Context: an optimization exercise on an open-source flow, tuned for small area. The choices shown serve that exercise and are no tape-out recipe.
The RTL was checked by simulation tests, not by an equivalence proof against the original design.
Some runs may be left out. An edit can pass the tests and still lose a function that they never use.

==> run_1/layer_met4.png <==
The bar under the picture is 50 um long. Supply wires on this layer in grey.
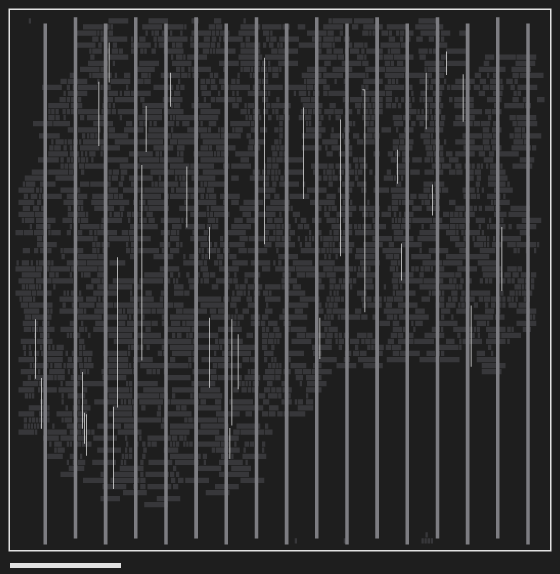
==> run_1/layer_met3.png <==
The bar under the picture is 50 um long.
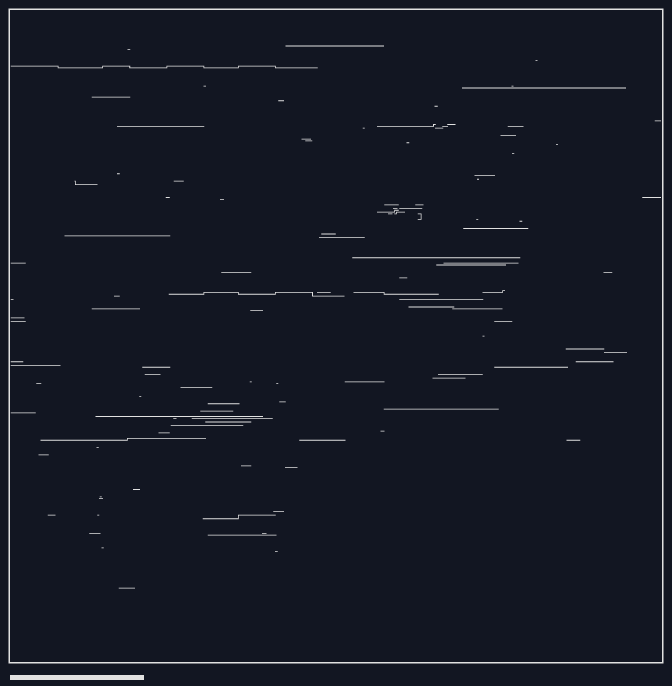
==> run_1/layer_met2.png <==
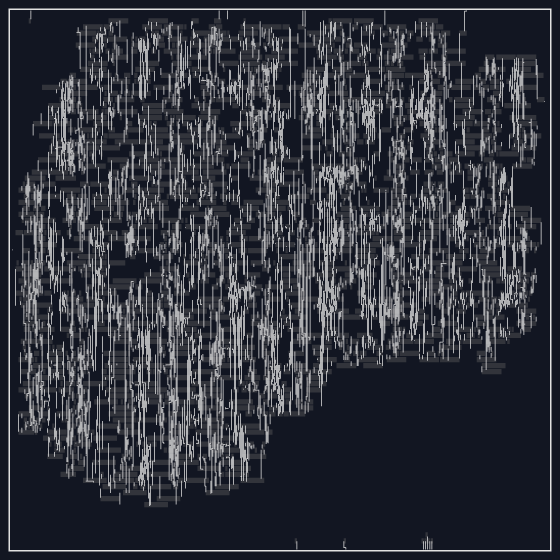
==> run_1/layer_met1.png <==
The bar under the picture is 50 um long. Supply wires on this layer in grey.
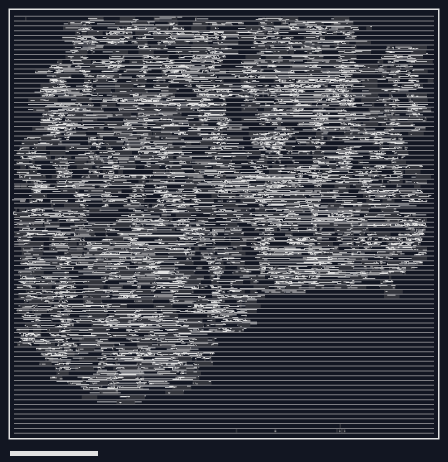
### design.v
module rst_synch(RST_n,clk,rst_n);
input RST_n;
input clk;
output reg rst_n;
reg dff1;
always_ff @(negedge clk, negedge RST_n)begin
	if(!RST_n) begin
		dff1 <= 0;
		rst_n <= 0;
	end
	else begin
		dff1 <= 1;
		rst_n <= dff1;	
	end
end
endmodule	
module PWM11(duty, clk, rst_n, PWM_sig);
  input [10:0] duty;
  input clk, rst_n;
  output logic PWM_sig;
  logic PWM_sig_next;
  logic [10:0] cnt;
  always_ff @(posedge clk, negedge rst_n)
    if (!rst_n) begin
      PWM_sig <= 1'b0;
      cnt <= 11'h000;
    end
    else begin
      PWM_sig <= PWM_sig_next;
      cnt <= cnt+1;
    end
  assign PWM_sig_next = (cnt<duty) ? 1'b1: 1'b0;
endmodule
module mtr_drv(lft_duty, right_duty, clk, rst_n, PWML, PWMR, DIRL, DIRR);
  input [11:0] lft_duty, right_duty;
  input clk, rst_n;
  output PWML, PWMR;
  output DIRL, DIRR;
  logic [10:0] ABS_L, ABS_R;
  assign DIRL = lft_duty[11]  ? 1'b1: 1'b0;   
  assign DIRR = right_duty[11]? 1'b1: 1'b0;   
  assign ABS_L = lft_duty[11] ? ~lft_duty[10:0]: lft_duty[10:0];   
  assign ABS_R = right_duty[11] ? ~right_duty[10:0]: right_duty[10:0];   
  PWM11 PWM11_L (.duty(ABS_L), .clk(clk), .rst_n(rst_n), .PWM_sig(PWML));
  PWM11 PWM11_R (.duty(ABS_R), .clk(clk), .rst_n(rst_n), .PWM_sig(PWMR));
endmodule
module SPI_mstr16(clk,rst_n,SS_n,SCLK,MOSI,MISO,wrt,cmd,done,rd_data);
  input clk,rst_n;
  input wrt;
  input [15:0] cmd;
  input MISO;
  output reg done;		 
  output reg SS_n;		 
  output SCLK, MOSI;
  output [15:0] rd_data;
  typedef enum reg[1:0] {IDLE, FRNT_PRCH, MAIN, BCK_PRCH} state_t;
  state_t state, nxt_state;
  reg [15:0] shft_reg;
  reg [4:0] sclk_div;
  reg MISO_smpl;
  reg [3:0] bit_cnt;
  logic set_done,initialize,rst_sclk_div,shft,smpl;
  wire SCLK_rise_nxt, SCLK_fall_nxt;
  always @(posedge clk)
    if (initialize)
	  shft_reg <= cmd;
	else if (shft)
	  shft_reg <= {shft_reg[14:0],MISO_smpl};
  assign rd_data = shft_reg;
  assign MOSI = shft_reg[15];
  always @(posedge clk)
    if (smpl)
	  MISO_smpl <= MISO;
  always @(posedge clk)
    if (rst_sclk_div)
	  sclk_div <= 5'b10111;
	else
	  sclk_div <= sclk_div + 1;
  assign SCLK = sclk_div[4];
  assign SCLK_fall_nxt = &sclk_div;
  assign SCLK_rise_nxt = ~sclk_div[4] & &sclk_div[3:0];
  always @(posedge clk)
    if (initialize)
	  bit_cnt <= 4'b0000;
	else if (shft)
	  bit_cnt <= bit_cnt + 1;
  always @(posedge clk,negedge rst_n)
    if (!rst_n)
	  done <= 1'b0;			 
	else if (set_done)
	  done <= 1'b1;
	else if (initialize)
	  done <= 1'b0;
  always @(posedge clk,negedge rst_n)
    if (!rst_n)
	  SS_n <= 1'b1;			 
	else if (set_done)
	  SS_n <= 1'b1;
	else if (initialize)
	  SS_n <= 1'b0;
  always @(posedge clk, negedge	rst_n)
    if (!rst_n)
	  state <= IDLE;
	else
	  state <= nxt_state;
  always_comb begin
    nxt_state = IDLE;
	initialize = 0;
	rst_sclk_div = 0;
	set_done = 0;
	shft = 0;
	smpl = 0;
	case (state)
	  IDLE : begin
	    if (wrt) begin
		  initialize = 1;
		  nxt_state = FRNT_PRCH;
		end	 
        rst_sclk_div = 1;			 
	  end
	  FRNT_PRCH : begin
	    if (SCLK_rise_nxt) begin
		  smpl = 1;
		  nxt_state = MAIN;
		end else
		  nxt_state = FRNT_PRCH;
	  end
	  MAIN : begin
	    smpl = SCLK_rise_nxt;
		shft = SCLK_fall_nxt;
		if (&bit_cnt & SCLK_rise_nxt)
		  nxt_state = BCK_PRCH;
		else
		  nxt_state = MAIN;
	  end
	  BCK_PRCH : begin
	    if (SCLK_fall_nxt) begin
		  rst_sclk_div = 1;			 
		  set_done = 1;
		  shft = 1;
		  nxt_state = IDLE;
		end else
		  nxt_state = BCK_PRCH;  
	  end
	endcase
  end
endmodule
module A2D_intf(clk, rst_n, strt_cnv, chnnl, MISO, cnv_cmplt, res, SS_n, SCLK, MOSI);
  input clk, rst_n;
  input strt_cnv;     
  input [2:0] chnnl;   
  input MISO;      
  output logic cnv_cmplt;
  output logic [11:0] res;   
  output SS_n;   
  output SCLK;
  output MOSI;
  logic [15:0] rd_data;   
  logic wrt, done;
  logic [15:0] cmd;
  SPI_mstr16 SPI0(.clk(clk), .rst_n(rst_n), .SS_n(SS_n), .SCLK(SCLK), .MOSI(MOSI), .MISO(MISO), .wrt(wrt), .cmd(cmd), .done(done), .rd_data(rd_data));
  assign res = ~rd_data[11:0];
  assign cmd = {2'b00, chnnl, 11'h000};
  typedef enum logic [1:0] {IDLE, CONV, WAIT, READ} state_t;
  state_t state, nxt_state;
  always_ff @(posedge clk, negedge rst_n)
    if (!rst_n)
      state <= IDLE;
    else 
      state <= nxt_state;
  logic set_cmplt;   
  always_comb begin
    nxt_state = state;
    wrt = 1'b0;
    set_cmplt = 1'b0;
    case (state)
      IDLE: 
        if (strt_cnv) begin   
          wrt = 1'b1;
          set_cmplt = 1'b0;    
          nxt_state = CONV;
        end
      CONV: 
        if (done) begin   
          set_cmplt = 1'b0;
          nxt_state = WAIT;
        end
        else begin
          set_cmplt = 1'b0;
        end
      WAIT:  
        begin
          wrt = 1'b1;
          set_cmplt = 1'b0;
          nxt_state = READ;
        end
      READ:   
        if (done) begin
          nxt_state = IDLE;
          set_cmplt = 1'b1;   
        end
        else begin
          set_cmplt = 1'b0;
        end      
      default: nxt_state = IDLE;
    endcase
  end
  always_ff @(posedge clk, negedge rst_n)
    if (!rst_n)
      cnv_cmplt <= 1'b0;
    else if (strt_cnv)   
      cnv_cmplt <= 1'b0;
    else
      cnv_cmplt <= set_cmplt;   
endmodule
module IR_intf(clk,rst_n,SS_n,SCLK,MOSI,MISO,
				IR_L0,IR_L1,IR_L2,IR_L3,
				IR_R0,IR_R1,IR_R2,IR_R3,
				IR_en,IR_vld,line_present);
	parameter FAST_SIM = 0;
	localparam LINE_THRES = 12'h040;	 
	input clk,rst_n;	 
	output logic SS_n;	 
	output logic SCLK;	 
	output logic MOSI;	 
	input MISO;		 
	output logic [11:0] IR_L0,IR_L1,IR_L2,IR_L3;	 
	output logic [11:0] IR_R0,IR_R1,IR_R2,IR_R3;	 
	output logic IR_en;		 
	output logic IR_vld;		 
	output logic line_present;	 
	typedef enum reg[3:0]{IDLE,SETTLE,CONV,STRT_CONV} state_t;
	state_t state, nxt_state;
	logic [17:0] tmr;	 
	logic nxt_round;	 
	logic settled;		 
	logic inc_chnnl;	 
	logic strt_cnv;		 
	logic cnv_cmplt;	 
	logic clr_chnnl;	 
	logic clr;		 
	logic set_IR_en;	 
	logic clr_IR_en;	 
	logic [2:0] chnnl;	 
	logic [11:0] res;	 
	logic [11:0] IR_max;	 
	generate
		if(FAST_SIM) begin
			assign nxt_round = &tmr[13:0];
			assign settled = &tmr[10:0];
		end else begin
			assign nxt_round = &tmr;
			assign settled = &tmr[11:0];
		end
	endgenerate
	always_ff @(posedge clk, negedge rst_n) begin
		if(!rst_n)
			tmr <= 18'h3FFFF;
		else if(nxt_round)  
			tmr <= 0;
		else
			tmr <= tmr + 1;
	end
	always_ff @(posedge clk, negedge rst_n)begin
		if(!rst_n)
			IR_en <= 0;
		else if(clr_IR_en)
			IR_en <= 0;
		else if(set_IR_en)
			IR_en <= 1;
	end
	A2D_intf iA2D(.clk(clk),.rst_n(rst_n),.strt_cnv(strt_cnv),
				.cnv_cmplt(cnv_cmplt),.chnnl(chnnl),.res(res),
				.SS_n(SS_n),.SCLK(SCLK),.MOSI(MOSI),.MISO(MISO));
	always_ff @(posedge clk, negedge rst_n) begin
		if(!rst_n)
			state <= IDLE;
		else
			state <= nxt_state;
	end
	always_comb begin
		inc_chnnl = 0;
		clr_chnnl = 0;
		strt_cnv = 0;
		clr = 0;	
		IR_vld = 0;
		set_IR_en = 0;
		clr_IR_en = 0;
		nxt_state = state;
		case(state)
			IDLE:	 
				if(nxt_round) begin
					clr = 1;
					clr_chnnl = 1;
					set_IR_en = 1;
					nxt_state = SETTLE;
				end
			SETTLE: 	 
				if(settled) begin
					strt_cnv = 1;
					nxt_state = CONV;
				end
			CONV:	 
				if(cnv_cmplt) begin
					if(chnnl == 7) begin
						IR_vld = 1;
						clr_IR_en = 1;
						nxt_state = IDLE;
					end else begin
						inc_chnnl = 1;
						nxt_state = STRT_CONV;
					end
				end
			STRT_CONV: begin
				strt_cnv = 1;
				nxt_state = CONV;
				end
			default: 
				nxt_state = IDLE;
		endcase
	end
	always_ff @(posedge clk) begin
		if(clr)
			IR_max <= 0;
		else if(cnv_cmplt) begin
			if(res > IR_max)
				IR_max <= res;
		end
	end	
	always_ff @(posedge clk, negedge rst_n) begin
		if(!rst_n)
			line_present <= 0;
		else if(IR_vld) begin
			if(IR_max > LINE_THRES)
				line_present <= 1;
			else
				line_present <= 0;
		end 
	end
	always_ff @(posedge clk, negedge rst_n) begin
		if(!rst_n)
			chnnl <= 0;
		else if(clr_chnnl)
			chnnl <= 0;
		else if(inc_chnnl)
			chnnl <= chnnl + 1;
	end
	always_ff @(posedge clk) begin
		if(chnnl == 3'h0)
			IR_R0 <= res;
	end
	always_ff @(posedge clk) begin
		if(chnnl == 3'h1)
			IR_R1 <= res;
	end
	always_ff @(posedge clk) begin
		if(chnnl == 3'h2)
			IR_R2 <= res;
	end
	always_ff @(posedge clk) begin
		if(chnnl == 3'h3)
			IR_R3 <= res;
	end
	always_ff @(posedge clk) begin
		if(chnnl == 3'h4)
			IR_L0 <= res;
	end
	always_ff @(posedge clk) begin
		if(chnnl == 3'h5)
			IR_L1 <= res;
	end
	always_ff @(posedge clk) begin
		if(chnnl == 3'h6)
			IR_L2 <= res;
	end
	always_ff @(posedge clk) begin
		if(chnnl == 3'h7)
			IR_L3 <= res;
	end
endmodule
module err_compute_DP(clk,en_accum,clr_accum,sub,sel,IR_R0,IR_R1,IR_R2,IR_R3,
                    IR_L0,IR_L1,IR_L2,IR_L3,error);
  input clk;							 
  input en_accum,clr_accum;				 
  input sub;							 
  input [2:0] sel;						 
  input [11:0] IR_R0,IR_R1,IR_R2,IR_R3;  
  input [11:0] IR_L0,IR_L1,IR_L2,IR_L3;  
  output reg signed [15:0] error;	 
logic [15:0] next_error;
logic [15:0] IR;   
logic [15:0] IR_XOR_sub;
assign IR = (sel == 3'b000) ? {4'h0,IR_R0} :
	    (sel == 3'b001) ? {4'h0,IR_L0} :
	    (sel == 3'b010) ? {3'h0,IR_R1,1'b0} :
	    (sel == 3'b011) ? {3'h0,IR_L1,1'b0} :
	    (sel == 3'b100) ? {2'h0,IR_R2,2'h0} :
	    (sel == 3'b101) ? {2'h0,IR_L2,2'h0} : 
	    (sel == 3'b110) ? {1'b0,IR_R3,3'h0} : {1'b0,IR_L3,3'h0};
assign IR_XOR_sub = IR ^ {16{sub}};
assign next_error = error + IR_XOR_sub + sub;
  always_ff @(posedge clk)
    if (clr_accum)
	  error <= 16'h0000;
	else if (en_accum)
	  error <= next_error; 
endmodule
module err_compute_SM(
clk,
rst_n,
IR_vld,
sel,
clr_accum,
en_accum,
err_vld
);
input clk;
input rst_n;
input IR_vld;
output reg [2:0] sel;
output logic clr_accum;
output logic en_accum;
output logic err_vld;
logic inc_sel;   
always @(posedge clk, negedge rst_n)begin
	if(!rst_n)begin
		sel <= 3'b000;
	end
	else if(clr_accum)begin	 
		sel <= 3'b000;
	end
	else if(inc_sel)begin	 
		sel <= sel + 1;
	end
end
typedef enum reg [2:0] {IDLE,COMPUTE,VALID} state_t;
state_t state, nxt_state;
always_ff @(posedge clk, negedge rst_n)begin
	if(!rst_n)
		state <= IDLE;
	else
		state <= nxt_state;
end
always_comb begin
	clr_accum = 0;
	en_accum = 0;
	err_vld = 0;
	inc_sel = 0;
	nxt_state = state_t'(state);
	case(state)
		IDLE: begin
			if(IR_vld)begin		 
				clr_accum = 1;		 
				nxt_state = COMPUTE;
			end
		end
		COMPUTE: begin
			en_accum = 1;		 
			if(sel < 7)begin	 
				inc_sel = 1;
				nxt_state = COMPUTE;
			end
			else if(sel >= 7)begin	 
				inc_sel = 0;
				nxt_state = VALID;
			end	
		end
		VALID : begin
			err_vld = 1;		 
			nxt_state = IDLE;
		end
	endcase
end
endmodule
module err_compute(
clk,
rst_n,
IR_vld,
IR_R0,IR_R1,IR_R2,IR_R3,
IR_L0,IR_L1,IR_L2,IR_L3,
error,
err_vld
);
input clk;
input rst_n;
input IR_vld;
input [11:0] IR_R0,IR_R1,IR_R2,IR_R3;
input [11:0] IR_L0,IR_L1,IR_L2,IR_L3;
output reg signed [15:0] error;
output logic err_vld;
logic [15:0] error_raw;
logic err_vld_old;
logic  en_accum,clr_accum;
logic [2:0] sel;
err_compute_DP iDP(.clk(clk),.en_accum(en_accum),.clr_accum(clr_accum),.sub(sel[0]),
                     .sel(sel),.IR_R0(IR_R0),.IR_R1(IR_R1),.IR_R2(IR_R2),.IR_R3(IR_R3),
                     .IR_L0(IR_L0),.IR_L1(IR_L1),.IR_L2(IR_L2),.IR_L3(IR_L3),.error(error_raw));
err_compute_SM iSM(.clk(clk),.rst_n(rst_n),.IR_vld(IR_vld),.sel(sel),.clr_accum(clr_accum),
			.en_accum(en_accum),.err_vld(err_vld_old));	
always_ff @(posedge clk, negedge rst_n)begin
	if(!rst_n)
		error <= 16'h0000;
	else if(err_vld_old)
		error <= error_raw;
end
always_ff @(posedge clk, negedge rst_n)begin
	if(!rst_n)
		err_vld <= 0;
	else
		err_vld <= err_vld_old;
end 
endmodule
module UART_rcv(clk,rst_n,RX,rdy,rx_data,clr_rdy);
input clk,rst_n;			 
input RX;					 
input clr_rdy;				 
output rdy;					 
output [7:0] rx_data;		 
typedef enum reg {IDLE, RX_STATE} state_t;
state_t state, nxt_state;
reg [8:0] shift_reg;		 
reg [3:0] bit_cnt;			 
reg [12:0] baud_cnt;		 
reg rdy;					 
reg rx_ff1, rx_ff2;			 
logic start, set_rdy, receiving;		 
wire shift;
always_ff @(posedge clk or negedge rst_n)
  if (!rst_n)
    state <= IDLE;
  else
    state <= nxt_state;
always_ff @(posedge clk or negedge rst_n)
  if (!rst_n)
    bit_cnt <= 4'b0000;
  else if (start)
    bit_cnt <= 4'b0000;
  else if (shift)
    bit_cnt <= bit_cnt+1;
always_ff @(posedge clk or negedge rst_n)
  if (!rst_n)
    baud_cnt <= 2604;			 
  else if (start)
    baud_cnt <= 2604;			 
  else if (shift)
    baud_cnt <= 5208;			 
  else if (receiving)
    baud_cnt <= baud_cnt-1;		 
always_ff @(posedge clk)
  if (shift)
    shift_reg <= {rx_ff2,shift_reg[8:1]};    
always @(posedge clk or negedge rst_n)
  if (!rst_n)
    rdy <= 1'b0;
  else if (start || clr_rdy)
    rdy <= 1'b0;			 
  else if (set_rdy)
    rdy <= 1'b1;
always_ff @(posedge clk or negedge rst_n)
  if (!rst_n)
    begin
      rx_ff1 <= 1'b1;			 
      rx_ff2 <= 1'b1;
    end
  else
    begin
      rx_ff1 <= RX;
      rx_ff2 <= rx_ff1;
    end
always_comb
  begin
    start         = 0;
    set_rdy    = 0;
    receiving     = 0;
    nxt_state     = IDLE;	 
    case (state)
      IDLE : begin
        if (!rx_ff2)		 
          begin
            nxt_state = RX_STATE;
            start = 1;
          end
        else nxt_state = IDLE;
      end
      default : begin		 
        if (bit_cnt==4'b1010)
          begin
            set_rdy = 1;
            nxt_state = IDLE;
          end
        else
          nxt_state = RX_STATE;
        receiving = 1;
      end
    endcase
  end
assign shift = ~|baud_cnt; 						 
assign rx_data = shift_reg[7:0];				 
endmodule
module UART_wrapper(
clk,
rst_n,
clr_cmd_rdy,
RX,
cmd_rdy,
cmd
);
input clk;
input rst_n;
input clr_cmd_rdy;
input RX;
output reg cmd_rdy;
output reg [15:0] cmd;
reg [7:0] UPPER_BYTE; 	 
reg [7:0] rx_data;	 
logic store;		 
logic rdy;		 
logic set_cmd_rdy;	 
logic clr_rdy;		 
UART_rcv iRCV(.clk(clk),.rst_n(rst_n),.RX(RX),.clr_rdy(clr_rdy),.rx_data(rx_data),.rdy(rdy));
always_ff @(posedge clk) begin
	if(store)
		UPPER_BYTE <= rx_data;
end
assign cmd = {UPPER_BYTE,rx_data};   
typedef enum reg [1:0] {UPPER,LOWER} state_t;
state_t state, nxt_state;
always_ff @(posedge clk, negedge rst_n)begin
	if(!rst_n)
		state <= UPPER;
	else
		state <= nxt_state;
end
always_comb begin
	store = 0;
	clr_rdy = 0;
	set_cmd_rdy = 0;
	nxt_state = state_t'(state);
	case(state)
		UPPER: begin
			if(rdy)begin	 
				store = 1;
				clr_rdy = 1;	 
				nxt_state = LOWER;
			end
		end
		LOWER: begin
			if(rdy)begin
				set_cmd_rdy = 1;	 
				clr_rdy = 1;	 
				nxt_state = UPPER;
			end
		end
		default: begin
			nxt_state = UPPER;
		end
	endcase
end
always_ff @(posedge clk, negedge rst_n)begin
	if(!rst_n)begin
		cmd_rdy <= 0;
	end
	else if(set_cmd_rdy)begin
		cmd_rdy <= 1;
	end
	else if(clr_cmd_rdy)begin
		cmd_rdy <= 0;
	end
end
endmodule
module cmd_proc(clk, rst_n, line_present,BMPL_n,BMPR_n, RX, go, err_opn_lp,buzz);
input clk;
input rst_n;
input line_present;
input RX;
input BMPL_n;
input BMPR_n;
output reg go;
output reg [15:0] err_opn_lp;
output reg buzz;
parameter FAST_SIM = 0;
logic last_veer_rght;
logic nxt_cmd;
logic [15:0] cmd_reg;
logic [1:0] cmd_2bit;
logic cmd_rdy;
logic cap_cmd;
logic rev1;
logic rev2;
logic veer;
logic clr_err_opn_lp;
logic BMP_wait;	 
logic buzz_en;	 
logic [15:0]		cmd;			 
logic REV_tmr1;	 
logic REV_tmr2;	 
logic BMP_DBNC_tmr;	 
logic [25:0] tmr;	 
logic [14:0] buzz_cnt;	 
UART_wrapper iUART( 
		   .cmd_rdy		(cmd_rdy),
		   .cmd			(cmd[15:0]),
		   .clk			(clk),
		   .rst_n		(rst_n),
		   .clr_cmd_rdy		(cap_cmd),
		   .RX			(RX));
assign REV_tmr1 = (tmr[20:16] == 5'h0A && FAST_SIM)? 1 : (tmr[25:21] == 5'h16 && ~FAST_SIM)? 1 : 0;
assign REV_tmr2 =  (tmr[20:16] == 5'h10 && FAST_SIM)? 1 : (tmr[25:21] == 5'h1F && ~FAST_SIM)? 1 : 0;
assign BMP_DBNC_tmr = (FAST_SIM && &tmr[16:0])? 1 : (~FAST_SIM && &tmr[21:0])? 1:0;
always_ff @(posedge clk,negedge rst_n)begin
	if(!rst_n)
		tmr <= 26'h0000000;
	else if(~go && ~BMP_wait)
		tmr <= 26'h0000000;
	else
		tmr <= tmr + 1;
end
always_ff @(posedge clk,negedge rst_n)begin
	if(!rst_n)
		buzz_cnt <= 0;
	else if(!buzz_en)
		buzz_cnt <= 0;
	else if(buzz_en)
		buzz_cnt <= buzz_cnt + 1;
end
assign buzz = buzz_cnt[14];	 
always_ff @(posedge clk,negedge rst_n)begin
	if(!rst_n)
		cmd_reg <= 16'h0000;
	else if(cap_cmd)
		cmd_reg <= cmd;
	else if(nxt_cmd)
		cmd_reg <= {2'b00,cmd_reg[15:2]};
end
assign cmd_2bit = cmd_reg[1:0];
always_ff @(posedge clk,negedge rst_n)begin
	if(!rst_n)
		last_veer_rght <= 0;
	else if(nxt_cmd)
		last_veer_rght <= cmd_reg[0];
end
always @(posedge clk, negedge rst_n) begin
	if(!rst_n)
		err_opn_lp <= 16'h0000;
	else if(clr_err_opn_lp)
		err_opn_lp <= 16'h0000;
	else if(veer && cmd_2bit[0])
		err_opn_lp <= 16'h340;
	else if(veer && cmd_2bit[1])
		err_opn_lp <= -16'h340;
	else if(rev1 && last_veer_rght)
		err_opn_lp <= -16'h1E0;
	else if(rev1 && ~last_veer_rght)
		err_opn_lp <= 16'h1E0;
	else if(rev2 && last_veer_rght)
		err_opn_lp <= 16'h380;
	else if(rev2 && ~last_veer_rght)
		err_opn_lp <= -16'h380;
end
typedef enum reg [7:0] {IDLE,LINE_PRESENT,OBSTRUCT,WAIT,EDGE_DETECT,WAIT_SHORT,WAIT_LONG,WAIT_LINE_PRESENT} state_t;
state_t state, nxt_state;
always_ff @(posedge clk or negedge rst_n)begin
	  if (!rst_n)
		      state <= IDLE;
	  else
		      state <= nxt_state;
end
always_comb begin
	go = 1;
	buzz_en = 0;
	cap_cmd = 0;
	nxt_cmd = 0;
	rev1 = 0;
	rev2 = 0;
	veer = 0;
	clr_err_opn_lp = 0;
	BMP_wait = 0;
	nxt_state = state;
	case(state)
		IDLE: begin
			go = 0;
			if(cmd_rdy && line_present)begin
				nxt_state = LINE_PRESENT;
				go = 1;
				cap_cmd = 1;
			end
		end
		LINE_PRESENT: begin
			if(~line_present && cmd_2bit == 2'b11)begin
				nxt_state = WAIT_SHORT;
				go = 0;
				rev1 = 1;
			end
			else if(~line_present && |cmd_2bit[1:0])begin
				nxt_state = WAIT_LINE_PRESENT;
				veer = 1;
			end
			else if(~line_present && cmd_2bit == 2'b00)begin
				go = 0;
				nxt_state = IDLE;
			end
			else if(line_present)begin
				nxt_state = OBSTRUCT;
			end
		end
		OBSTRUCT: begin
			if(~BMPR_n || ~BMPL_n)begin
				nxt_state = WAIT;
				go = 0;
				buzz_en = 1;
			end
			else
				nxt_state = LINE_PRESENT;
		end
		WAIT: begin
			go = 0;
			BMP_wait = 1;
			buzz_en = 1;
			if(BMP_DBNC_tmr)begin
				nxt_state = EDGE_DETECT;
				go = 0;
				buzz_en = 1;
			end
		end
		EDGE_DETECT: begin
			go = 0;
			buzz_en = 1;
			if(~BMPR_n || ~BMPL_n)begin
				nxt_state = LINE_PRESENT;
				go = 1;
			end
		end
		WAIT_SHORT: begin
			if(REV_tmr1)begin
				nxt_state = WAIT_LONG;
				go = 0;
				rev2 = 1;
			end
		end
		WAIT_LONG: begin
			if(REV_tmr2)begin
				nxt_state = WAIT_LINE_PRESENT;
				clr_err_opn_lp = 1;
			end
		end
		WAIT_LINE_PRESENT: begin
			if(line_present)begin
				nxt_state = LINE_PRESENT;
				clr_err_opn_lp = 1;
				nxt_cmd = 1;
			end
		end
		default: begin
			nxt_state = IDLE;
		end
	endcase
end
endmodule
module P_term(
error,
err_sat,
P_term
);
input [15:0] error;
output logic signed [10:0] err_sat;  
output logic signed [14:0] P_term;
localparam P_COEFF = 4'h6;
logic signed [16:0] mult;
assign err_sat = (error[15] && ~&error[14:10]) ? 11'b10000000000 :			
			(~error[15] && |error[14:10]) ? 11'b01111111111 : error[10:0];
assign mult = $signed(P_COEFF) * err_sat;	 
assign P_term = (mult[16] && ~&mult[15:14]) ? 15'b100000000000000 :
			(~mult[16] && |mult[15:14]) ? 15'b011111111111111 : mult[14:0];
endmodule
module I_term(
clk,
rst_n,
err_sat,
line_present,
go,
moving,
err_vld,
I_term
);
input clk;
input rst_n;
input [10:0] err_sat;
input line_present;
input go;
input moving;
input err_vld;
output reg [9:0] I_term;
logic [15:0] err_sat_ext;  	 
logic [15:0] integrator;	
logic over;  			 
logic [15:0] add_result;	 
logic line_1;	 
logic line_2;	 
logic line_3;	 
logic line_present_edge;	 
assign err_sat_ext = {{6{err_sat[10]}}, err_sat[9:0]};
assign add_result = err_sat_ext + integrator;
assign over = ((err_sat_ext[15] == integrator[15]) && (add_result[15] != integrator[15]))? 1'b1 : 1'b0;
always_ff @(posedge clk, negedge rst_n)begin
	if(!rst_n)begin
		line_1 <= 0;
	end
	else begin
		line_1 <= line_present;
	end
end
assign line_present_edge = (~line_1 && line_present) ? 1'b1 : 1'b0; 
always_ff @(posedge clk, negedge rst_n)begin
	if(!rst_n)
		integrator <= 16'h0000;
	else if(~go || ~moving || line_present_edge)
		integrator <= 16'h0000;
	else if(~over && err_vld)
		integrator <= add_result;
end
assign I_term = integrator[15:6];
endmodule
module D_term(
clk,
rst_n,
err_sat,
err_vld,
D_term
);
input clk;
input rst_n;
input [10:0] err_sat;
input err_vld;
output signed [14:0] D_term;
localparam D_COEFF = 7'h38;
logic [10:0] err_current;
logic [10:0] err_prev;
logic [10:0] D_diff;
logic signed [7:0] D_diff_sat;
logic signed [7:0] D_diff_sat_piped;
always_ff @(posedge clk, negedge rst_n)begin
	if(!rst_n)begin
		err_current <= 15'h0000;
		err_prev <= 15'h0000;
	end
	else if(err_vld)begin
		err_current <= err_sat;
		err_prev <= err_current;
	end
end
assign D_diff = err_sat - err_prev;
assign D_diff_sat = (D_diff[10] && ~D_diff[9:7]) ? 8'b10000000 :
			(~D_diff[10] && |D_diff[9:7]) ? 8'b01111111 : D_diff[7:0];
always_ff @(posedge clk, negedge rst_n)begin
	if(!rst_n)
		D_diff_sat_piped <= 0;
	else
		D_diff_sat_piped <= D_diff_sat;
end
assign D_term = $signed(D_COEFF) * D_diff_sat_piped;
endmodule
module PID(
clk,
rst_n,
error,
err_vld,
go,
line_present,
rght_spd,
lft_spd
);
parameter FAST_SIM = 0;
input clk;
input rst_n;
input [15:0] error;
input err_vld;
input go;
input line_present;
output reg signed [11:0] rght_spd;
output reg signed [11:0] lft_spd;
logic [5:0] FRWRD;
logic [10:0] frwrd;
logic [10:0] err_sat;
logic [14:0] P_term;
logic [9:0] I_term;
logic signed [14:0] D_term;
logic moving;
logic [14:0] PID;
logic [10:0] err_sat_piped;	 
logic err_vld_piped;
generate
	if(FAST_SIM)
		assign FRWRD = 6'h20;
	else
		assign FRWRD = 6'h04;
endgenerate
always_ff @(posedge clk, negedge rst_n)begin
	if(!rst_n)
		err_sat_piped <= 0;
	else
		err_sat_piped <= err_sat;
end
always_ff @(posedge clk, negedge rst_n)begin
	if(!rst_n)
		err_vld_piped <= 0;
	else
		err_vld_piped <= err_vld;
end
P_term iP(.error(error),.err_sat(err_sat),.P_term(P_term));
I_term iI(.clk(clk),.rst_n(rst_n),.err_sat(err_sat_piped),.line_present(line_present),
		.go(go),.moving(moving),.err_vld(err_vld_piped),.I_term(I_term));
D_term iD(.clk(clk),.rst_n(rst_n),.err_sat(err_sat_piped),.err_vld(err_vld_piped),.D_term(D_term));
assign PID = P_term + I_term + D_term;
always_ff @(posedge clk, negedge rst_n)begin
	if(!rst_n)
		frwrd <= 0;
	else if(~go)
		frwrd <= 0;
	else if(err_vld && !(&frwrd[9:8]))
		frwrd <= frwrd + FRWRD;
end
assign moving = (frwrd > 11'h080) ? 1'b1 : 1'b0;
always_ff @(posedge clk, negedge rst_n)begin
	if(!rst_n)
		lft_spd <= 12'h000;
	else if(moving && go)
		lft_spd <= PID[14:3] + {1'b0,frwrd};
	else if(moving && ~go)
		lft_spd <= 12'h000 + {1'b0,frwrd};
	else if(~moving)
		lft_spd <= {1'b0,frwrd};
end
always_ff @(posedge clk, negedge rst_n)begin
	if(!rst_n)
		rght_spd <= 12'h000;
	else if(moving && go)
		rght_spd <=  {1'b0,frwrd} - PID[14:3];
	else if(moving && ~go)
		rght_spd <= {1'b0,frwrd} - 12'h000;
	else if(~moving)
		rght_spd <= {1'b0,frwrd};
end
endmodule
module MazeRunner(clk,RST_n,SS_n,MOSI,MISO,SCLK,PWMR,PWML,
                  DIRR,DIRL,IR_EN,BMPL_n,BMPR_n,buzz,
				  buzz_n,RX,LED);
  input clk;		 
  input RST_n;		 
  output SS_n;		 
  output MOSI;		 
  output SCLK;		 
  input MISO;		 
  output PWMR;		 
  output PWML;		 
  output DIRR;		 
  output DIRL;		 
  output IR_EN;		 
  input BMPL_n;		 
  input BMPR_n;		 
  output buzz;		 
  output buzz_n;
  input RX;			 
  output [7:0] LED;	 
  wire rst_n;		 
  wire send_resp;	 
  wire cmd_rdy;		 
  wire [7:0] cmd;	 
  wire clr_cmd_rdy;	 
  wire [11:0] IR_R0,IR_R1,IR_R2,IR_R3;
  wire [11:0] IR_L0,IR_L1,IR_L2,IR_L3;
  wire IR_vld;					 
  wire line_present;		 
  wire err_vld;				 
  wire go;
  wire [15:0] err_raw;		 
  wire [15:0] err_opn_lp;	 
  wire [15:0] error;		 
  wire signed [11:0] lft_spd,rght_spd;
  wire bmp_raw;				 
  localparam FAST_SIM = 1;		 
  rst_synch iRST(.clk(clk),.RST_n(RST_n),.rst_n(rst_n));
  mtr_drv imtr(.clk(clk),.rst_n(rst_n),.lft_duty(lft_spd),.right_duty(rght_spd),.DIRL(DIRL)
			,.DIRR(DIRR),.PWML(PWML),.PWMR(PWMR));
  IR_intf #(FAST_SIM) iIR(.clk(clk), .rst_n(rst_n), .MISO(MISO), .SS_n(SS_n), .SCLK(SCLK), .MOSI(MOSI), .line_present(line_present),
               .IR_en(IR_EN), .IR_vld(IR_vld), .IR_R0(IR_R0), .IR_R1(IR_R1), .IR_R2(IR_R2), .IR_R3(IR_R3), .IR_L0(IR_L0),
		 .IR_L1(IR_L1), .IR_L2(IR_L2), .IR_L3(IR_L3));
  err_compute ierr(.clk(clk),.rst_n(rst_n),.IR_vld(IR_vld), .IR_R0(IR_R0), .IR_R1(IR_R1), .IR_R2(IR_R2), .IR_R3(IR_R3), .IR_L0(IR_L0),
			 .IR_L1(IR_L1), .IR_L2(IR_L2), .IR_L3(IR_L3),.error(err_raw),.err_vld(err_vld));
  cmd_proc #(FAST_SIM) icmd(.clk(clk),.rst_n(rst_n),.line_present(line_present),.BMPL_n(BMPL_n),.BMPR_n(BMPR_n),.RX(RX),.go(go),.err_opn_lp(err_opn_lp),.buzz(buzz));
  assign buzz_n = ~buzz;
  assign error = (line_present) ? err_raw : err_opn_lp;	 
  PID #(FAST_SIM) iPID(.clk(clk),.rst_n(rst_n),.error(error),.err_vld(err_vld),.go(go),.line_present(line_present),.rght_spd(rght_spd),.lft_spd(lft_spd));
  assign LED = 8'h00;	 
endmodule
### constraint.sdc
create_clock -name core_clock -period 10.0 [get_ports {clk}]
set_input_delay 2.0000 -clock core_clock [delete_from_list [all_inputs] [get_ports {clk}]]
set_output_delay 2.0000 -clock core_clock [all_outputs]
set_load 0.01 [all_outputs]
### run.sh
#!/bin/bash
# synth_recipe.tcl (not shown) runs the flow's synth.tcl, then flattens the netlist and writes it again
# the make line also repeats each setting of config.mk as NAME=value (left out here)
make -C /OpenROAD-flow-scripts/flow DESIGN_CONFIG=/design/flow/config.mk WORK_HOME=/design/flow/orfs CLKGATE_MAP_FILE= SYNTH_SCRIPT=/design/flow/synth_recipe.tcl finish
### config.mk
export PLATFORM = sky130hd
export DESIGN_NAME = MazeRunner
export DESIGN_NICKNAME = MazeRunner
export VERILOG_FILES = /design/flow/design.v
export SDC_FILE = /design/flow/constraint.sdc
export NUM_CORES = 4
export LEC_CHECK = 0
export CAP_MARGIN = 20
export CORE_MARGIN = 2
export CORE_UTILIZATION = 40
export PLACE_DENSITY = 0.6
export SLEW_MARGIN = 20
==> run notes, run 1 <==
fin crit period=about 6.7 ns; max frequency=149 MHz; Skew-Pair Late Insertion Delay=0.60 ns; kind of critical path=flop to flop; gpl congestion=0.868; clk root buf=clkbuf_16; Critical Path RT=around 10 ns; slowest cell delay on critical path=between 0.8 and 0.9 ns; drt pass-1 iters=5; flops & latches, synth=421; # diodes=0; clock buffer depth=3; max-slew violations=0; fillers=about 5300; chip width=243 um; M3 GR Usage=0.0239; Crit. End Element=flop; Std-Cell Rows=between 80 and 90; H-tree Lvls=2; CTS tree=done; initial drt markers=833; Worst Skew=0.0206 ns; post-place instance area=about 24000 um^2; initial antenna violation count=0; Seq area share=0.430; postcts setup bufs=0; Area Overhead vs Synth=11.1%; Post-synth ARST share=0.603; outcome=finished clean; number of nets in the layout=approximately 2400; final hold vios=0; unrepaired setup endpoints after global routing=false; Post-CTS Hold Fix Bufs=0; tapcell count=756; XOR/XNOR Fraction of Synth Area=0.0794; area leader, netlist=dfrtp_1; Max FO, Critical Path=25; first-pass GRT wire length=76500 um; vias in the first global route=15700; crit share post-route=0.670; Hold WC Path Type=flop to flop; Die Y=243 um; hpwl dp=approximately 32000 um; drt total wl=44300 um; mapped cell area=22800 um^2; slew at the pin closest to its max-slew limit=1.01 ns; startpoint types=flop
Back to the opening pictures, layer_met4.png:
wire length on this layer: 1000 um
main direction: vertical

Back to the opening pictures, layer_met3.png:
main direction: horizontal
longest straight run: 62.3 um
nets with wire on the layer: 64
share of all routed wire: 3.1%

Back to the opening pictures, layer_met2.png:
longest straight run: 64.9 um
main direction: vertical
share of all routed wire: 47%
nets with wire on the layer: 1994
wire length on this layer: 20.9 mm

Back to the opening pictures, layer_met1.png:
main direction: horizontal
share of all routed wire: 48%
nets with wire on the layer: 2264

==> run 1: synthesized netlist by cell type (9+ instances only) <==
master and instances:
nand2_1 187, xnor2_1 128, a31oi_1 13, xor2_1 79
clkbuf_1 45, dfstp_2 22, o21bai_1 9, nor3b_1 11
and3_1 32, o21ai_0 102, o21a_1 19, nor2b_1 38
nor2_1 188, dfrtp_1 230, o31ai_1 10, edfxtp_1 117
fa_1 18, o21ai_1 10, o221ai_1 10, inv_1 146
buf_2 12, ha_1 177, mux2i_1 51, a22o_1 10
dfxtp_1 50, o211ai_1 10, nand2b_1 20, a21oi_1 83
nand4_1 25, a211oi_1 17, nor3_1 32, mux2_2 30
and2_1 18, nand3_1 86, a21o_1 35
==> run 1: through the flow <==
step            util  hold WS [ns]  std cells  setup WS [ns]
2_1_floorplan      -         0.292       2200          -2.65
3_3_place_gp   0.422         0.301       2913           2.79
3_5_place_dp   0.422         0.304       2913           2.78
4_1_cts        0.450         0.304       2999           3.29
5_1_grt        0.450         0.321       2999           2.61
6_report       0.450         0.306       2999           3.30
==> run 1: final timing paths <==
path                                  start                      to  slack, ns  depth (start not counted)
min in group asynchronous        iRST.rst_n               iIR.IR_en       5.36                          0
max                        iIR.line_present       iPID.rght_spd[10]       3.30                         29
min                               iRST.dff1              iRST.rst_n       0.31                          0
max in group asynchronous        iRST.rst_n  iPID.iD.err_current[5]       3.38                          1
min reg2reg                       iRST.dff1              iRST.rst_n       0.31                          0
max reg2reg                iIR.line_present       iPID.rght_spd[10]       3.30                         29
==> run 1: routing by layer <==
metal | part of all wire | wire [um]
met1 | 0.48 | 21000
met2 | 0.47 | 20900
met3 | 0.031 | 1370
met4 | 0.023 | 999
met5 | 0 | 0
==> run 1: worst register-to-register path: cells and delay by family (launching register included) <==
kind	cells	cell delay (ns)
AO/OA/AOI/OAI	12	2.67
XOR/XNOR	2	0.34
flip-flops	1	0.84
buffers and inverters	4	0.30
adder cells (fa/ha/maj)	5	1.50
AND/OR/NAND/NOR	6	0.91
--- run 2 (changed files replaced; the others as in run 1) ---
==> design.v <==
module rst_synch(RST_n,clk,rst_n);
input RST_n;
input clk;
output reg rst_n;
reg dff1;
always_ff @(negedge clk, negedge RST_n)begin
	if(!RST_n) begin
		dff1 <= 0;
		rst_n <= 0;
	end
	else begin
		dff1 <= 1;
		rst_n <= dff1;	
	end
end
endmodule	
module MazeRunner(clk,RST_n,SS_n,MOSI,MISO,SCLK,PWMR,PWML,
                  DIRR,DIRL,IR_EN,BMPL_n,BMPR_n,buzz,
                  buzz_n,RX,LED);
  input clk;
  input RST_n;
  output SS_n;
  output MOSI;
  output SCLK;
  input MISO;
  output PWMR;
  output PWML;
  output DIRR;
  output DIRL;
  output IR_EN;
  input BMPL_n;
  input BMPR_n;
  output buzz;
  output buzz_n;
  input RX;
  output [7:0] LED;
  wire rst_n;
  rst_synch iRST(.clk(clk),.RST_n(RST_n),.rst_n(rst_n));
  logic [10:0] pcnt;
  always_ff @(posedge clk, negedge rst_n)
    if (!rst_n) pcnt <= 11'h000;
    else        pcnt <= pcnt + 11'h001;
  wire [3:0] m = pcnt[3:0];
  logic [9:0] fq;
  logic [4:0] fh;
  wire round_end = (fh == 5'd27) && (fq == 10'd223);
  wire frame_end = (fq == (10'd545 + {9'd0,fh[0]}));
  always_ff @(posedge clk, negedge rst_n)
    if (!rst_n) begin
      fq <= 10'd68;
      fh <= 5'd28;
    end else if (round_end) begin
      fq <= 10'd68;
      fh <= 5'd28;
    end else if (frame_end) begin
      fq <= 10'd23;
      fh <= fh + 5'd1;
    end else
      fq <= fq + 10'd1;
  wire conv   = ~fh[4];                   
  wire [2:0] chnnl = fh[3:1];
  wire [4:0] bitf = fq[9:5];              
  assign SS_n = ~(conv & (fq < 10'd544));
  assign SCLK = SS_n | fq[4];
  assign MOSI = ((bitf == 5'd3) & chnnl[2]) | ((bitf == 5'd4) & chnnl[1]) | ((bitf == 5'd5) & chnnl[0]);
  wire u_start  = (fh == 5'd28) && (fq == 10'd68);     
  wire ir_vld   = (fh == 5'd15) && (fq == 10'd545);
  wire err_cap  = (fh == 5'd16) && (fq == 10'd30);
  wire err_vld  = (fh == 5'd16) && (fq == 10'd31);
  wire err_vld2 = (fh == 5'd16) && (fq == 10'd32);
  logic IR_en;
  always_ff @(posedge clk, negedge rst_n)
    if (!rst_n)       IR_en <= 1'b0;
    else if (u_start) IR_en <= 1'b1;
    else if (ir_vld)  IR_en <= 1'b0;
  assign IR_EN = IR_en;
  wire smpl = (fq[4:0] == 5'd15);
  logic MISO_smpl;
  always_ff @(posedge clk)
    if (smpl) MISO_smpl <= MISO;
  wire data_frm = conv & fh[0];
  wire data_bit = (bitf >= 5'd5) && (bitf <= 5'd16);
  logic ln_over, ln_ge;
  wire ln_en  = data_frm & data_bit & smpl;
  wire ln_msb = (bitf == 5'd5);
  wire ln_c   = (bitf != 5'd10);           
  wire ln_eq  = ln_msb | ~ln_ge;
  always_ff @(posedge clk) begin
    if (fh[4])
      ln_over <= 1'b0;
    else if (ln_en & ln_eq & ~MISO & ln_c & (chnnl != 3'd7))
      ln_over <= 1'b1;
    if (ln_en & ln_eq)
      ln_ge <= MISO & ~ln_c;
  end
  logic line_present;
  always_ff @(posedge clk, negedge rst_n)
    if (!rst_n)      line_present <= 1'b0;
    else if (ir_vld) line_present <= ln_over;
  logic [15:0] acc;
  logic cy;
  wire [3:0] pos_sum = m + bitf[3:0];
  wire inj = data_frm & data_bit & fq[4] & (pos_sum == {2'b00, chnnl[1:0]}) & MISO_smpl;
  wire sub = fh[0] ? ~fh[3] : ~(fh[3] ^ (fh[2:1] == 2'b00));
  wire a   = acc[0];
  wire s   = a ^ inj ^ cy;
  wire ap  = a ^ sub;
  wire co  = (ap & inj) | (ap & cy) | (inj & cy);
  wire clr = fh[4] & fh[3];
  always_ff @(posedge clk) begin
    acc <= {s & ~clr, acc[15:1]};
    cy  <= co & ~clr & (m != 4'd15);
  end
  logic [10:0] err_raw;    
  always_ff @(posedge clk)
    if (err_cap)
      err_raw <= (acc[15] && ~&acc[14:10]) ? 11'h400 :
                 (~acc[15] && |acc[14:10]) ? 11'h3FF : acc[10:0];
  logic rx_ff1, rx_ff2;
  always_ff @(posedge clk, negedge rst_n)
    if (!rst_n) begin
      rx_ff1 <= 1'b1;
      rx_ff2 <= 1'b1;
    end else begin
      rx_ff1 <= RX;
      rx_ff2 <= rx_ff1;
    end
  logic [3:0] bit_cnt;
  logic [12:0] baud_cnt;
  logic [8:0] shift_reg;
  wire rx_idle = bit_cnt[3] & (bit_cnt[2] | (bit_cnt[1] & bit_cnt[0]));
  wire rdy     = (bit_cnt == 4'd11);
  wire start   = rx_idle & ~rx_ff2;
  wire shift   = (baud_cnt == 13'd0);
  always_ff @(posedge clk, negedge rst_n)
    if (!rst_n)       bit_cnt <= 4'd12;
    else if (rx_idle) bit_cnt <= start ? 4'd0 : 4'd12;
    else if (shift | (bit_cnt == 4'd10)) bit_cnt <= bit_cnt + 4'd1;
  always_ff @(posedge clk)
    if (start)        baud_cnt <= 13'd2604;
    else if (shift)   baud_cnt <= 13'd5208;
    else if (!rx_idle) baud_cnt <= baud_cnt - 13'd1;
  always_ff @(posedge clk)
    if (shift) shift_reg <= {rx_ff2, shift_reg[8:1]};
  logic upper_st, cmd_rdy;
  logic [7:0] upper_byte;
  always_ff @(posedge clk)
    if (rdy & ~upper_st) upper_byte <= shift_reg[7:0];
  always_ff @(posedge clk, negedge rst_n)
    if (!rst_n) upper_st <= 1'b0;
    else if (rdy) upper_st <= ~upper_st;
  localparam [2:0] IDLE = 3'd0, LINE_PRESENT = 3'd1, OBSTRUCT = 3'd2, WAIT = 3'd3,
                   EDGE_DETECT = 3'd4, WAIT_SHORT = 3'd5, WAIT_LONG = 3'd6, WAIT_LINE_PRESENT = 3'd7;
  logic [2:0] state, nxt_state;
  logic go, buzz_en, cap_cmd, nxt_cmd, rev1, rev2, veer, clr_opn, clr_tmr;
  logic [15:0] cmd_reg;
  logic last_veer_rght;
  logic [20:0] tmr;        
  logic buzz_q;            
  wire bump = ~BMPR_n | ~BMPL_n;
  wire [1:0] cmd_2bit = cmd_reg[1:0];
  always_ff @(posedge clk, negedge rst_n)
    if (!rst_n) cmd_rdy <= 1'b0;
    else if (rdy & upper_st) cmd_rdy <= 1'b1;
    else if (cap_cmd) cmd_rdy <= 1'b0;
  always_comb begin
    go = 1;
    buzz_en = 0;
    cap_cmd = 0;
    nxt_cmd = 0;
    rev1 = 0;
    rev2 = 0;
    veer = 0;
    clr_opn = 0;
    clr_tmr = 0;
    nxt_state = state;
    case (state)
      IDLE: begin
        go = 0;
        clr_tmr = 1;
        if (cmd_rdy && line_present) begin
          nxt_state = LINE_PRESENT;
          go = 1;
          cap_cmd = 1;
        end
      end
      LINE_PRESENT: begin
        clr_tmr = 1;
        if (~line_present && cmd_2bit == 2'b11) begin
          nxt_state = WAIT_SHORT;
          go = 0;
          rev1 = 1;
        end else if (~line_present && |cmd_2bit) begin
          nxt_state = WAIT_LINE_PRESENT;
          veer = 1;
        end else if (~line_present) begin
          go = 0;
          nxt_state = IDLE;
        end else
          nxt_state = OBSTRUCT;
      end
      OBSTRUCT: begin
        if (bump) begin
          nxt_state = WAIT;
          go = 0;
          buzz_en = 1;
        end else
          nxt_state = LINE_PRESENT;
      end
      WAIT: begin
        go = 0;
        buzz_en = 1;
        if (tmr[17]) nxt_state = EDGE_DETECT;
      end
      EDGE_DETECT: begin
        go = 0;
        buzz_en = 1;
        if (bump) begin
          nxt_state = LINE_PRESENT;
          go = 1;
        end
      end
      WAIT_SHORT: begin
        if (tmr[19] & tmr[17]) begin
          nxt_state = WAIT_LONG;
          go = 0;
          rev2 = 1;
          clr_tmr = 1;
        end
      end
      WAIT_LONG: begin
        if (tmr[20]) begin
          nxt_state = WAIT_LINE_PRESENT;
          clr_opn = 1;
        end
      end
      default: begin    
        if (line_present) begin
          nxt_state = LINE_PRESENT;
          clr_opn = 1;
          nxt_cmd = 1;
        end
      end
    endcase
  end
  always_ff @(posedge clk, negedge rst_n)
    if (!rst_n) state <= IDLE;
    else        state <= nxt_state;
  always_ff @(posedge clk)
    if (clr_tmr) tmr <= 21'h0;
    else         tmr <= tmr + 21'h1;
  always_ff @(posedge clk, negedge rst_n)
    if (!rst_n) buzz_q <= 1'b0;
    else        buzz_q <= buzz_en;
  assign buzz = buzz_q & tmr[14];
  assign buzz_n = ~buzz;
  always_ff @(posedge clk)
    if (cap_cmd)      cmd_reg <= {upper_byte, shift_reg[7:0]};
    else if (nxt_cmd) cmd_reg <= {2'b00, cmd_reg[15:2]};
  always_ff @(posedge clk, negedge rst_n)
    if (!rst_n)       last_veer_rght <= 1'b0;
    else if (nxt_cmd) last_veer_rght <= cmd_reg[0];
  logic opn_neg;
  logic [1:0] opn_mag;
  always_ff @(posedge clk, negedge rst_n)
    if (!rst_n) begin
      opn_neg <= 1'b0;
      opn_mag <= 2'd0;
    end else if (clr_opn) begin
      opn_neg <= 1'b0;
      opn_mag <= 2'd0;
    end else if (veer) begin
      opn_neg <= ~cmd_2bit[0];
      opn_mag <= 2'd1;
    end else if (rev1) begin
      opn_neg <= last_veer_rght;
      opn_mag <= 2'd2;
    end else if (rev2) begin
      opn_neg <= ~last_veer_rght;
      opn_mag <= 2'd3;
    end
  logic [5:0] opn_m;
  always_comb
    case (opn_mag)
      2'd0: opn_m = 6'd0;
      2'd1: opn_m = 6'd26;
      2'd2: opn_m = 6'd15;
      default: opn_m = 6'd28;
    endcase
  wire [5:0] opn_hi = opn_neg ? -opn_m : opn_m;
  wire [10:0] err_sat = line_present ? err_raw : {opn_hi, 5'b00000};
  logic [10:0] err_sat_piped, err_current, err_prev;
  logic [7:0]  D_diff_sat_piped;
  logic [15:0] integrator;
  logic line_1;
  logic [4:0] frwrd;         
  logic signed [11:0] lft_spd, rght_spd;
  wire moving = (frwrd > 5'd4);
  always_ff @(posedge clk) begin
    err_sat_piped <= err_sat;
    line_1 <= line_present;
  end
  always_ff @(posedge clk)
    if (err_vld2) begin
      err_current <= err_sat_piped;
      err_prev <= err_current;
    end
  wire [10:0] D_diff = err_sat_piped - err_prev;
  always_ff @(posedge clk)
    D_diff_sat_piped <= (D_diff[10] && (D_diff[9:7] != 3'b111)) ? 8'h80 :
                        (~D_diff[10] && |D_diff[9:7]) ? 8'h7F : D_diff[7:0];
  wire [15:0] err_ext = {{5{err_sat_piped[10]}}, err_sat_piped};
  wire [15:0] add_result = err_ext + integrator;
  wire over = (err_ext[15] == integrator[15]) && (add_result[15] != integrator[15]);
  always_ff @(posedge clk)
    if (~go || ~moving || (line_present & ~line_1))
      integrator <= 16'h0000;
    else if (~over && err_vld2)
      integrator <= add_result;
  wire [14:0] P_term = {{2{err_sat[10]}}, err_sat, 2'b00} + {{3{err_sat[10]}}, err_sat, 1'b0};
  wire [14:0] D_term = {{1{D_diff_sat_piped[7]}}, D_diff_sat_piped, 6'b0} - {{4{D_diff_sat_piped[7]}}, D_diff_sat_piped, 3'b0};
  wire [14:0] PID = P_term + {5'b0, integrator[15:6]} + D_term;
  always_ff @(posedge clk, negedge rst_n)
    if (!rst_n) frwrd <= 5'd0;
    else if (~go) frwrd <= 5'd0;
    else if (err_vld && !(frwrd[4] & frwrd[3])) frwrd <= frwrd + 5'd1;
  wire [11:0] fw = {2'b00, frwrd, 5'b00000};
  always_ff @(posedge clk, negedge rst_n)
    if (!rst_n) begin
      lft_spd <= 12'h000;
      rght_spd <= 12'h000;
    end else if (moving && go) begin
      lft_spd <= PID[14:3] + fw;
      rght_spd <= fw - PID[14:3];
    end else begin
      lft_spd <= fw;
      rght_spd <= fw;
    end
  assign DIRL = lft_spd[11];
  assign DIRR = rght_spd[11];
  wire [10:0] duty_l = lft_spd[11] ? ~lft_spd[10:0] : lft_spd[10:0];
  wire [10:0] duty_r = rght_spd[11] ? ~rght_spd[10:0] : rght_spd[10:0];
  logic PWML_q, PWMR_q;
  always_ff @(posedge clk, negedge rst_n)
    if (!rst_n) begin
      PWML_q <= 1'b0;
      PWMR_q <= 1'b0;
    end else begin
      PWML_q <= (pcnt < duty_l);
      PWMR_q <= (pcnt < duty_r);
    end
  assign PWML = PWML_q;
  assign PWMR = PWMR_q;
  assign LED = 8'h00;
endmodule
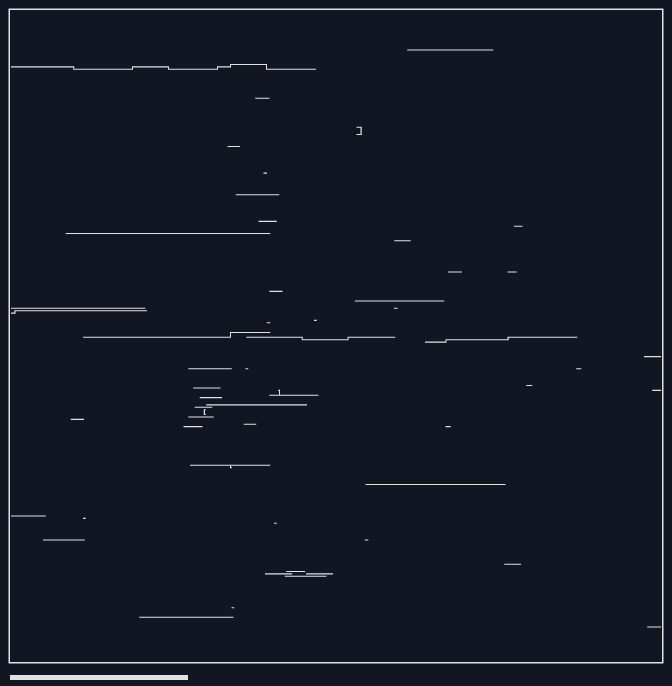
(run_2/layer_met3.png)
The bar under the picture is 50 um long.
vias: 8744
M3 GR Usage: 0.0220
drt total wl: 24800 um

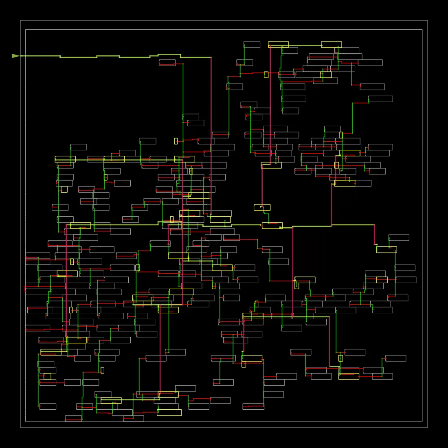
(run_2/clocks.png)
clk_buf instances: 35
Worst Skew: 0.0140 ns
Skew-Pair Late Insertion Delay: 0.54 ns
cts bufs inserted: 27

==> run notes, run 2 <==
area leader, netlist=edfxtp_1; startpoint types=input pin; Hold WC Path Type=flop to flop; clk root buf=clkbuf_16; final hold vios=0 (unchanged); first-pass GRT wire length=42000 um (-45%); flops & latches, synth=232 (-45%); kind of critical path=input pin to asynchronous set/reset pin; number of nets in the layout=1429 (-41%); max-slew violations=0 (unchanged); unrepaired setup endpoints after global routing=false; Area Overhead vs Synth=11.0%; chip width=184 um (-24%); outcome=finished clean; WHS Endpoint=iRST.rst_n; # diodes=0 (unchanged); Max FO, Critical Path=2 (-92%); CTS tree=done; worst r2r dst=lft_spd[1]; postcts setup bufs=0 (unchanged); min-delay src=iRST.dff1; Crit. End Element=asynchronous set/reset pin; Reg2Reg Depth=1 (-97%); commonest cells in the netlist=nor2_1 (114), ha_1 (105), inv_1 (101); initial drt markers=357 (-57%); hpwl dp=18000 um (-43%); mapped cell area=12900 um^2 (-43%); gpl congestion=0.833 (-4.1%); slew at the pin closest to its max-slew limit=0.990 ns (-0.0177 ns); slowest cell delay on critical path=0.49 ns (-0.35 ns); hold slack=0.299 ns (-0.00660 ns); Std-Cell Rows=65 (-25%); drt pass-1 iters=4 (-1); clock buffer depth=3 (unchanged); vias in the first global route=8445 (-46%); post-place instance area=13500 um^2 (-43%); Post-CTS Hold Fix Bufs=0 (unchanged); r2r startpoint=iRST.rst_n; XOR/XNOR Fraction of Synth Area=0.0943 (+0.0149)
## run 2: cell type report
type | count | area (um^2)
Clock inverter | 15 | 141
Sequential cell | 232 | 5720
Timing Repair Buffer | 20 | 188
Inverter | 104 | 390
Fill cell | 2974 | 17300
Multi-Input combinational cell | 912 | 6660
Tap cell | 402 | 503
Clock buffer | 35 | 726
## run 2: cell families (layout without fill, tap and decap cells)
logic type               after synthesis  after routing
adder cells (fa/ha/maj)              130            130
other                                  2              9
buffers and inverters                143            174
flip-flops                           232            232
multiplexers                          29             29
AO/OA/AOI/OAI                        232            232
AND/OR/NAND/NOR                      373            373
XOR/XNOR                             139            139
## run 2: stage by stage
step / utilization / instances / worst slack, ns
global placement: 0.425 / 1670 / 2.78
finish: 0.453 / 1720 / 3.34
detailed placement: 0.425 / 1670 / 2.78
floorplan: - / 1287 / 2.67
global route: 0.453 / 1720 / 3.33
CTS: 0.453 / 1720 / 3.35
## run 2: how the worst max path moves through the flow
| stage | startpoint | end | slack (ns) | depth (start not counted) |
|---|---|---|---|---|
| after floorplan | iRST.rst_n | IR_en | 2.67 | 0 |
| after global placement | RST_n | iRST.rst_n | 2.78 | 1 |
| after detailed placement | RST_n | iRST.rst_n | 2.78 | 1 |
| after CTS | RST_n | iRST.dff1 | 3.35 | 1 |
| after global routing | RST_n | iRST.rst_n | 3.33 | 1 |
| final | RST_n | iRST.rst_n | 3.34 | 1 |
## run 2: per-layer routing
metal | wire length (um) | share of wire
met1 | 12000 | 0.48
met5 | 0 | 0
met3 | 712 | 0.029
met4 | 533 | 0.021
met2 | 11500 | 0.47
==> run 3: a larger rewrite; changed files in full <==
==> design.v <==
module rst_synch(RST_n,clk,rst_n);
input RST_n;
input clk;
output reg rst_n;
reg dff1;
always_ff @(negedge clk, negedge RST_n)begin
	if(!RST_n) begin
		dff1 <= 0;
		rst_n <= 0;
	end
	else begin
		dff1 <= 1;
		rst_n <= dff1;	
	end
end
endmodule	
module mtr_drv(clk,rst_n,cnt,lft_duty,right_duty,PWML,PWMR,DIRL,DIRR);
  input clk, rst_n;
  input [10:0] cnt;              
  input [11:0] lft_duty, right_duty;
  output logic PWML, PWMR;
  output DIRL, DIRR;
  assign DIRL = lft_duty[11];
  assign DIRR = right_duty[11];
  wire [10:0] abs_l = lft_duty[11] ? ~lft_duty[10:0] : lft_duty[10:0];
  wire [10:0] abs_r = right_duty[11] ? ~right_duty[10:0] : right_duty[10:0];
  wire ge_l, ge_r;
  rca #(11) iCL(.a(cnt),.b(~abs_l),.ci(1'b1),.s(),.co(ge_l));
  rca #(11) iCR(.a(cnt),.b(~abs_r),.ci(1'b1),.s(),.co(ge_r));
  always_ff @(posedge clk, negedge rst_n)
    if (!rst_n) begin
      PWML <= 1'b0;
      PWMR <= 1'b0;
    end else begin
      PWML <= ~ge_l;
      PWMR <= ~ge_r;
    end
endmodule
module IR_intf(clk,rst_n,pcnt,MISO,SS_n,SCLK,MOSI,IR_en,line_present,err_raw,err_vld,err_vld2);
  input clk, rst_n;
  input [10:0] pcnt;             
  input MISO;
  output SS_n, SCLK, MOSI;
  output logic IR_en;
  output logic line_present;
  output logic [10:0] err_raw;   
  output err_vld, err_vld2;      
  wire [3:0] m = pcnt[3:0];
  logic [9:0] fq;
  logic [4:0] fh;
  wire [9:0] fq_inc;
  wire [4:0] fh_inc;
  rca #(10) iFQ(.a(fq),.b(10'h000),.ci(1'b1),.s(fq_inc),.co());
  rca #(5) iFH(.a(fh),.b(5'h00),.ci(1'b1),.s(fh_inc),.co());
  wire round_end = (fh == 5'd27) && (fq == 10'd223);
  wire fq_hi = fq[9] & fq[5];             
  wire frame_end = fq_hi & (fh[0] ? fq[1] : fq[0]);
  always_ff @(posedge clk, negedge rst_n)
    if (!rst_n) begin
      fq <= 10'd68;
      fh <= 5'd28;
    end else if (round_end) begin
      fq <= 10'd68;
      fh <= 5'd28;
    end else if (frame_end) begin
      fq <= 10'd23;
      fh <= fh_inc;
    end else
      fq <= fq_inc;
  wire conv   = ~fh[4];                   
  wire [2:0] chnnl = fh[3:1];
  wire [4:0] bitf = fq[9:5];              
  assign SS_n = ~(conv & ~fq_hi);
  assign SCLK = SS_n | fq[4];
  assign MOSI = ((bitf == 5'd3) & chnnl[2]) | ((bitf == 5'd4) & chnnl[1]) | ((bitf == 5'd5) & chnnl[0]);
  wire u_start  = (fh == 5'd28) && (fq == 10'd68);     
  wire ir_vld   = (fh == 5'd15) && fq_hi && fq[0];        
  wire err_cap  = (fh == 5'd16) && (fq == 10'd30);
  assign err_vld  = (fh == 5'd16) && (fq == 10'd31);
  assign err_vld2 = (fh == 5'd16) && (fq == 10'd32);
  always_ff @(posedge clk, negedge rst_n)
    if (!rst_n)       IR_en <= 1'b0;
    else if (u_start) IR_en <= 1'b1;
    else if (ir_vld)  IR_en <= 1'b0;
  wire smpl = (fq[4:0] == 5'd15);
  logic MISO_smpl;
  always_ff @(posedge clk)
    if (smpl) MISO_smpl <= MISO;
  wire data_frm = conv & fh[0];
  wire data_bit = (bitf >= 5'd5) && (bitf <= 5'd16);
  logic ln_over, ln_ge;
  wire ln_en  = data_frm & data_bit & smpl;
  wire ln_msb = (bitf == 5'd5);
  wire ln_c   = (bitf != 5'd10);           
  wire ln_eq  = ln_msb | ~ln_ge;
  always_ff @(posedge clk) begin
    if (fh[4])
      ln_over <= 1'b0;
    else if (ln_en & ln_eq & ~MISO & ln_c & (chnnl != 3'd7))
      ln_over <= 1'b1;
    if (ln_en & ln_eq)
      ln_ge <= MISO & ~ln_c;
  end
  always_ff @(posedge clk, negedge rst_n)
    if (!rst_n)      line_present <= 1'b0;
    else if (ir_vld) line_present <= ln_over;
  logic [15:0] acc;
  logic cy;
  wire [3:0] pos_sum;
  rca #(4) iPS(.a(m),.b(bitf[3:0]),.ci(1'b0),.s(pos_sum),.co());
  wire inj = data_frm & data_bit & fq[4] & (pos_sum == {2'b00, chnnl[1:0]}) & MISO_smpl;
  wire sub = fh[0] ? ~fh[3] : ~(fh[3] ^ (fh[2:1] == 2'b00));
  wire a   = acc[0];
  wire s   = a ^ inj ^ cy;
  wire ap  = a ^ sub;
  wire co  = (ap & inj) | (ap & cy) | (inj & cy);
  wire clr = fh[4] & fh[3];
  always_ff @(posedge clk) begin
    acc <= {s & ~clr, acc[15:1]};
    cy  <= co & ~clr & (m != 4'd15);
  end
  always_ff @(posedge clk)
    if (err_cap)
      err_raw <= (acc[15] && ~&acc[14:10]) ? 11'h400 :
                 (~acc[15] && |acc[14:10]) ? 11'h3FF : acc[10:0];
endmodule
module rca #(parameter W = 8) (a, b, ci, s, co);
  input [W-1:0] a, b;
  input ci;
  output [W-1:0] s;
  output co;
  wire [W:0] c;
  assign c[0] = ci;
  genvar i;
  generate
    for (i = 0; i < W; i = i + 1) begin : bitn
      assign s[i] = a[i] ^ b[i] ^ c[i];
      assign c[i+1] = (a[i] & b[i]) | (a[i] & c[i]) | (b[i] & c[i]);
    end
  endgenerate
  assign co = c[W];
endmodule
module UART_wrapper(clk,rst_n,clr_cmd_rdy,RX,cmd_rdy,cmd);
  input clk, rst_n;
  input clr_cmd_rdy;
  input RX;
  output logic cmd_rdy;
  output [15:0] cmd;
  logic rx_ff1, rx_ff2;
  always_ff @(posedge clk, negedge rst_n)
    if (!rst_n) begin
      rx_ff1 <= 1'b1;
      rx_ff2 <= 1'b1;
    end else begin
      rx_ff1 <= RX;
      rx_ff2 <= rx_ff1;
    end
  logic [3:0] bit_cnt;
  logic [12:0] baud_cnt;
  logic [8:0] shift_reg;
  wire rx_idle = bit_cnt[3] & (bit_cnt[2] | (bit_cnt[1] & bit_cnt[0]));
  wire rdy     = (bit_cnt == 4'd11);
  wire start   = rx_idle & ~rx_ff2;
  wire shift   = (baud_cnt == 13'd0);
  wire [3:0] bit_inc;
  wire [12:0] baud_dec;
  rca #(4) iBI(.a(bit_cnt),.b(4'h0),.ci(1'b1),.s(bit_inc),.co());
  rca #(13) iBD(.a(baud_cnt),.b(13'h1FFF),.ci(1'b0),.s(baud_dec),.co());
  always_ff @(posedge clk, negedge rst_n)
    if (!rst_n)       bit_cnt <= 4'd12;
    else if (rx_idle) bit_cnt <= start ? 4'd0 : 4'd12;
    else if (shift | (bit_cnt == 4'd10)) bit_cnt <= bit_inc;
  always_ff @(posedge clk)
    if (start)         baud_cnt <= 13'd2604;
    else if (shift)    baud_cnt <= 13'd5208;
    else if (!rx_idle) baud_cnt <= baud_dec;
  always_ff @(posedge clk)
    if (shift) shift_reg <= {rx_ff2, shift_reg[8:1]};
  logic upper_st;
  logic [7:0] upper_byte;
  always_ff @(posedge clk)
    if (rdy & ~upper_st) upper_byte <= shift_reg[7:0];
  always_ff @(posedge clk, negedge rst_n)
    if (!rst_n)   upper_st <= 1'b0;
    else if (rdy) upper_st <= ~upper_st;
  always_ff @(posedge clk, negedge rst_n)
    if (!rst_n) cmd_rdy <= 1'b0;
    else if (rdy & upper_st) cmd_rdy <= 1'b1;
    else if (clr_cmd_rdy) cmd_rdy <= 1'b0;
  assign cmd = {upper_byte, shift_reg[7:0]};
endmodule
module cmd_proc(clk,rst_n,line_present,BMPL_n,BMPR_n,RX,go,err_opn,buzz);
  input clk, rst_n;
  input line_present;
  input BMPL_n, BMPR_n;
  input RX;
  output logic go;
  output [10:0] err_opn;         
  output buzz;
  logic cmd_rdy;
  logic [15:0] cmd;
  logic cap_cmd;
  UART_wrapper iUART(.clk(clk),.rst_n(rst_n),.clr_cmd_rdy(cap_cmd),.RX(RX),.cmd_rdy(cmd_rdy),.cmd(cmd));
  localparam [2:0] IDLE = 3'd0, LINE_PRESENT = 3'd1, OBSTRUCT = 3'd2, WAIT = 3'd3,
                   EDGE_DETECT = 3'd4, WAIT_SHORT = 3'd5, WAIT_LONG = 3'd6, WAIT_LINE_PRESENT = 3'd7;
  logic [2:0] state, nxt_state;
  logic buzz_en, nxt_cmd, rev1, rev2, veer, clr_opn, clr_tmr;
  logic [15:0] cmd_reg;
  logic last_veer_rght;
  logic [20:0] tmr;
  logic buzz_q;                  
  wire bump = ~BMPR_n | ~BMPL_n;
  wire [1:0] cmd_2bit = cmd_reg[1:0];
  always_comb begin
    go = 1;
    buzz_en = 0;
    cap_cmd = 0;
    nxt_cmd = 0;
    rev1 = 0;
    rev2 = 0;
    veer = 0;
    clr_opn = 0;
    clr_tmr = 0;
    nxt_state = state;
    case (state)
      IDLE: begin
        go = 0;
        clr_tmr = 1;
        if (cmd_rdy && line_present) begin
          nxt_state = LINE_PRESENT;
          go = 1;
          cap_cmd = 1;
        end
      end
      LINE_PRESENT: begin
        clr_tmr = 1;
        if (~line_present && cmd_2bit == 2'b11) begin
          nxt_state = WAIT_SHORT;
          go = 0;
          rev1 = 1;
        end else if (~line_present && |cmd_2bit) begin
          nxt_state = WAIT_LINE_PRESENT;
          veer = 1;
        end else if (~line_present) begin
          go = 0;
          nxt_state = IDLE;
        end else
          nxt_state = OBSTRUCT;
      end
      OBSTRUCT: begin
        if (bump) begin
          nxt_state = WAIT;
          go = 0;
          buzz_en = 1;
        end else
          nxt_state = LINE_PRESENT;
      end
      WAIT: begin                
        go = 0;
        buzz_en = 1;
        if (tmr[17]) nxt_state = EDGE_DETECT;
      end
      EDGE_DETECT: begin
        go = 0;
        buzz_en = 1;
        if (bump) begin
          nxt_state = LINE_PRESENT;
          go = 1;
        end
      end
      WAIT_SHORT: begin          
        if (tmr[19] & tmr[17]) begin
          nxt_state = WAIT_LONG;
          go = 0;
          rev2 = 1;
          clr_tmr = 1;
        end
      end
      WAIT_LONG: begin           
        if (tmr[20]) begin
          nxt_state = WAIT_LINE_PRESENT;
          clr_opn = 1;
        end
      end
      default: begin             
        if (line_present) begin
          nxt_state = LINE_PRESENT;
          clr_opn = 1;
          nxt_cmd = 1;
        end
      end
    endcase
  end
  always_ff @(posedge clk, negedge rst_n)
    if (!rst_n) state <= IDLE;
    else        state <= nxt_state;
  wire [20:0] tmr_inc;
  rca #(21) iTI(.a(tmr),.b(21'h0),.ci(1'b1),.s(tmr_inc),.co());
  always_ff @(posedge clk)
    if (clr_tmr) tmr <= 21'h0;
    else         tmr <= tmr_inc;
  always_ff @(posedge clk, negedge rst_n)
    if (!rst_n) buzz_q <= 1'b0;
    else        buzz_q <= buzz_en;
  assign buzz = buzz_q & tmr[14];
  always_ff @(posedge clk)
    if (cap_cmd)      cmd_reg <= cmd;
    else if (nxt_cmd) cmd_reg <= {2'b00, cmd_reg[15:2]};
  always_ff @(posedge clk, negedge rst_n)
    if (!rst_n)       last_veer_rght <= 1'b0;
    else if (nxt_cmd) last_veer_rght <= cmd_reg[0];
  logic opn_neg;
  logic [1:0] opn_mag;
  always_ff @(posedge clk, negedge rst_n)
    if (!rst_n) begin
      opn_neg <= 1'b0;
      opn_mag <= 2'd0;
    end else if (clr_opn) begin
      opn_neg <= 1'b0;
      opn_mag <= 2'd0;
    end else if (veer) begin
      opn_neg <= ~cmd_2bit[0];
      opn_mag <= 2'd1;
    end else if (rev1) begin
      opn_neg <= last_veer_rght;
      opn_mag <= 2'd2;
    end else if (rev2) begin
      opn_neg <= ~last_veer_rght;
      opn_mag <= 2'd3;
    end
  logic [5:0] opn_hi;
  always_comb
    case ({opn_neg, opn_mag})
      3'b0_01: opn_hi = 6'd26;           
      3'b1_01: opn_hi = 6'd38;           
      3'b0_10: opn_hi = 6'd15;           
      3'b1_10: opn_hi = 6'd49;           
      3'b0_11: opn_hi = 6'd28;           
      3'b1_11: opn_hi = 6'd36;           
      default: opn_hi = 6'd0;
    endcase
  assign err_opn = {opn_hi, 5'b00000};
endmodule
module PID(clk,rst_n,err_sat,err_vld,err_vld2,go,line_present,lft_spd,rght_spd);
  input clk, rst_n;
  input [10:0] err_sat;          
  input err_vld;
  input err_vld2;                
  input go;
  input line_present;
  output [11:0] lft_spd, rght_spd;
  logic [10:0] err_sat_piped, err_current, err_prev;
  logic [7:0]  D_diff_sat_piped;
  logic [15:0] integrator;
  logic line_1;
  logic [4:0] frwrd_q;           
  logic go_q;
  logic [11:0] pid_q;
  wire [4:0] frwrd_inc;
  rca #(5) iFI(.a(frwrd_q),.b(5'h00),.ci(1'b1),.s(frwrd_inc),.co());
  wire [4:0] frwrd = ~go_q ? 5'd0 :
                     (err_vld2 && !(frwrd_q[4] & frwrd_q[3])) ? frwrd_inc : frwrd_q;
  wire moving = frwrd[4] | frwrd[3] | (frwrd[2] & (frwrd[1] | frwrd[0]));    
  always_ff @(posedge clk, negedge rst_n)
    if (!rst_n) begin
      frwrd_q <= 5'd0;
      go_q <= 1'b0;
    end else begin
      frwrd_q <= frwrd;
      go_q <= go;
    end
  always_ff @(posedge clk) begin
    err_sat_piped <= err_sat;
    line_1 <= line_present;
  end
  always_ff @(posedge clk)
    if (err_vld2) begin
      err_current <= err_sat_piped;
      err_prev <= err_current;
    end
  wire [10:0] D_diff;
  rca #(11) iDD(.a(err_sat_piped),.b(~err_prev),.ci(1'b1),.s(D_diff),.co());
  always_ff @(posedge clk)
    D_diff_sat_piped <= (D_diff[10] && (D_diff[9:7] != 3'b111)) ? 8'h80 :
                        (~D_diff[10] && |D_diff[9:7]) ? 8'h7F : D_diff[7:0];
  wire [15:0] err_ext = {{5{err_sat_piped[10]}}, err_sat_piped};
  wire [15:0] add_result;
  rca #(16) iIA(.a(err_ext),.b(integrator),.ci(1'b0),.s(add_result),.co());
  wire over = (err_ext[15] == integrator[15]) && (add_result[15] != integrator[15]);
  always_ff @(posedge clk)
    if (~go || ~moving || (line_present & ~line_1))
      integrator <= 16'h0000;
    else if (~over && err_vld2)
      integrator <= add_result;
  wire [14:0] P_term, PI_term, D_term, PID;
  rca #(15) iP(.a({{2{err_sat[10]}}, err_sat, 2'b00}),.b({{3{err_sat[10]}}, err_sat, 1'b0}),.ci(1'b0),.s(P_term),.co());
  rca #(15) iPI(.a(P_term),.b({5'b0, integrator[15:6]}),.ci(1'b0),.s(PI_term),.co());
  rca #(15) iD(.a({D_diff_sat_piped[7], D_diff_sat_piped, 6'b0}),.b(~{{4{D_diff_sat_piped[7]}}, D_diff_sat_piped, 3'b0}),.ci(1'b1),.s(D_term),.co());
  rca #(15) iPID(.a(PI_term),.b(D_term),.ci(1'b0),.s(PID),.co());
  always_ff @(posedge clk, negedge rst_n)
    if (!rst_n)              pid_q <= 12'h000;
    else if (moving && go)   pid_q <= PID[14:3];
    else                     pid_q <= 12'h000;
  wire [11:0] fw = {2'b00, frwrd_q, 5'b00000};
  rca #(12) iL(.a(fw),.b(pid_q),.ci(1'b0),.s(lft_spd),.co());
  rca #(12) iR(.a(fw),.b(~pid_q),.ci(1'b1),.s(rght_spd),.co());
endmodule
module MazeRunner(clk,RST_n,SS_n,MOSI,MISO,SCLK,PWMR,PWML,
                  DIRR,DIRL,IR_EN,BMPL_n,BMPR_n,buzz,
                  buzz_n,RX,LED);
  input clk;             
  input RST_n;           
  output SS_n;           
  output MOSI;           
  output SCLK;           
  input MISO;            
  output PWMR;           
  output PWML;           
  output DIRR;           
  output DIRL;           
  output IR_EN;          
  input BMPL_n;          
  input BMPR_n;          
  output buzz;           
  output buzz_n;
  input RX;              
  output [7:0] LED;      
  wire rst_n;
  wire line_present, err_vld, err_vld2, go;
  wire [10:0] err_raw, err_opn, err_sat;
  wire [11:0] lft_spd, rght_spd;
  rst_synch iRST(.clk(clk),.RST_n(RST_n),.rst_n(rst_n));
  logic [10:0] pcnt;
  wire [10:0] pcnt_inc;
  rca #(11) iPC(.a(pcnt),.b(11'h000),.ci(1'b1),.s(pcnt_inc),.co());
  always_ff @(posedge clk, negedge rst_n)
    if (!rst_n) pcnt <= 11'h000;
    else        pcnt <= pcnt_inc;
  IR_intf iIR(.clk(clk),.rst_n(rst_n),.pcnt(pcnt),.MISO(MISO),.SS_n(SS_n),.SCLK(SCLK),.MOSI(MOSI),
              .IR_en(IR_EN),.line_present(line_present),.err_raw(err_raw),.err_vld(err_vld),.err_vld2(err_vld2));
  cmd_proc icmd(.clk(clk),.rst_n(rst_n),.line_present(line_present),.BMPL_n(BMPL_n),.BMPR_n(BMPR_n),
                .RX(RX),.go(go),.err_opn(err_opn),.buzz(buzz));
  assign buzz_n = ~buzz;
  assign err_sat = line_present ? err_raw : err_opn;
  PID iPID(.clk(clk),.rst_n(rst_n),.err_sat(err_sat),.err_vld(err_vld),.err_vld2(err_vld2),.go(go),
           .line_present(line_present),.lft_spd(lft_spd),.rght_spd(rght_spd));
  mtr_drv imtr(.clk(clk),.rst_n(rst_n),.cnt(pcnt),.lft_duty(lft_spd),.right_duty(rght_spd),
               .PWML(PWML),.PWMR(PWMR),.DIRL(DIRL),.DIRR(DIRR));
  assign LED = 8'h00;
endmodule
==> config.mk <==
export PLATFORM = sky130hd
export DESIGN_NAME = MazeRunner
export DESIGN_NICKNAME = MazeRunner
export VERILOG_FILES = /design/flow/design.v
export SDC_FILE = /design/flow/constraint.sdc
export NUM_CORES = 4
export LEC_CHECK = 0
export CAP_MARGIN = 20
export CORE_MARGIN = 2
export CORE_UTILIZATION = 40
export CTS_BUF_LIST = sky130_fd_sc_hd__clkbuf_8
export CTS_CLUSTER_DIAMETER = 60
export CTS_CLUSTER_SIZE = 16
export PLACE_DENSITY = 0.6
export SLEW_MARGIN = 20
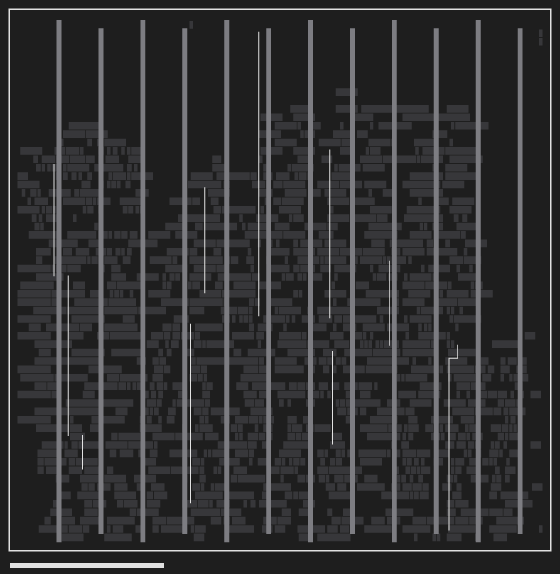
(run_3/layer_met4.png)
The bar under the picture is 50 um long. Supply wires on this layer in grey.
vias: 7032
drt total wl: 20700 um

==> run notes, run 3 <==
unrepaired setup endpoints after global routing=false; outcome=finished clean; slowest cell delay on critical path=0.47 ns (-0.02 ns); Register Area=5470 um^2 (-4.4%); M3 GR Usage=0.0176 (-0.00436); initial drt markers=339 (-5.0%); hpwl dp=15100 um (-16%); first-pass GRT wire length=35300 um (-16%); Crit. End Element=flop; kind of critical path=flop to flop; final hold vios=0 (unchanged); area leader, netlist=edfxtp_1; clk root buf=clkbuf_8; fillers=2726 (-8.3%); CTS tree=done; Post-CTS Hold Fix Bufs=0 (unchanged); setup ws final=1.75 ns (-1.59 ns); Finished Layout Cells=1441 (-16%); drt pass-1 iters=5 (+1); max-slew violations=0 (unchanged); Worst Skew=0.0321 ns (+0.0180 ns); # diodes=0 (unchanged); Hold WC Path Type=flop to flop; Cell Count Post-Placement=1403 (-16%)
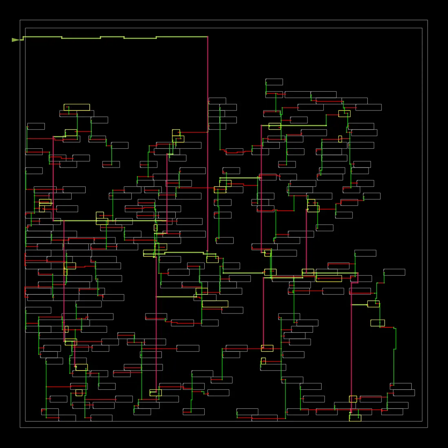
(run_3/clocks.png)
cts bufs inserted: 21

run 3: cell count changes in the layout (fill, tap and decap cells not counted), sizes merged, moves of 21 or more:
cell   previous run  this run
inv             106       127
ha              105        81
nor2            114        85
nand2            92        52
fa               21        65
xnor2            85        27
xor2             54         9
o21ai            62        36
run 3: critical path: cells and delay by family, from the launching register on:
family	cells	cell delay, ns
adder cells (fa/ha/maj)	15	6.70
multiplexers	1	0.24
AND/OR/NAND/NOR	3	0.82
flip-flops	1	0.34
run 3: metal layers:
layer	vias to the layer above	routed length [um]	part of all wire
met5	-	0	0
met4	0	456	0.022
met3	26	441	0.021
met2	58	9890	0.48
met1	3414	9940	0.48
li1	3534	-	-
run 3: worst paths after layout:
check | from | end | slack (ns)
max | iPID.err_sat_piped[0] | iPID.integrator[3] | 1.75
min | iRST.dff1 | iRST.rst_n | 0.31
min in group asynchronous | iRST.rst_n | icmd.buzz_q | 5.46
max in group asynchronous | RST_n | iRST.dff1 | 3.33
min reg2reg | iRST.dff1 | iRST.rst_n | 0.31
max reg2reg | iPID.err_sat_piped[0] | iPID.integrator[3] | 1.75
run 3: area by class of cell:
type	instances	area share
Multi-Input combinational cell	654	0.438
Sequential cell	222	0.433
Tap cell	384	0.0381
Inverter	121	0.0360
Clock buffer	22	0.0240
Timing Repair Buffer	22	0.0161
Clock inverter	16	0.0145
run 3: metrics by stage:
stage                     cell area [um^2]
after floorplan                      11700
after global placement               12100
after detailed placement             12100
after CTS                            12600
after global routing                 12600
final                                12600
run 3: kinds of logic (layout without fill, tap and decap cells):
family                     count (synthesis)  in the layout  synth area share
other                                      2              9          0.000643
buffers and inverters                    161            181            0.0611
DFF                                      222            222             0.468
xor gates and xnor gates                  36             36            0.0277
AOI/OAI and AO/OA                        176            176             0.100
adders and majority gates                149            149             0.201
muxes                                     39             39            0.0355
and+or+nand+nor                          245            245             0.105
==> run 4, diff against run 3 <==
--- a/config.mk
+++ b/config.mk
@@ -10,5 +10,2 @@
 export CORE_UTILIZATION = 40
-export CTS_BUF_LIST = sky130_fd_sc_hd__clkbuf_8
-export CTS_CLUSTER_DIAMETER = 60
-export CTS_CLUSTER_SIZE = 16
 export PLACE_DENSITY = 0.6
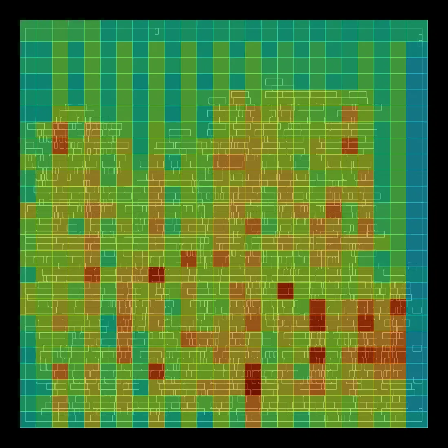
(run_4/congestion.png)
GR Util All Layers: 0.142
met1 Use GR: 0.194
M3 GR Usage: 0.0220

==> run notes, run 4 <==
critical path's top delay family=adder cells; clk sinks=222; fillers=2695 (-1.1%); slowest cell delay on critical path=0.47 ns (about the same); CTS tree=done; unrepaired setup endpoints after global routing=false; Register Area=5470 um^2 (unchanged); Setup crit end=iPID.integrator[3]; kind of critical path=flop to flop; most frequent cells in the layout=inv_1 (119), dfxtp_1 (88), nor2_1 (85), ha_1 (81), edfxtp_1 (68); cts bufs inserted=25 (+19%); area leader, netlist=edfxtp_1; max-slew violations=0 (unchanged); Post-CTS Hold Fix Bufs=0 (unchanged); drt pass-1 iters=4 (-1); worst setup path start=iPID.err_sat_piped[0]; Worst Skew=0.0145 ns (-0.0175 ns); worst r2r dst=iPID.integrator[3]; drt total wl=20900 um (+0.92%); Crit. End Element=flop; r2r setup slk=1.76 ns (about the same); post-place instance area=12100 um^2 (unchanged); outcome=finished clean; clk root buf=clkbuf_16; Hold WC Path Type=flop to flop; Final Cell Area=12900 um^2 (+2.4%); fin crit period=8.24 ns; first-pass GRT wire length=35700 um (+1.0%); r2r startpoint=iPID.err_sat_piped[0]
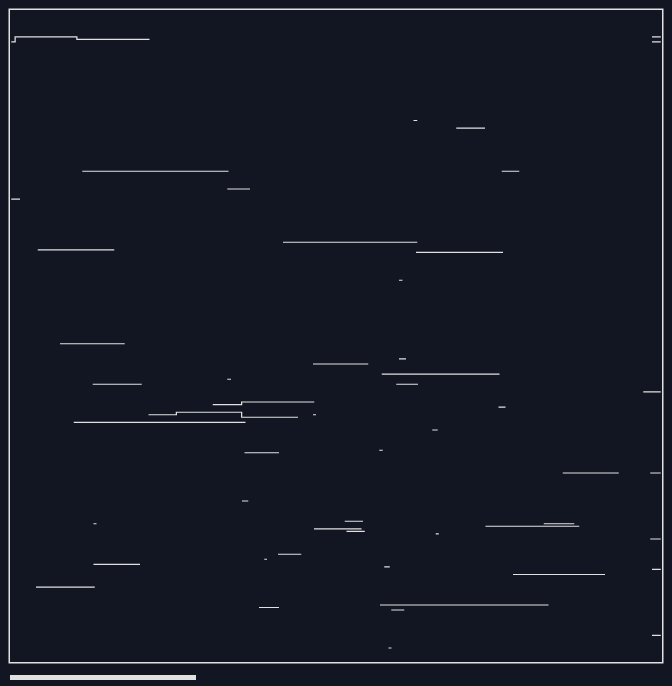
(run_4/layer_met3.png)
The bar under the picture is 50 um long.
main direction: horizontal
share of all routed wire: 2.8%
wire length on this layer: 590 um

==> run 4: per-layer routing <==
metal | part of all wire | wire length, um | track usage | vias to the layer above
li1 | - | - | - | 3550
met1 | 0.48 | 10000 | 0.194 | 3404
met2 | 0.47 | 9840 | 0.236 | 72
met3 | 0.028 | 589 | 0.0220 | 33
met4 | 0.023 | 475 | 0.0396 | 0
met5 | 0 | 0 | 0 | -
==> run 4: layout make-up <==
type | count | share of cell area
clock inverters | 14 | 0.00785
multi-input cells | 654 | 0.428
well taps | 384 | 0.0372
flip-flops and latches | 222 | 0.423
inverters | 121 | 0.0352
repair buffers | 22 | 0.0157
clock buffers | 32 | 0.0529
==> run 4: how the worst min path moves through the flow <==
stage,startpoint,to
floorplan,iRST.dff1,iRST.rst_n
global placement,iRST.dff1,iRST.rst_n
detailed placement,iRST.dff1,iRST.rst_n
CTS,iRST.dff1,iRST.rst_n
global route,iRST.dff1,iRST.rst_n
finish,iRST.dff1,iRST.rst_n
==> run 4: kinds of logic (layout without fill, tap and decap cells) <==
kind of cell | count (synthesis) | after routing | synth area share
xor+xnor | 36 | 36 | 0.0277
fa+ha+maj | 149 | 149 | 0.201
other cells | 2 | 9 | 0.000643
simple gates | 245 | 245 | 0.105
flops | 222 | 222 | 0.468
buf+inv | 161 | 189 | 0.0611
mux | 39 | 39 | 0.0355
compound gates | 176 | 176 | 0.100
==> run 4: stage by stage <==
step	setup WS, ns	instances	util
2_1_floorplan	2.00	1037	-
3_3_place_gp	1.81	1403	0.422
3_5_place_dp	1.67	1403	0.422
4_1_cts	1.65	1449	0.450
6_report	1.76	1449	0.450
5_1_grt	1.41	1449	0.450
==> run 4: worst register-to-register path, delay by kind of cell (launching register included) <==
| family | cells | cell delay, ns |
|---|---|---|
| adder cells (fa/ha/maj) | 15 | 6.70 |
| AND/OR/NAND/NOR | 3 | 0.82 |
| multiplexers | 1 | 0.25 |
| flip-flops | 1 | 0.33 |
==> run 5, diff against run 4 <==
--- a/config.mk
+++ b/config.mk
@@ -10,2 +10,5 @@
 export CORE_UTILIZATION = 40
+export CTS_BUF_LIST = sky130_fd_sc_hd__clkbuf_4
+export CTS_CLUSTER_DIAMETER = 40
+export CTS_CLUSTER_SIZE = 10
 export PLACE_DENSITY = 0.6
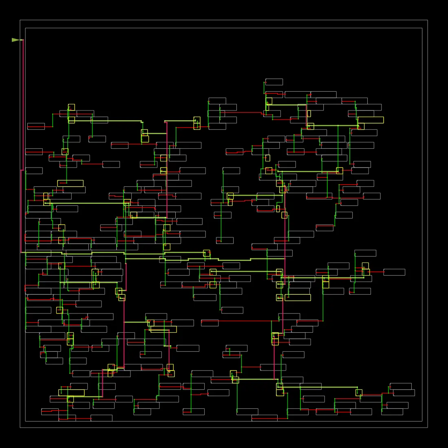
(run_5/clocks.png)
Skew-Pair Late Insertion Delay: 0.63 ns
num sequential: 222
Worst Skew: 0.0605 ns

==> run notes, run 5 <==
outcome=finished clean; GR Util All Layers=0.143 (+0.000861); most frequent cells in the layout=inv_1 (119), dfxtp_1 (88), nor2_1 (85), ha_1 (81), edfxtp_1 (68); Post-synth EDFFs=68; first-pass GRT wire length=35700 um (about the same); drt total wl=20900 um (about the same); # resized after CTS=0; r2r startpoint=iPID.err_sat_piped[0]; worst r2r dst=iPID.integrator[3]; area leader, netlist=edfxtp_1; Hold WC Path Type=flop to flop; r2r setup slk=1.76 ns (about the same); drt pass-1 iters=4 (unchanged); Crit. End Element=flop; cts bufs inserted=37 (+48%); Post-CTS Hold Fix Bufs=0 (unchanged); Worst slew margin=0.411; most common cell in the synthesized netlist=inv_1; min-delay src=iRST.dff1; slowest cell delay on critical path=0.47 ns (about the same); max-slew violations=0 (unchanged); critical path's top delay family=adder cells; Buffers on Ports=15; fin crit period=8.24 ns (+0.000200 ns); Critical Path, Cell by Cell=ha_1 > fa_1 > fa_1 > fa_1 > fa_1 > fa_1 > fa_1 > fa_1 > fa_1 > fa_1 > fa_1 > fa_1 > fa_1 > fa_1 > fa_1 > or3_1 > nand3_2 > mux2i_1 > nor2_1; kind of critical path=flop to flop; clk root buf=clkbuf_4; Buffers & Inverters on Critical Path=0; CTS tree=done; initial antenna violation count=1; Area Overhead vs Synth=9.05%; worst setup path start=iPID.err_sat_piped[0]; total gr overflow=0; Setup crit end=iPID.integrator[3]; unrepaired setup endpoints after global routing=false
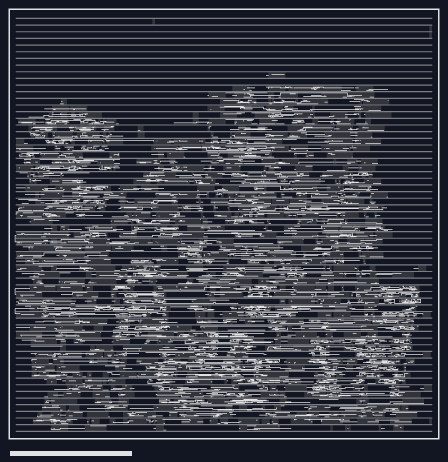
(run_5/layer_met1.png)
The bar under the picture is 50 um long. Supply wires on this layer in grey.
longest straight run: 33.1 um
share of all routed wire: 47%

[run 5: stage by stage]
step           utilization  cell area [um^2]  cells  setup slack, ns
5_1_grt              0.443             12700   1471             1.41
4_1_cts              0.443             12700   1470             1.65
3_3_place_gp         0.422             12100   1403             1.81
2_1_floorplan            -             11700   1037             2.00
6_report             0.443             12700   1471             1.76
3_5_place_dp         0.422             12100   1403             1.67
[run 5: how the worst min path moves through the flow]
stage and end:
4_1_cts iRST.rst_n, 3_3_place_gp iRST.rst_n, 6_report iRST.rst_n, 3_5_place_dp iRST.rst_n, 5_1_grt iRST.rst_n, 2_1_floorplan iRST.rst_n
[run 5: routing by layer]
| metal | GRT usage | up-vias | wire [um] |
|---|---|---|---|
| met5 | 0 | - | 0 |
| met4 | 0.0427 | 0 | 318 |
| met3 | 0.0276 | 26 | 772 |
| met2 | 0.236 | 88 | 9930 |
| met1 | 0.192 | 3451 | 9920 |
| li1 | - | 3587 | - |
[run 5: cells by family (layout without fill, tap and decap cells)]
logic type / count (synthesis) / in the layout / synth area share
AOI/OAI and AO/OA: 176 / 176 / 0.100
and+or+nand+nor: 245 / 245 / 0.105
muxes: 39 / 39 / 0.0355
DFF: 222 / 222 / 0.468
other: 2 / 10 / 0.000643
buffers and inverters: 161 / 210 / 0.0611
adders and majority gates: 149 / 149 / 0.201
xor gates and xnor gates: 36 / 36 / 0.0277
[run 5: final cells by class]
cell class / instances / area [um^2]
diodes: 1 / 2.50
clock buffers: 45 / 338
clock inverters: 22 / 260
fillers: 2745 / 16000
inverters: 121 / 454
multi-input cells: 654 / 5520
flip-flops and latches: 222 / 5470
well taps: 384 / 480
repair buffers: 22 / 203
==> run_5/layer_met4.png <==
The bar under the picture is 50 um long. Supply wires on this layer in grey.
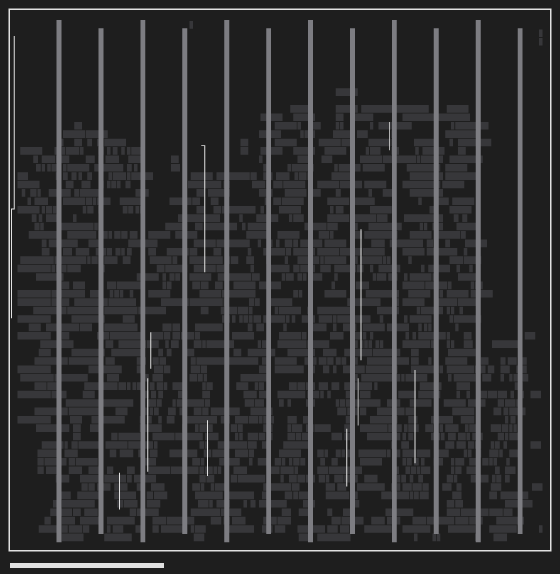

==> run 6, diff against run 5 <==
--- a/design.v
+++ b/design.v
@@ -158,3 +158,3 @@
   logic [3:0] bit_cnt;
-  logic [12:0] baud_cnt;
+  logic [12:0] baud_lfsr;    
   logic [8:0] shift_reg;
@@ -163,7 +163,6 @@
   wire start   = rx_idle & ~rx_ff2;
-  wire shift   = (baud_cnt == 13'd0);
+  wire shift   = &baud_lfsr;
   wire [3:0] bit_inc;
-  wire [12:0] baud_dec;
   rca #(4) iBI(.a(bit_cnt),.b(4'h0),.ci(1'b1),.s(bit_inc),.co());
-  rca #(13) iBD(.a(baud_cnt),.b(13'h1FFF),.ci(1'b0),.s(baud_dec),.co());
+  wire baud_fb = baud_lfsr[12] ^ baud_lfsr[4] ^ baud_lfsr[1] ^ baud_lfsr[0];
   always_ff @(posedge clk, negedge rst_n)
@@ -173,5 +172,5 @@
   always_ff @(posedge clk)
-    if (start)         baud_cnt <= 13'd2604;
-    else if (shift)    baud_cnt <= 13'd5208;
-    else if (!rx_idle) baud_cnt <= baud_dec;
+    if (start)         baud_lfsr <= 13'h1535;
+    else if (shift)    baud_lfsr <= 13'h0A87;
+    else if (!rx_idle) baud_lfsr <= {baud_lfsr[11:0], baud_fb};
   always_ff @(posedge clk)
@@ -209,3 +208,4 @@
   logic last_veer_rght;
-  logic [20:0] tmr;
+  logic [13:0] tmr_lo;
+  logic [6:0] tmr_hi;
   logic buzz_q;                  
@@ -260,3 +260,3 @@
         buzz_en = 1;
-        if (tmr[17]) nxt_state = EDGE_DETECT;
+        if (tmr_hi[3]) nxt_state = EDGE_DETECT;
       end
@@ -271,3 +271,3 @@
       WAIT_SHORT: begin          
-        if (tmr[19] & tmr[17]) begin
+        if (tmr_hi[5] & tmr_hi[3]) begin
           nxt_state = WAIT_LONG;
@@ -279,3 +279,3 @@
       WAIT_LONG: begin           
-        if (tmr[20]) begin
+        if (tmr_hi[6]) begin
           nxt_state = WAIT_LINE_PRESENT;
@@ -296,7 +296,14 @@
     else        state <= nxt_state;
-  wire [20:0] tmr_inc;
-  rca #(21) iTI(.a(tmr),.b(21'h0),.ci(1'b1),.s(tmr_inc),.co());
+  wire [6:0] tmr_hi_inc;
+  wire tmr_wrap = (tmr_lo == 14'h2000);
+  wire tmr_fb = tmr_lo[13] ^ tmr_lo[11] ^ tmr_lo[1] ^ tmr_lo[0] ^ ~|tmr_lo[12:0];
+  rca #(7) iTI(.a(tmr_hi),.b(7'h00),.ci(tmr_wrap),.s(tmr_hi_inc),.co());
   always_ff @(posedge clk)
-    if (clr_tmr) tmr <= 21'h0;
-    else         tmr <= tmr_inc;
+    if (clr_tmr) begin
+      tmr_lo <= 14'h0000;
+      tmr_hi <= 7'h00;
+    end else begin
+      tmr_lo <= {tmr_lo[12:0], tmr_fb};
+      tmr_hi <= tmr_hi_inc;
+    end
   always_ff @(posedge clk, negedge rst_n)
@@ -304,3 +311,3 @@
     else        buzz_q <= buzz_en;
-  assign buzz = buzz_q & tmr[14];
+  assign buzz = buzz_q & tmr_hi[0];
   always_ff @(posedge clk)
--- a/config.mk
+++ b/config.mk
@@ -10,5 +10,5 @@
 export CORE_UTILIZATION = 40
-export CTS_BUF_LIST = sky130_fd_sc_hd__clkbuf_4
-export CTS_CLUSTER_DIAMETER = 40
-export CTS_CLUSTER_SIZE = 10
+export CTS_BUF_LIST = sky130_fd_sc_hd__clkbuf_8
+export CTS_CLUSTER_DIAMETER = 60
+export CTS_CLUSTER_SIZE = 16
 export PLACE_DENSITY = 0.6
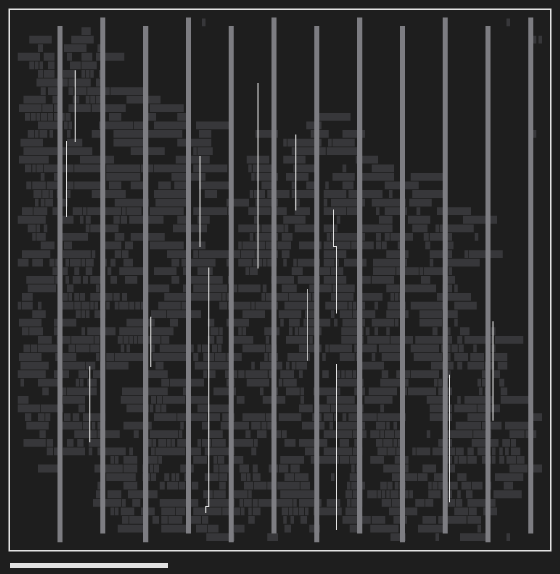
(run_6/layer_met4.png)
The bar under the picture is 50 um long. Supply wires on this layer in grey.
wire length on this layer: 455 um
longest straight run: 75.6 um
main direction: vertical
nets with wire on the layer: 5
share of all routed wire: 2.3%

==> run notes, run 6 <==
outcome=finished clean; Mean Syn Cell Area=11.7 um^2; synth top area cells=edfxtp_1 (18%), dfxtp_1 (16%), dfrtp_1 (12%), fa_1 (12%), ha_1 (6.4%); starting density of the core=0.405; Post-CTS Hold Fix Bufs=0 (unchanged); first-pass GRT wire length=33200 um (-6.8%); startpoint types=flop; clock buffer depth=3; most frequent cells in the layout=inv_1 (99), dfxtp_1 (88), edfxtp_1 (68), nand2_1 (66), fa_1 (65); Max Cap Violations=0; # diodes=0 (-1); IO Pins=24; final hold vios=0; # resized after CTS=0 (unchanged); Final Cell Area=12200 um^2 (-4.3%); fin crit period=8.26 ns (+0.0191 ns); drt pass-1 iters=4 (unchanged); GR Util All Layers=0.140 (-0.00247); total gr overflow=0 (unchanged); CTS tree=done; most common cell in the synthesized netlist=inv_1; unrepaired setup endpoints after global routing=false; drt total wl=19500 um (-6.9%); gpl congestion=0.791; chip width=about 170 um; initial antenna violation count=0 (-1); XOR/XNOR Fraction of Synth Area=0.0423 (+0.0146); Synth cell types=78; Buffers on Ports=15 (unchanged); Hold WC Path Type=flop to flop; max-slew violations=0 (unchanged); max frequency=roughly 120 MHz; vias in the first global route=between 6000 and 7000; total negative slack=0 ns; kind of critical path=flop to flop; Worst Skew=0.0341 ns (-0.0264 ns); Synth Area in Compound Gates=0.0817 (-0.0188); Worst slew margin=0.414 (+0.00313); simple-gate area share of the yosys netlist=0.112 (+0.00659); Post-synth EDFFs=68 (unchanged); layout cells sized above 1=0.0868; Area Overhead vs Synth=8.84%; clk root buf=clkbuf_8; Primary FF master, synth=dfxtp_1; fillers=2613 (-4.8%); post-place instance area=11700 um^2 (-3.5%); Crit. End Element=flop; largest family of logic cells by synthesized area=adder cells; Min-Delay Path Depth=0; final setup vio count=0; area leader, netlist=edfxtp_1; mux cell area share after synthesis=0.0433 (+0.00780); post-synthesis adder-cell area fraction=0.181 (-0.0199); Seq/Total Area, Yosys=0.489; CP Data Arrival Time=8.69 ns
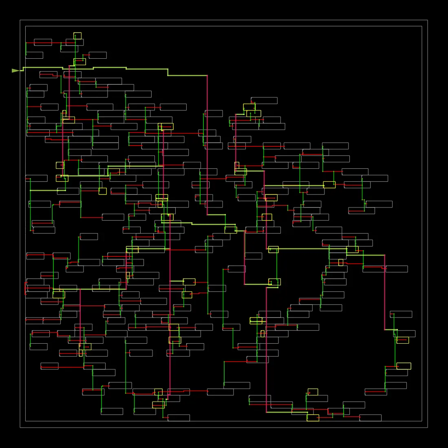
(run_6/clocks.png)
clk sinks: 222
Skew-Pair Late Insertion Delay: 0.56 ns
cts bufs inserted: 23

-- run 6: final cells by class --
| type | instances | area (um^2) | area share |
|---|---|---|---|
| flip-flops and latches | 222 | 5470 | 0.449 |
| multi-input cells | 607 | 5190 | 0.427 |
| well taps | 378 | 473 | 0.0388 |
| inverters | 99 | 372 | 0.0305 |
| clock buffers | 23 | 317 | 0.0260 |
| repair buffers | 21 | 195 | 0.0160 |
| clock inverters | 19 | 158 | 0.0129 |
-- run 6: path summary, 6_finish.rpt --
check | start | to | slack, ns
max | iPID.integrator[0] | iPID.integrator[10] | 1.74
min in group asynchronous | iRST.rst_n | icmd.state[2] | 5.32
max reg2reg | iPID.integrator[0] | iPID.integrator[10] | 1.74
min | iRST.dff1 | iRST.rst_n | 0.31
max in group asynchronous | RST_n | iRST.rst_n | 3.35
min reg2reg | iRST.dff1 | iRST.rst_n | 0.31
-- run 6: per-stage QoR --
stage	hold WS (ns)	std cells	util	worst slack [ns]
CTS	0.307	1369	0.441	1.64
floorplan	0.292	966	-	2.15
global route	0.322	1369	0.441	1.34
finish	0.306	1369	0.441	1.74
global placement	0.304	1327	0.423	1.79
detailed placement	0.297	1327	0.423	1.71
-- run 6: logic make-up after synthesis --
logic type                 count (synthesis)
buffers and inverters                    137
muxes                                     46
adders and majority gates                123
other                                      2
DFF                                      222
AOI/OAI and AO/OA                        139
xor gates and xnor gates                  45
and+or+nand+nor                          245
-- run 6: layer usage --
metal / wire length [um] / vias to the layer above / track usage / share of wire
met5: 0 / - / 0 / 0
met4: 454 / 0 / 0.0376 / 0.023
met3: 599 / 33 / 0.0207 / 0.031
met2: 8880 / 97 / 0.224 / 0.46
met1: 9550 / 3270 / 0.201 / 0.49
li1: - / 3292 / - / -
-- run 6: critical path, stage by stage (launching register included) --
cell	delay [ns]
dfxtp_1	0.33
ha_1	0.21
fa_1	0.45
fa_1	0.46
fa_1	0.46
fa_1	0.47
fa_1	0.46
fa_1	0.47
fa_1	0.46
fa_1	0.48
fa_1	0.46
fa_1	0.46
fa_1	0.46
fa_1	0.46
fa_1	0.46
fa_1	0.50
nand2_1	0.08
o211a_1	0.66
mux2i_1	0.29
nor2_1	0.06
==> run_6/layer_met2.png <==
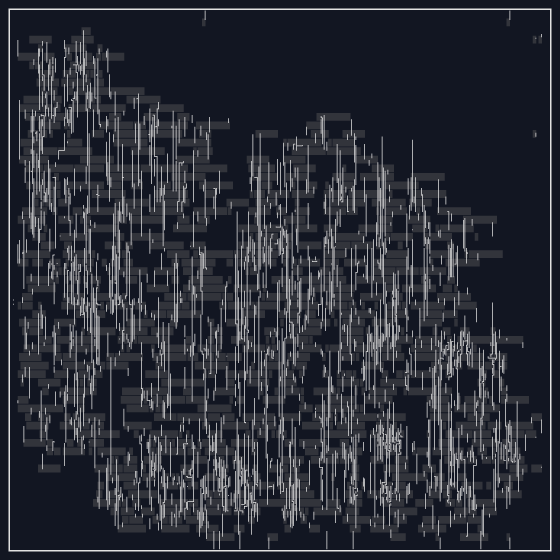

==> run 7, diff against run 6 <==
==> flow/run.sh (new file) <==
#!/bin/bash
# Own flow: the standard layout, with synthesis mapped for area by ABC.
# Synthesis runs first with flow/synth_area.tcl (the standard flow's synthesis script
# with a different ABC script); standard.sh then runs the remaining steps
# from the synthesized netlist.  Each tool's output goes to its own log.
set -euo pipefail
W=$(pwd)
make -C "$FLOW_HOME" DESIGN_CONFIG="$W/config.mk" WORK_HOME="$W/orfs" CLKGATE_MAP_FILE= \
  SYNTH_SCRIPT="$W/flow/synth_area.tcl" synth > "$W/synth.log" 2>&1
bash "$W/standard.sh" finish > "$W/layout.log" 2>&1
test -s "$W/out/final.def"
==> flow/abc_area.script (new file) <==
strash
balance
rewrite
refactor
balance
rewrite
rewrite -z
balance
refactor -z
rewrite -z
balance
balance
rewrite
refactor
balance
rewrite
rewrite -z
balance
refactor -z
rewrite -z
balance
dch -f
amap
topo
dnsize -c
==> flow/synth_area.tcl (new file) <==
# The standard synthesis script (synth_recipe.tcl), with the ABC step
# mapping for area: same passes, same registers; only the combinational
# mapping script differs.
set area_script [file join [file dirname [file normalize [info script]]] abc_area.script]
proc synth {args} { yosys synth -nofsm -noshare {*}$args }
proc abc {args} {
  global area_script
  set i [lsearch $args -script]
  if {$i >= 0} {
    set args [lreplace $args $i [expr {$i + 1}] -script $area_script]
  }
  yosys abc {*}$args
}
source $::env(SCRIPTS_DIR)/synth.tcl
# left out here: clear keep_hierarchy, flatten, clean up, hide names made inside functions, write 1_2_yosys.v
==> standard.sh (new file) <==
#!/bin/bash
# synth_recipe.tcl (not shown) runs the flow's synth.tcl, then flattens the netlist and writes it again
# the make line also repeats each setting of config.mk as NAME=value (left out here)
make -C /OpenROAD-flow-scripts/flow DESIGN_CONFIG=/design/flow/config.mk WORK_HOME=/design/flow/orfs CLKGATE_MAP_FILE= SYNTH_SCRIPT=/design/flow/synth_recipe.tcl "${@:-finish}"
removed: run.sh
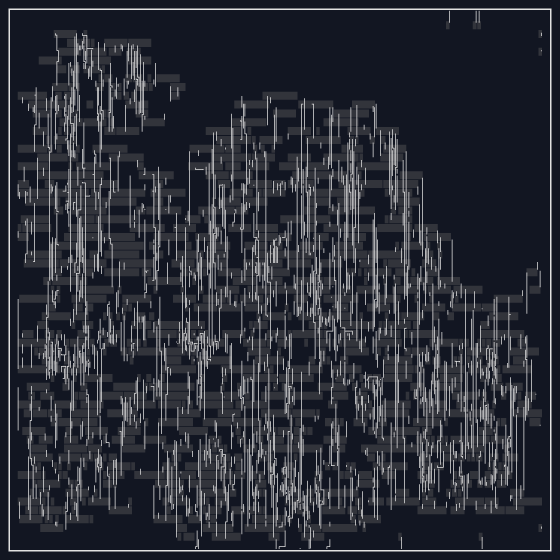
(run_7/layer_met2.png)
main direction: vertical
nets with wire on the layer: 913
wire length on this layer: 8790 um
longest straight run: 52.4 um

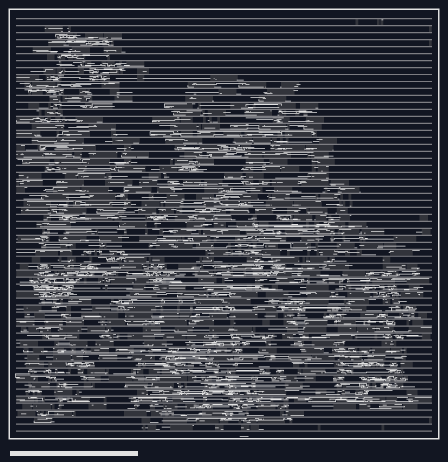
(run_7/layer_met1.png)
The bar under the picture is 50 um long. Supply wires on this layer in grey.
longest straight run: 46.0 um
nets with wire on the layer: 1035
main direction: horizontal
share of all routed wire: 48%
wire length on this layer: 9000 um

==> run notes, run 7 <==
Post-CTS Hold Fix Bufs=0 (unchanged); synth top area cells=edfxtp_1 (19%), dfxtp_1 (17%), dfrtp_1 (13%), fa_1 (12%), ha_1 (6.7%); Worst Skew=0.0294 ns (-0.00465 ns); Post-synth EDFFs=68 (unchanged); area leader, netlist=edfxtp_1; Buffers & Inverters on Critical Path=2 (+2); gpl congestion=0.847 (+7.1%); initial antenna violation count=0 (unchanged); clock buffer depth=3 (unchanged); most frequent cells in the layout=clkinv_1 (158), nor2_1 (91), dfxtp_1 (88), edfxtp_1 (68), fa_1 (65); Primary FF master, synth=dfxtp_1; Critical Path, Cell by Cell=ha_1 > fa_1 > fa_1 > fa_1 > fa_1 > fa_1 > fa_1 > fa_1 > fa_1 > fa_1 > fa_1 > fa_1 > fa_1 > fa_1 > fa_1 > o311ai_2 > buf_4 > clkinv_1 > o221a_1; drt total wl=18700 um (-3.8%); fin crit period=8.39 ns (+0.133 ns); hold slack=0.308 ns (+0.00208 ns); Synth Area in Compound Gates=0.131 (+0.0492); unrepaired setup endpoints after global routing=false; Place WS=1.56 ns (-0.150 ns); CP Data Arrival Time=8.84 ns (+0.15 ns); first-pass GRT wire length=32600 um (-1.9%); kind of critical path=flop to flop; outcome=finished clean; Hold WC Path Type=flop to flop; Finished Layout Cells=1341 (-2.0%); total gr overflow=0 (unchanged); clk sinks=222 (unchanged); most common cell in the synthesized netlist=clkinv_1; Synth cell types=50 (-36%); IO Pins=24 (unchanged); Buffers on Ports=15 (unchanged); fin util=0.451 (+0.0104); post-place instance area=11200 um^2 (-4.4%); cts bufs inserted=23 (unchanged); chip width=167 um (-2.7%); slowest cell delay on critical path=0.49 ns (-0.17 ns); Mean Syn Cell Area=11.2 um^2 (-3.7%)
==> run 7: changes by cell type after synthesis, sizes merged, moves of 21 or more <==
cell	previous run	this run
xnor2	30	0
o221a	0	21
a21oi	26	47
and2	28	1
inv	99	0
nor2	60	92
clkinv	0	158
mux2i	27	0
==> run 7: logic make-up (layout without fill, tap and decap cells) <==
group                    after synthesis  count (layout)
AND/OR/NAND/NOR                      226             226
buffers and inverters                167             224
adder cells (fa/ha/maj)              122             122
flip-flops                           222             222
AO/OA/AOI/OAI                        202             202
other                                  2              10
==> run 7: path summary, 6_finish.rpt <==
path / depth (start not counted) / from / endpoint / slack, ns
max in group asynchronous: 1 / RST_n / iRST.dff1 / 3.35
min in group asynchronous: 0 / iRST.rst_n / icmd.iUART.bit_cnt[0] / 5.15
worst min-delay path: 0 / iRST.dff1 / iRST.rst_n / 0.31
worst max-delay path: 19 / iPID.err_sat_piped[0] / iPID.integrator[7] / 1.61
worst min register to register: 0 / iRST.dff1 / iRST.rst_n / 0.31
worst max register to register: 19 / iPID.err_sat_piped[0] / iPID.integrator[7] / 1.61
==> run 7: final cells by class <==
type / instances / area (um^2) / share of cell area
sequential: 222 / 5470 / 0.466
multi-input combinational: 559 / 4490 / 0.383
inverter: 158 / 593 / 0.0506
tap: 335 / 419 / 0.0358
clock buffer: 24 / 330 / 0.0282
timing repair buffer: 24 / 218 / 0.0186
clock inverter: 18 / 199 / 0.0170
antenna: 1 / 2.50 / 0.000214
==> run 7: worst reg2reg max path, cell delays in order (launching register included) <==
cell,delay (ns)
dfxtp_1,0.35
ha_1,0.21
fa_1,0.46
fa_1,0.46
fa_1,0.46
fa_1,0.46
fa_1,0.46
fa_1,0.48
fa_1,0.46
fa_1,0.46
fa_1,0.46
fa_1,0.46
fa_1,0.46
fa_1,0.46
fa_1,0.46
fa_1,0.49
o311ai_2,0.22
buf_4,0.25
clkinv_1,0.39
o221a_1,0.39
==> run 7: routing by layer <==
layer | track usage | wire length [um] | part of all wire | vias up
li1 | - | - | - | 3357
met1 | 0.199 | 9000 | 0.48 | 3210
met2 | 0.230 | 8790 | 0.47 | 91
met3 | 0.0214 | 580 | 0.031 | 25
met4 | 0.0337 | 376 | 0.020 | 0
met5 | 0 | 0 | 0 | -
==> run 8, diff against run 7 <==
--- a/flow/run.sh
+++ b/flow/run.sh
@@ -9,2 +9,5 @@
   SYNTH_SCRIPT="$W/flow/synth_area.tcl" synth > "$W/synth.log" 2>&1
+# clock tree: clkbuf_8 leaves over clusters of up to 16 registers, no
+# dummy loads
+export CTS_ARGS="-sink_clustering_enable -repair_clock_nets -sink_clustering_size 16 -sink_clustering_max_diameter 60 -buf_list sky130_fd_sc_hd__clkbuf_8 -dont_use_dummy_load"
 bash "$W/standard.sh" finish > "$W/layout.log" 2>&1
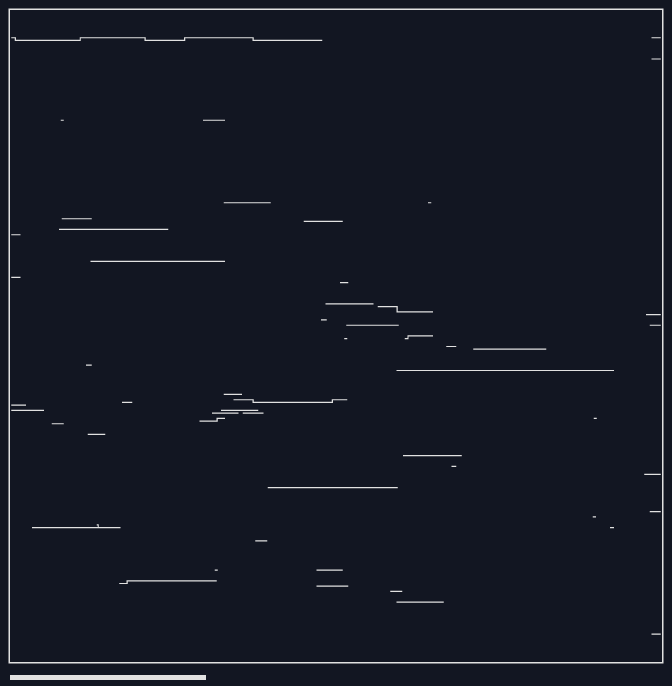
(run_8/layer_met3.png)
The bar under the picture is 50 um long.
drt total wl: 18600 um
vias: 6659
M3 GR Usage: 0.0214

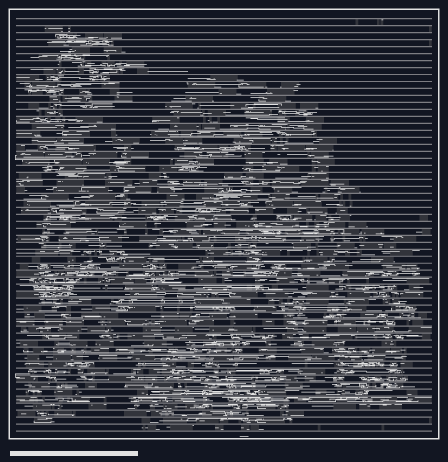
(run_8/layer_met1.png)
The bar under the picture is 50 um long. Supply wires on this layer in grey.
longest straight run: 52.9 um
wire length on this layer: 8960 um
nets with wire on the layer: 1035
share of all routed wire: 48%

==> run notes, run 8 <==
slowest cell delay on critical path=0.49 ns (about the same); fillers=2471; CP Data Arrival Time=8.80 ns (-0.04 ns); Synth cell types=50 (unchanged); most common cell in the synthesized netlist=clkinv_1; gpl congestion=0.847 (unchanged); fin util=0.443 (-0.00828); min-delay src=iRST.dff1; cts bufs inserted=23 (unchanged); IO Pins=24 (unchanged); # resized after CTS=0; Reg2Reg Depth=19 (unchanged); commonest cells in the netlist=clkinv_1 (158), nor2_1 (92), dfxtp_1 (88); worst r2r dst=iPID.integrator[7]; unrepaired setup endpoints after global routing=false; Register Area=5470 um^2 (unchanged); chip width=167 um (unchanged); r2r setup slk=1.61 ns (about the same); fin crit period=8.39 ns (-0.00390 ns); Worst Skew=0.0591 ns (+0.0297 ns); Primary FF master, synth=dfxtp_1; Mean Syn Cell Area=11.2 um^2 (unchanged); initial antenna violation count=0 (unchanged); Post-synth EDFFs=68 (unchanged); kind of critical path=flop to flop; Min-Delay Path Depth=0 (unchanged); clk sinks=222 (unchanged); Post-CTS Hold Fix Bufs=0 (unchanged); number of nets in the layout=1116; Max Cap Violations=0; Critical Path, Cell by Cell=ha_1 > fa_1 > fa_1 > fa_1 > fa_1 > fa_1 > fa_1 > fa_1 > fa_1 > fa_1 > fa_1 > fa_1 > fa_1 > fa_1 > fa_1 > o311ai_2 > buf_4 > clkinv_1 > o221a_1; WHS Endpoint=iRST.rst_n; GR Util All Layers=0.140; Buffers on Ports=15 (unchanged); first-pass GRT wire length=32300 um (-0.85%); Hold WC Path Type=flop to flop; Syn. warnings=7; multi-input logic area=4490 um^2 (unchanged); r2r startpoint=iPID.err_sat_piped[0]; clock buffer depth=3 (unchanged); outcome=finished clean; area leader, netlist=edfxtp_1; total gr overflow=0 (unchanged); CTS clock-pin slew for the worst setup and hold paths=0.10 ns; most frequent cells in the layout=clkinv_1 (158), nor2_1 (91), dfxtp_1 (88), edfxtp_1 (68), fa_1 (65); WL/cell=~14 um; synth top area cells=edfxtp_1 (19%), dfxtp_1 (17%), dfrtp_1 (13%), fa_1 (12%), ha_1 (6.7%); # diodes=0 (-1)
==> run 8: metal layers <==
metal  vias up  GRT usage  part of all wire
met1      3215      0.199              0.48
met5         -          0                 0
met3        28     0.0214             0.029
li1       3336          -                 -
met4         0     0.0352             0.023
met2        80      0.227              0.47
==> run 8: cell families (layout without fill, tap and decap cells) <==
family                     after synthesis  after routing  share of synthesized area
and+or+nand+nor                        226            226                     0.0984
DFF                                    222            222                      0.517
AOI/OAI and AO/OA                      202            202                      0.131
buffers and inverters                  167            205                     0.0622
adders and majority gates              122            122                      0.191
other                                    2              9                   0.000711
==> run 8: stage by stage <==
stage	std cells	worst slack, ns	cell area, um^2	hold slack [ns]
floorplan	948	0.282	10600	0.292
global placement	1298	1.68	11200	0.302
detailed placement	1298	1.56	11200	0.298
CTS	1321	1.55	11500	0.309
global route	1321	1.20	11500	0.312
finish	1321	1.61	11500	0.308
==> run 8: layout make-up <==
type	instances	share of cell area
Clock buffer	23	0.0275
Inverter	158	0.0516
Multi-Input combinational cell	559	0.390
Sequential cell	222	0.475
Tap cell	335	0.0364
Timing Repair Buffer	24	0.0189
==> run 8: worst max-delay path by stage <==
stage / from / to / slack [ns] / cells past startpoint
final: iPID.err_sat_piped[0] / iPID.integrator[7] / 1.61 / 19
after global routing: iPID.err_sat_piped[0] / iPID.integrator[7] / 1.20 / 19
after CTS: iPID.err_sat_piped[0] / iPID.integrator[7] / 1.55 / 19
after detailed placement: iPID.err_sat_piped[0] / iPID.integrator[7] / 1.56 / 19
after global placement: iPID.integrator[0] / iPID.integrator[2] / 1.68 / 19
after floorplan: iPID.integrator[0] / iPID.integrator[0] / 0.28 / 18
==> run 8: critical path, delay by kind of cell (launching register included) <==
kind / cells / cell delay [ns]
adder cells (fa/ha/maj): 15 / 6.69
buffers and inverters: 2 / 0.63
AO/OA/AOI/OAI: 2 / 0.60
flip-flops: 1 / 0.35

==> screenshots <==
The metal 1 layer.
The bar under the picture is 50 um long. Supply wires on this layer in grey.
(a)
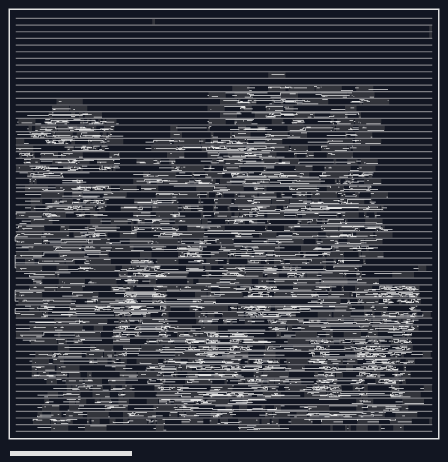
(b)
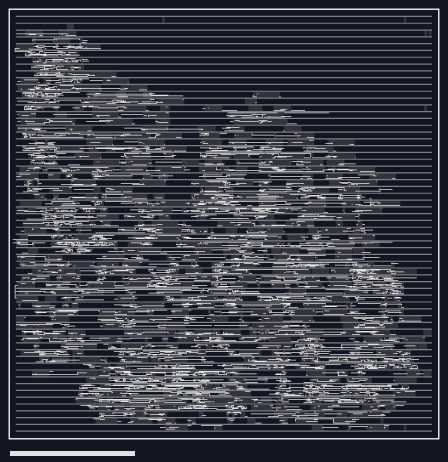
(c)
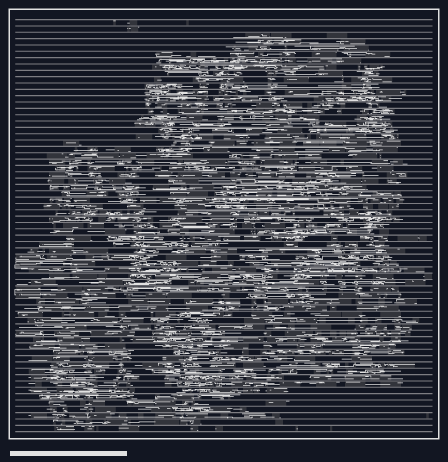
- run 2 = (c)
- run 6 = (b)
- run 3 = (a)

Key to (a):
longest straight run: 35.4 um
main direction: horizontal

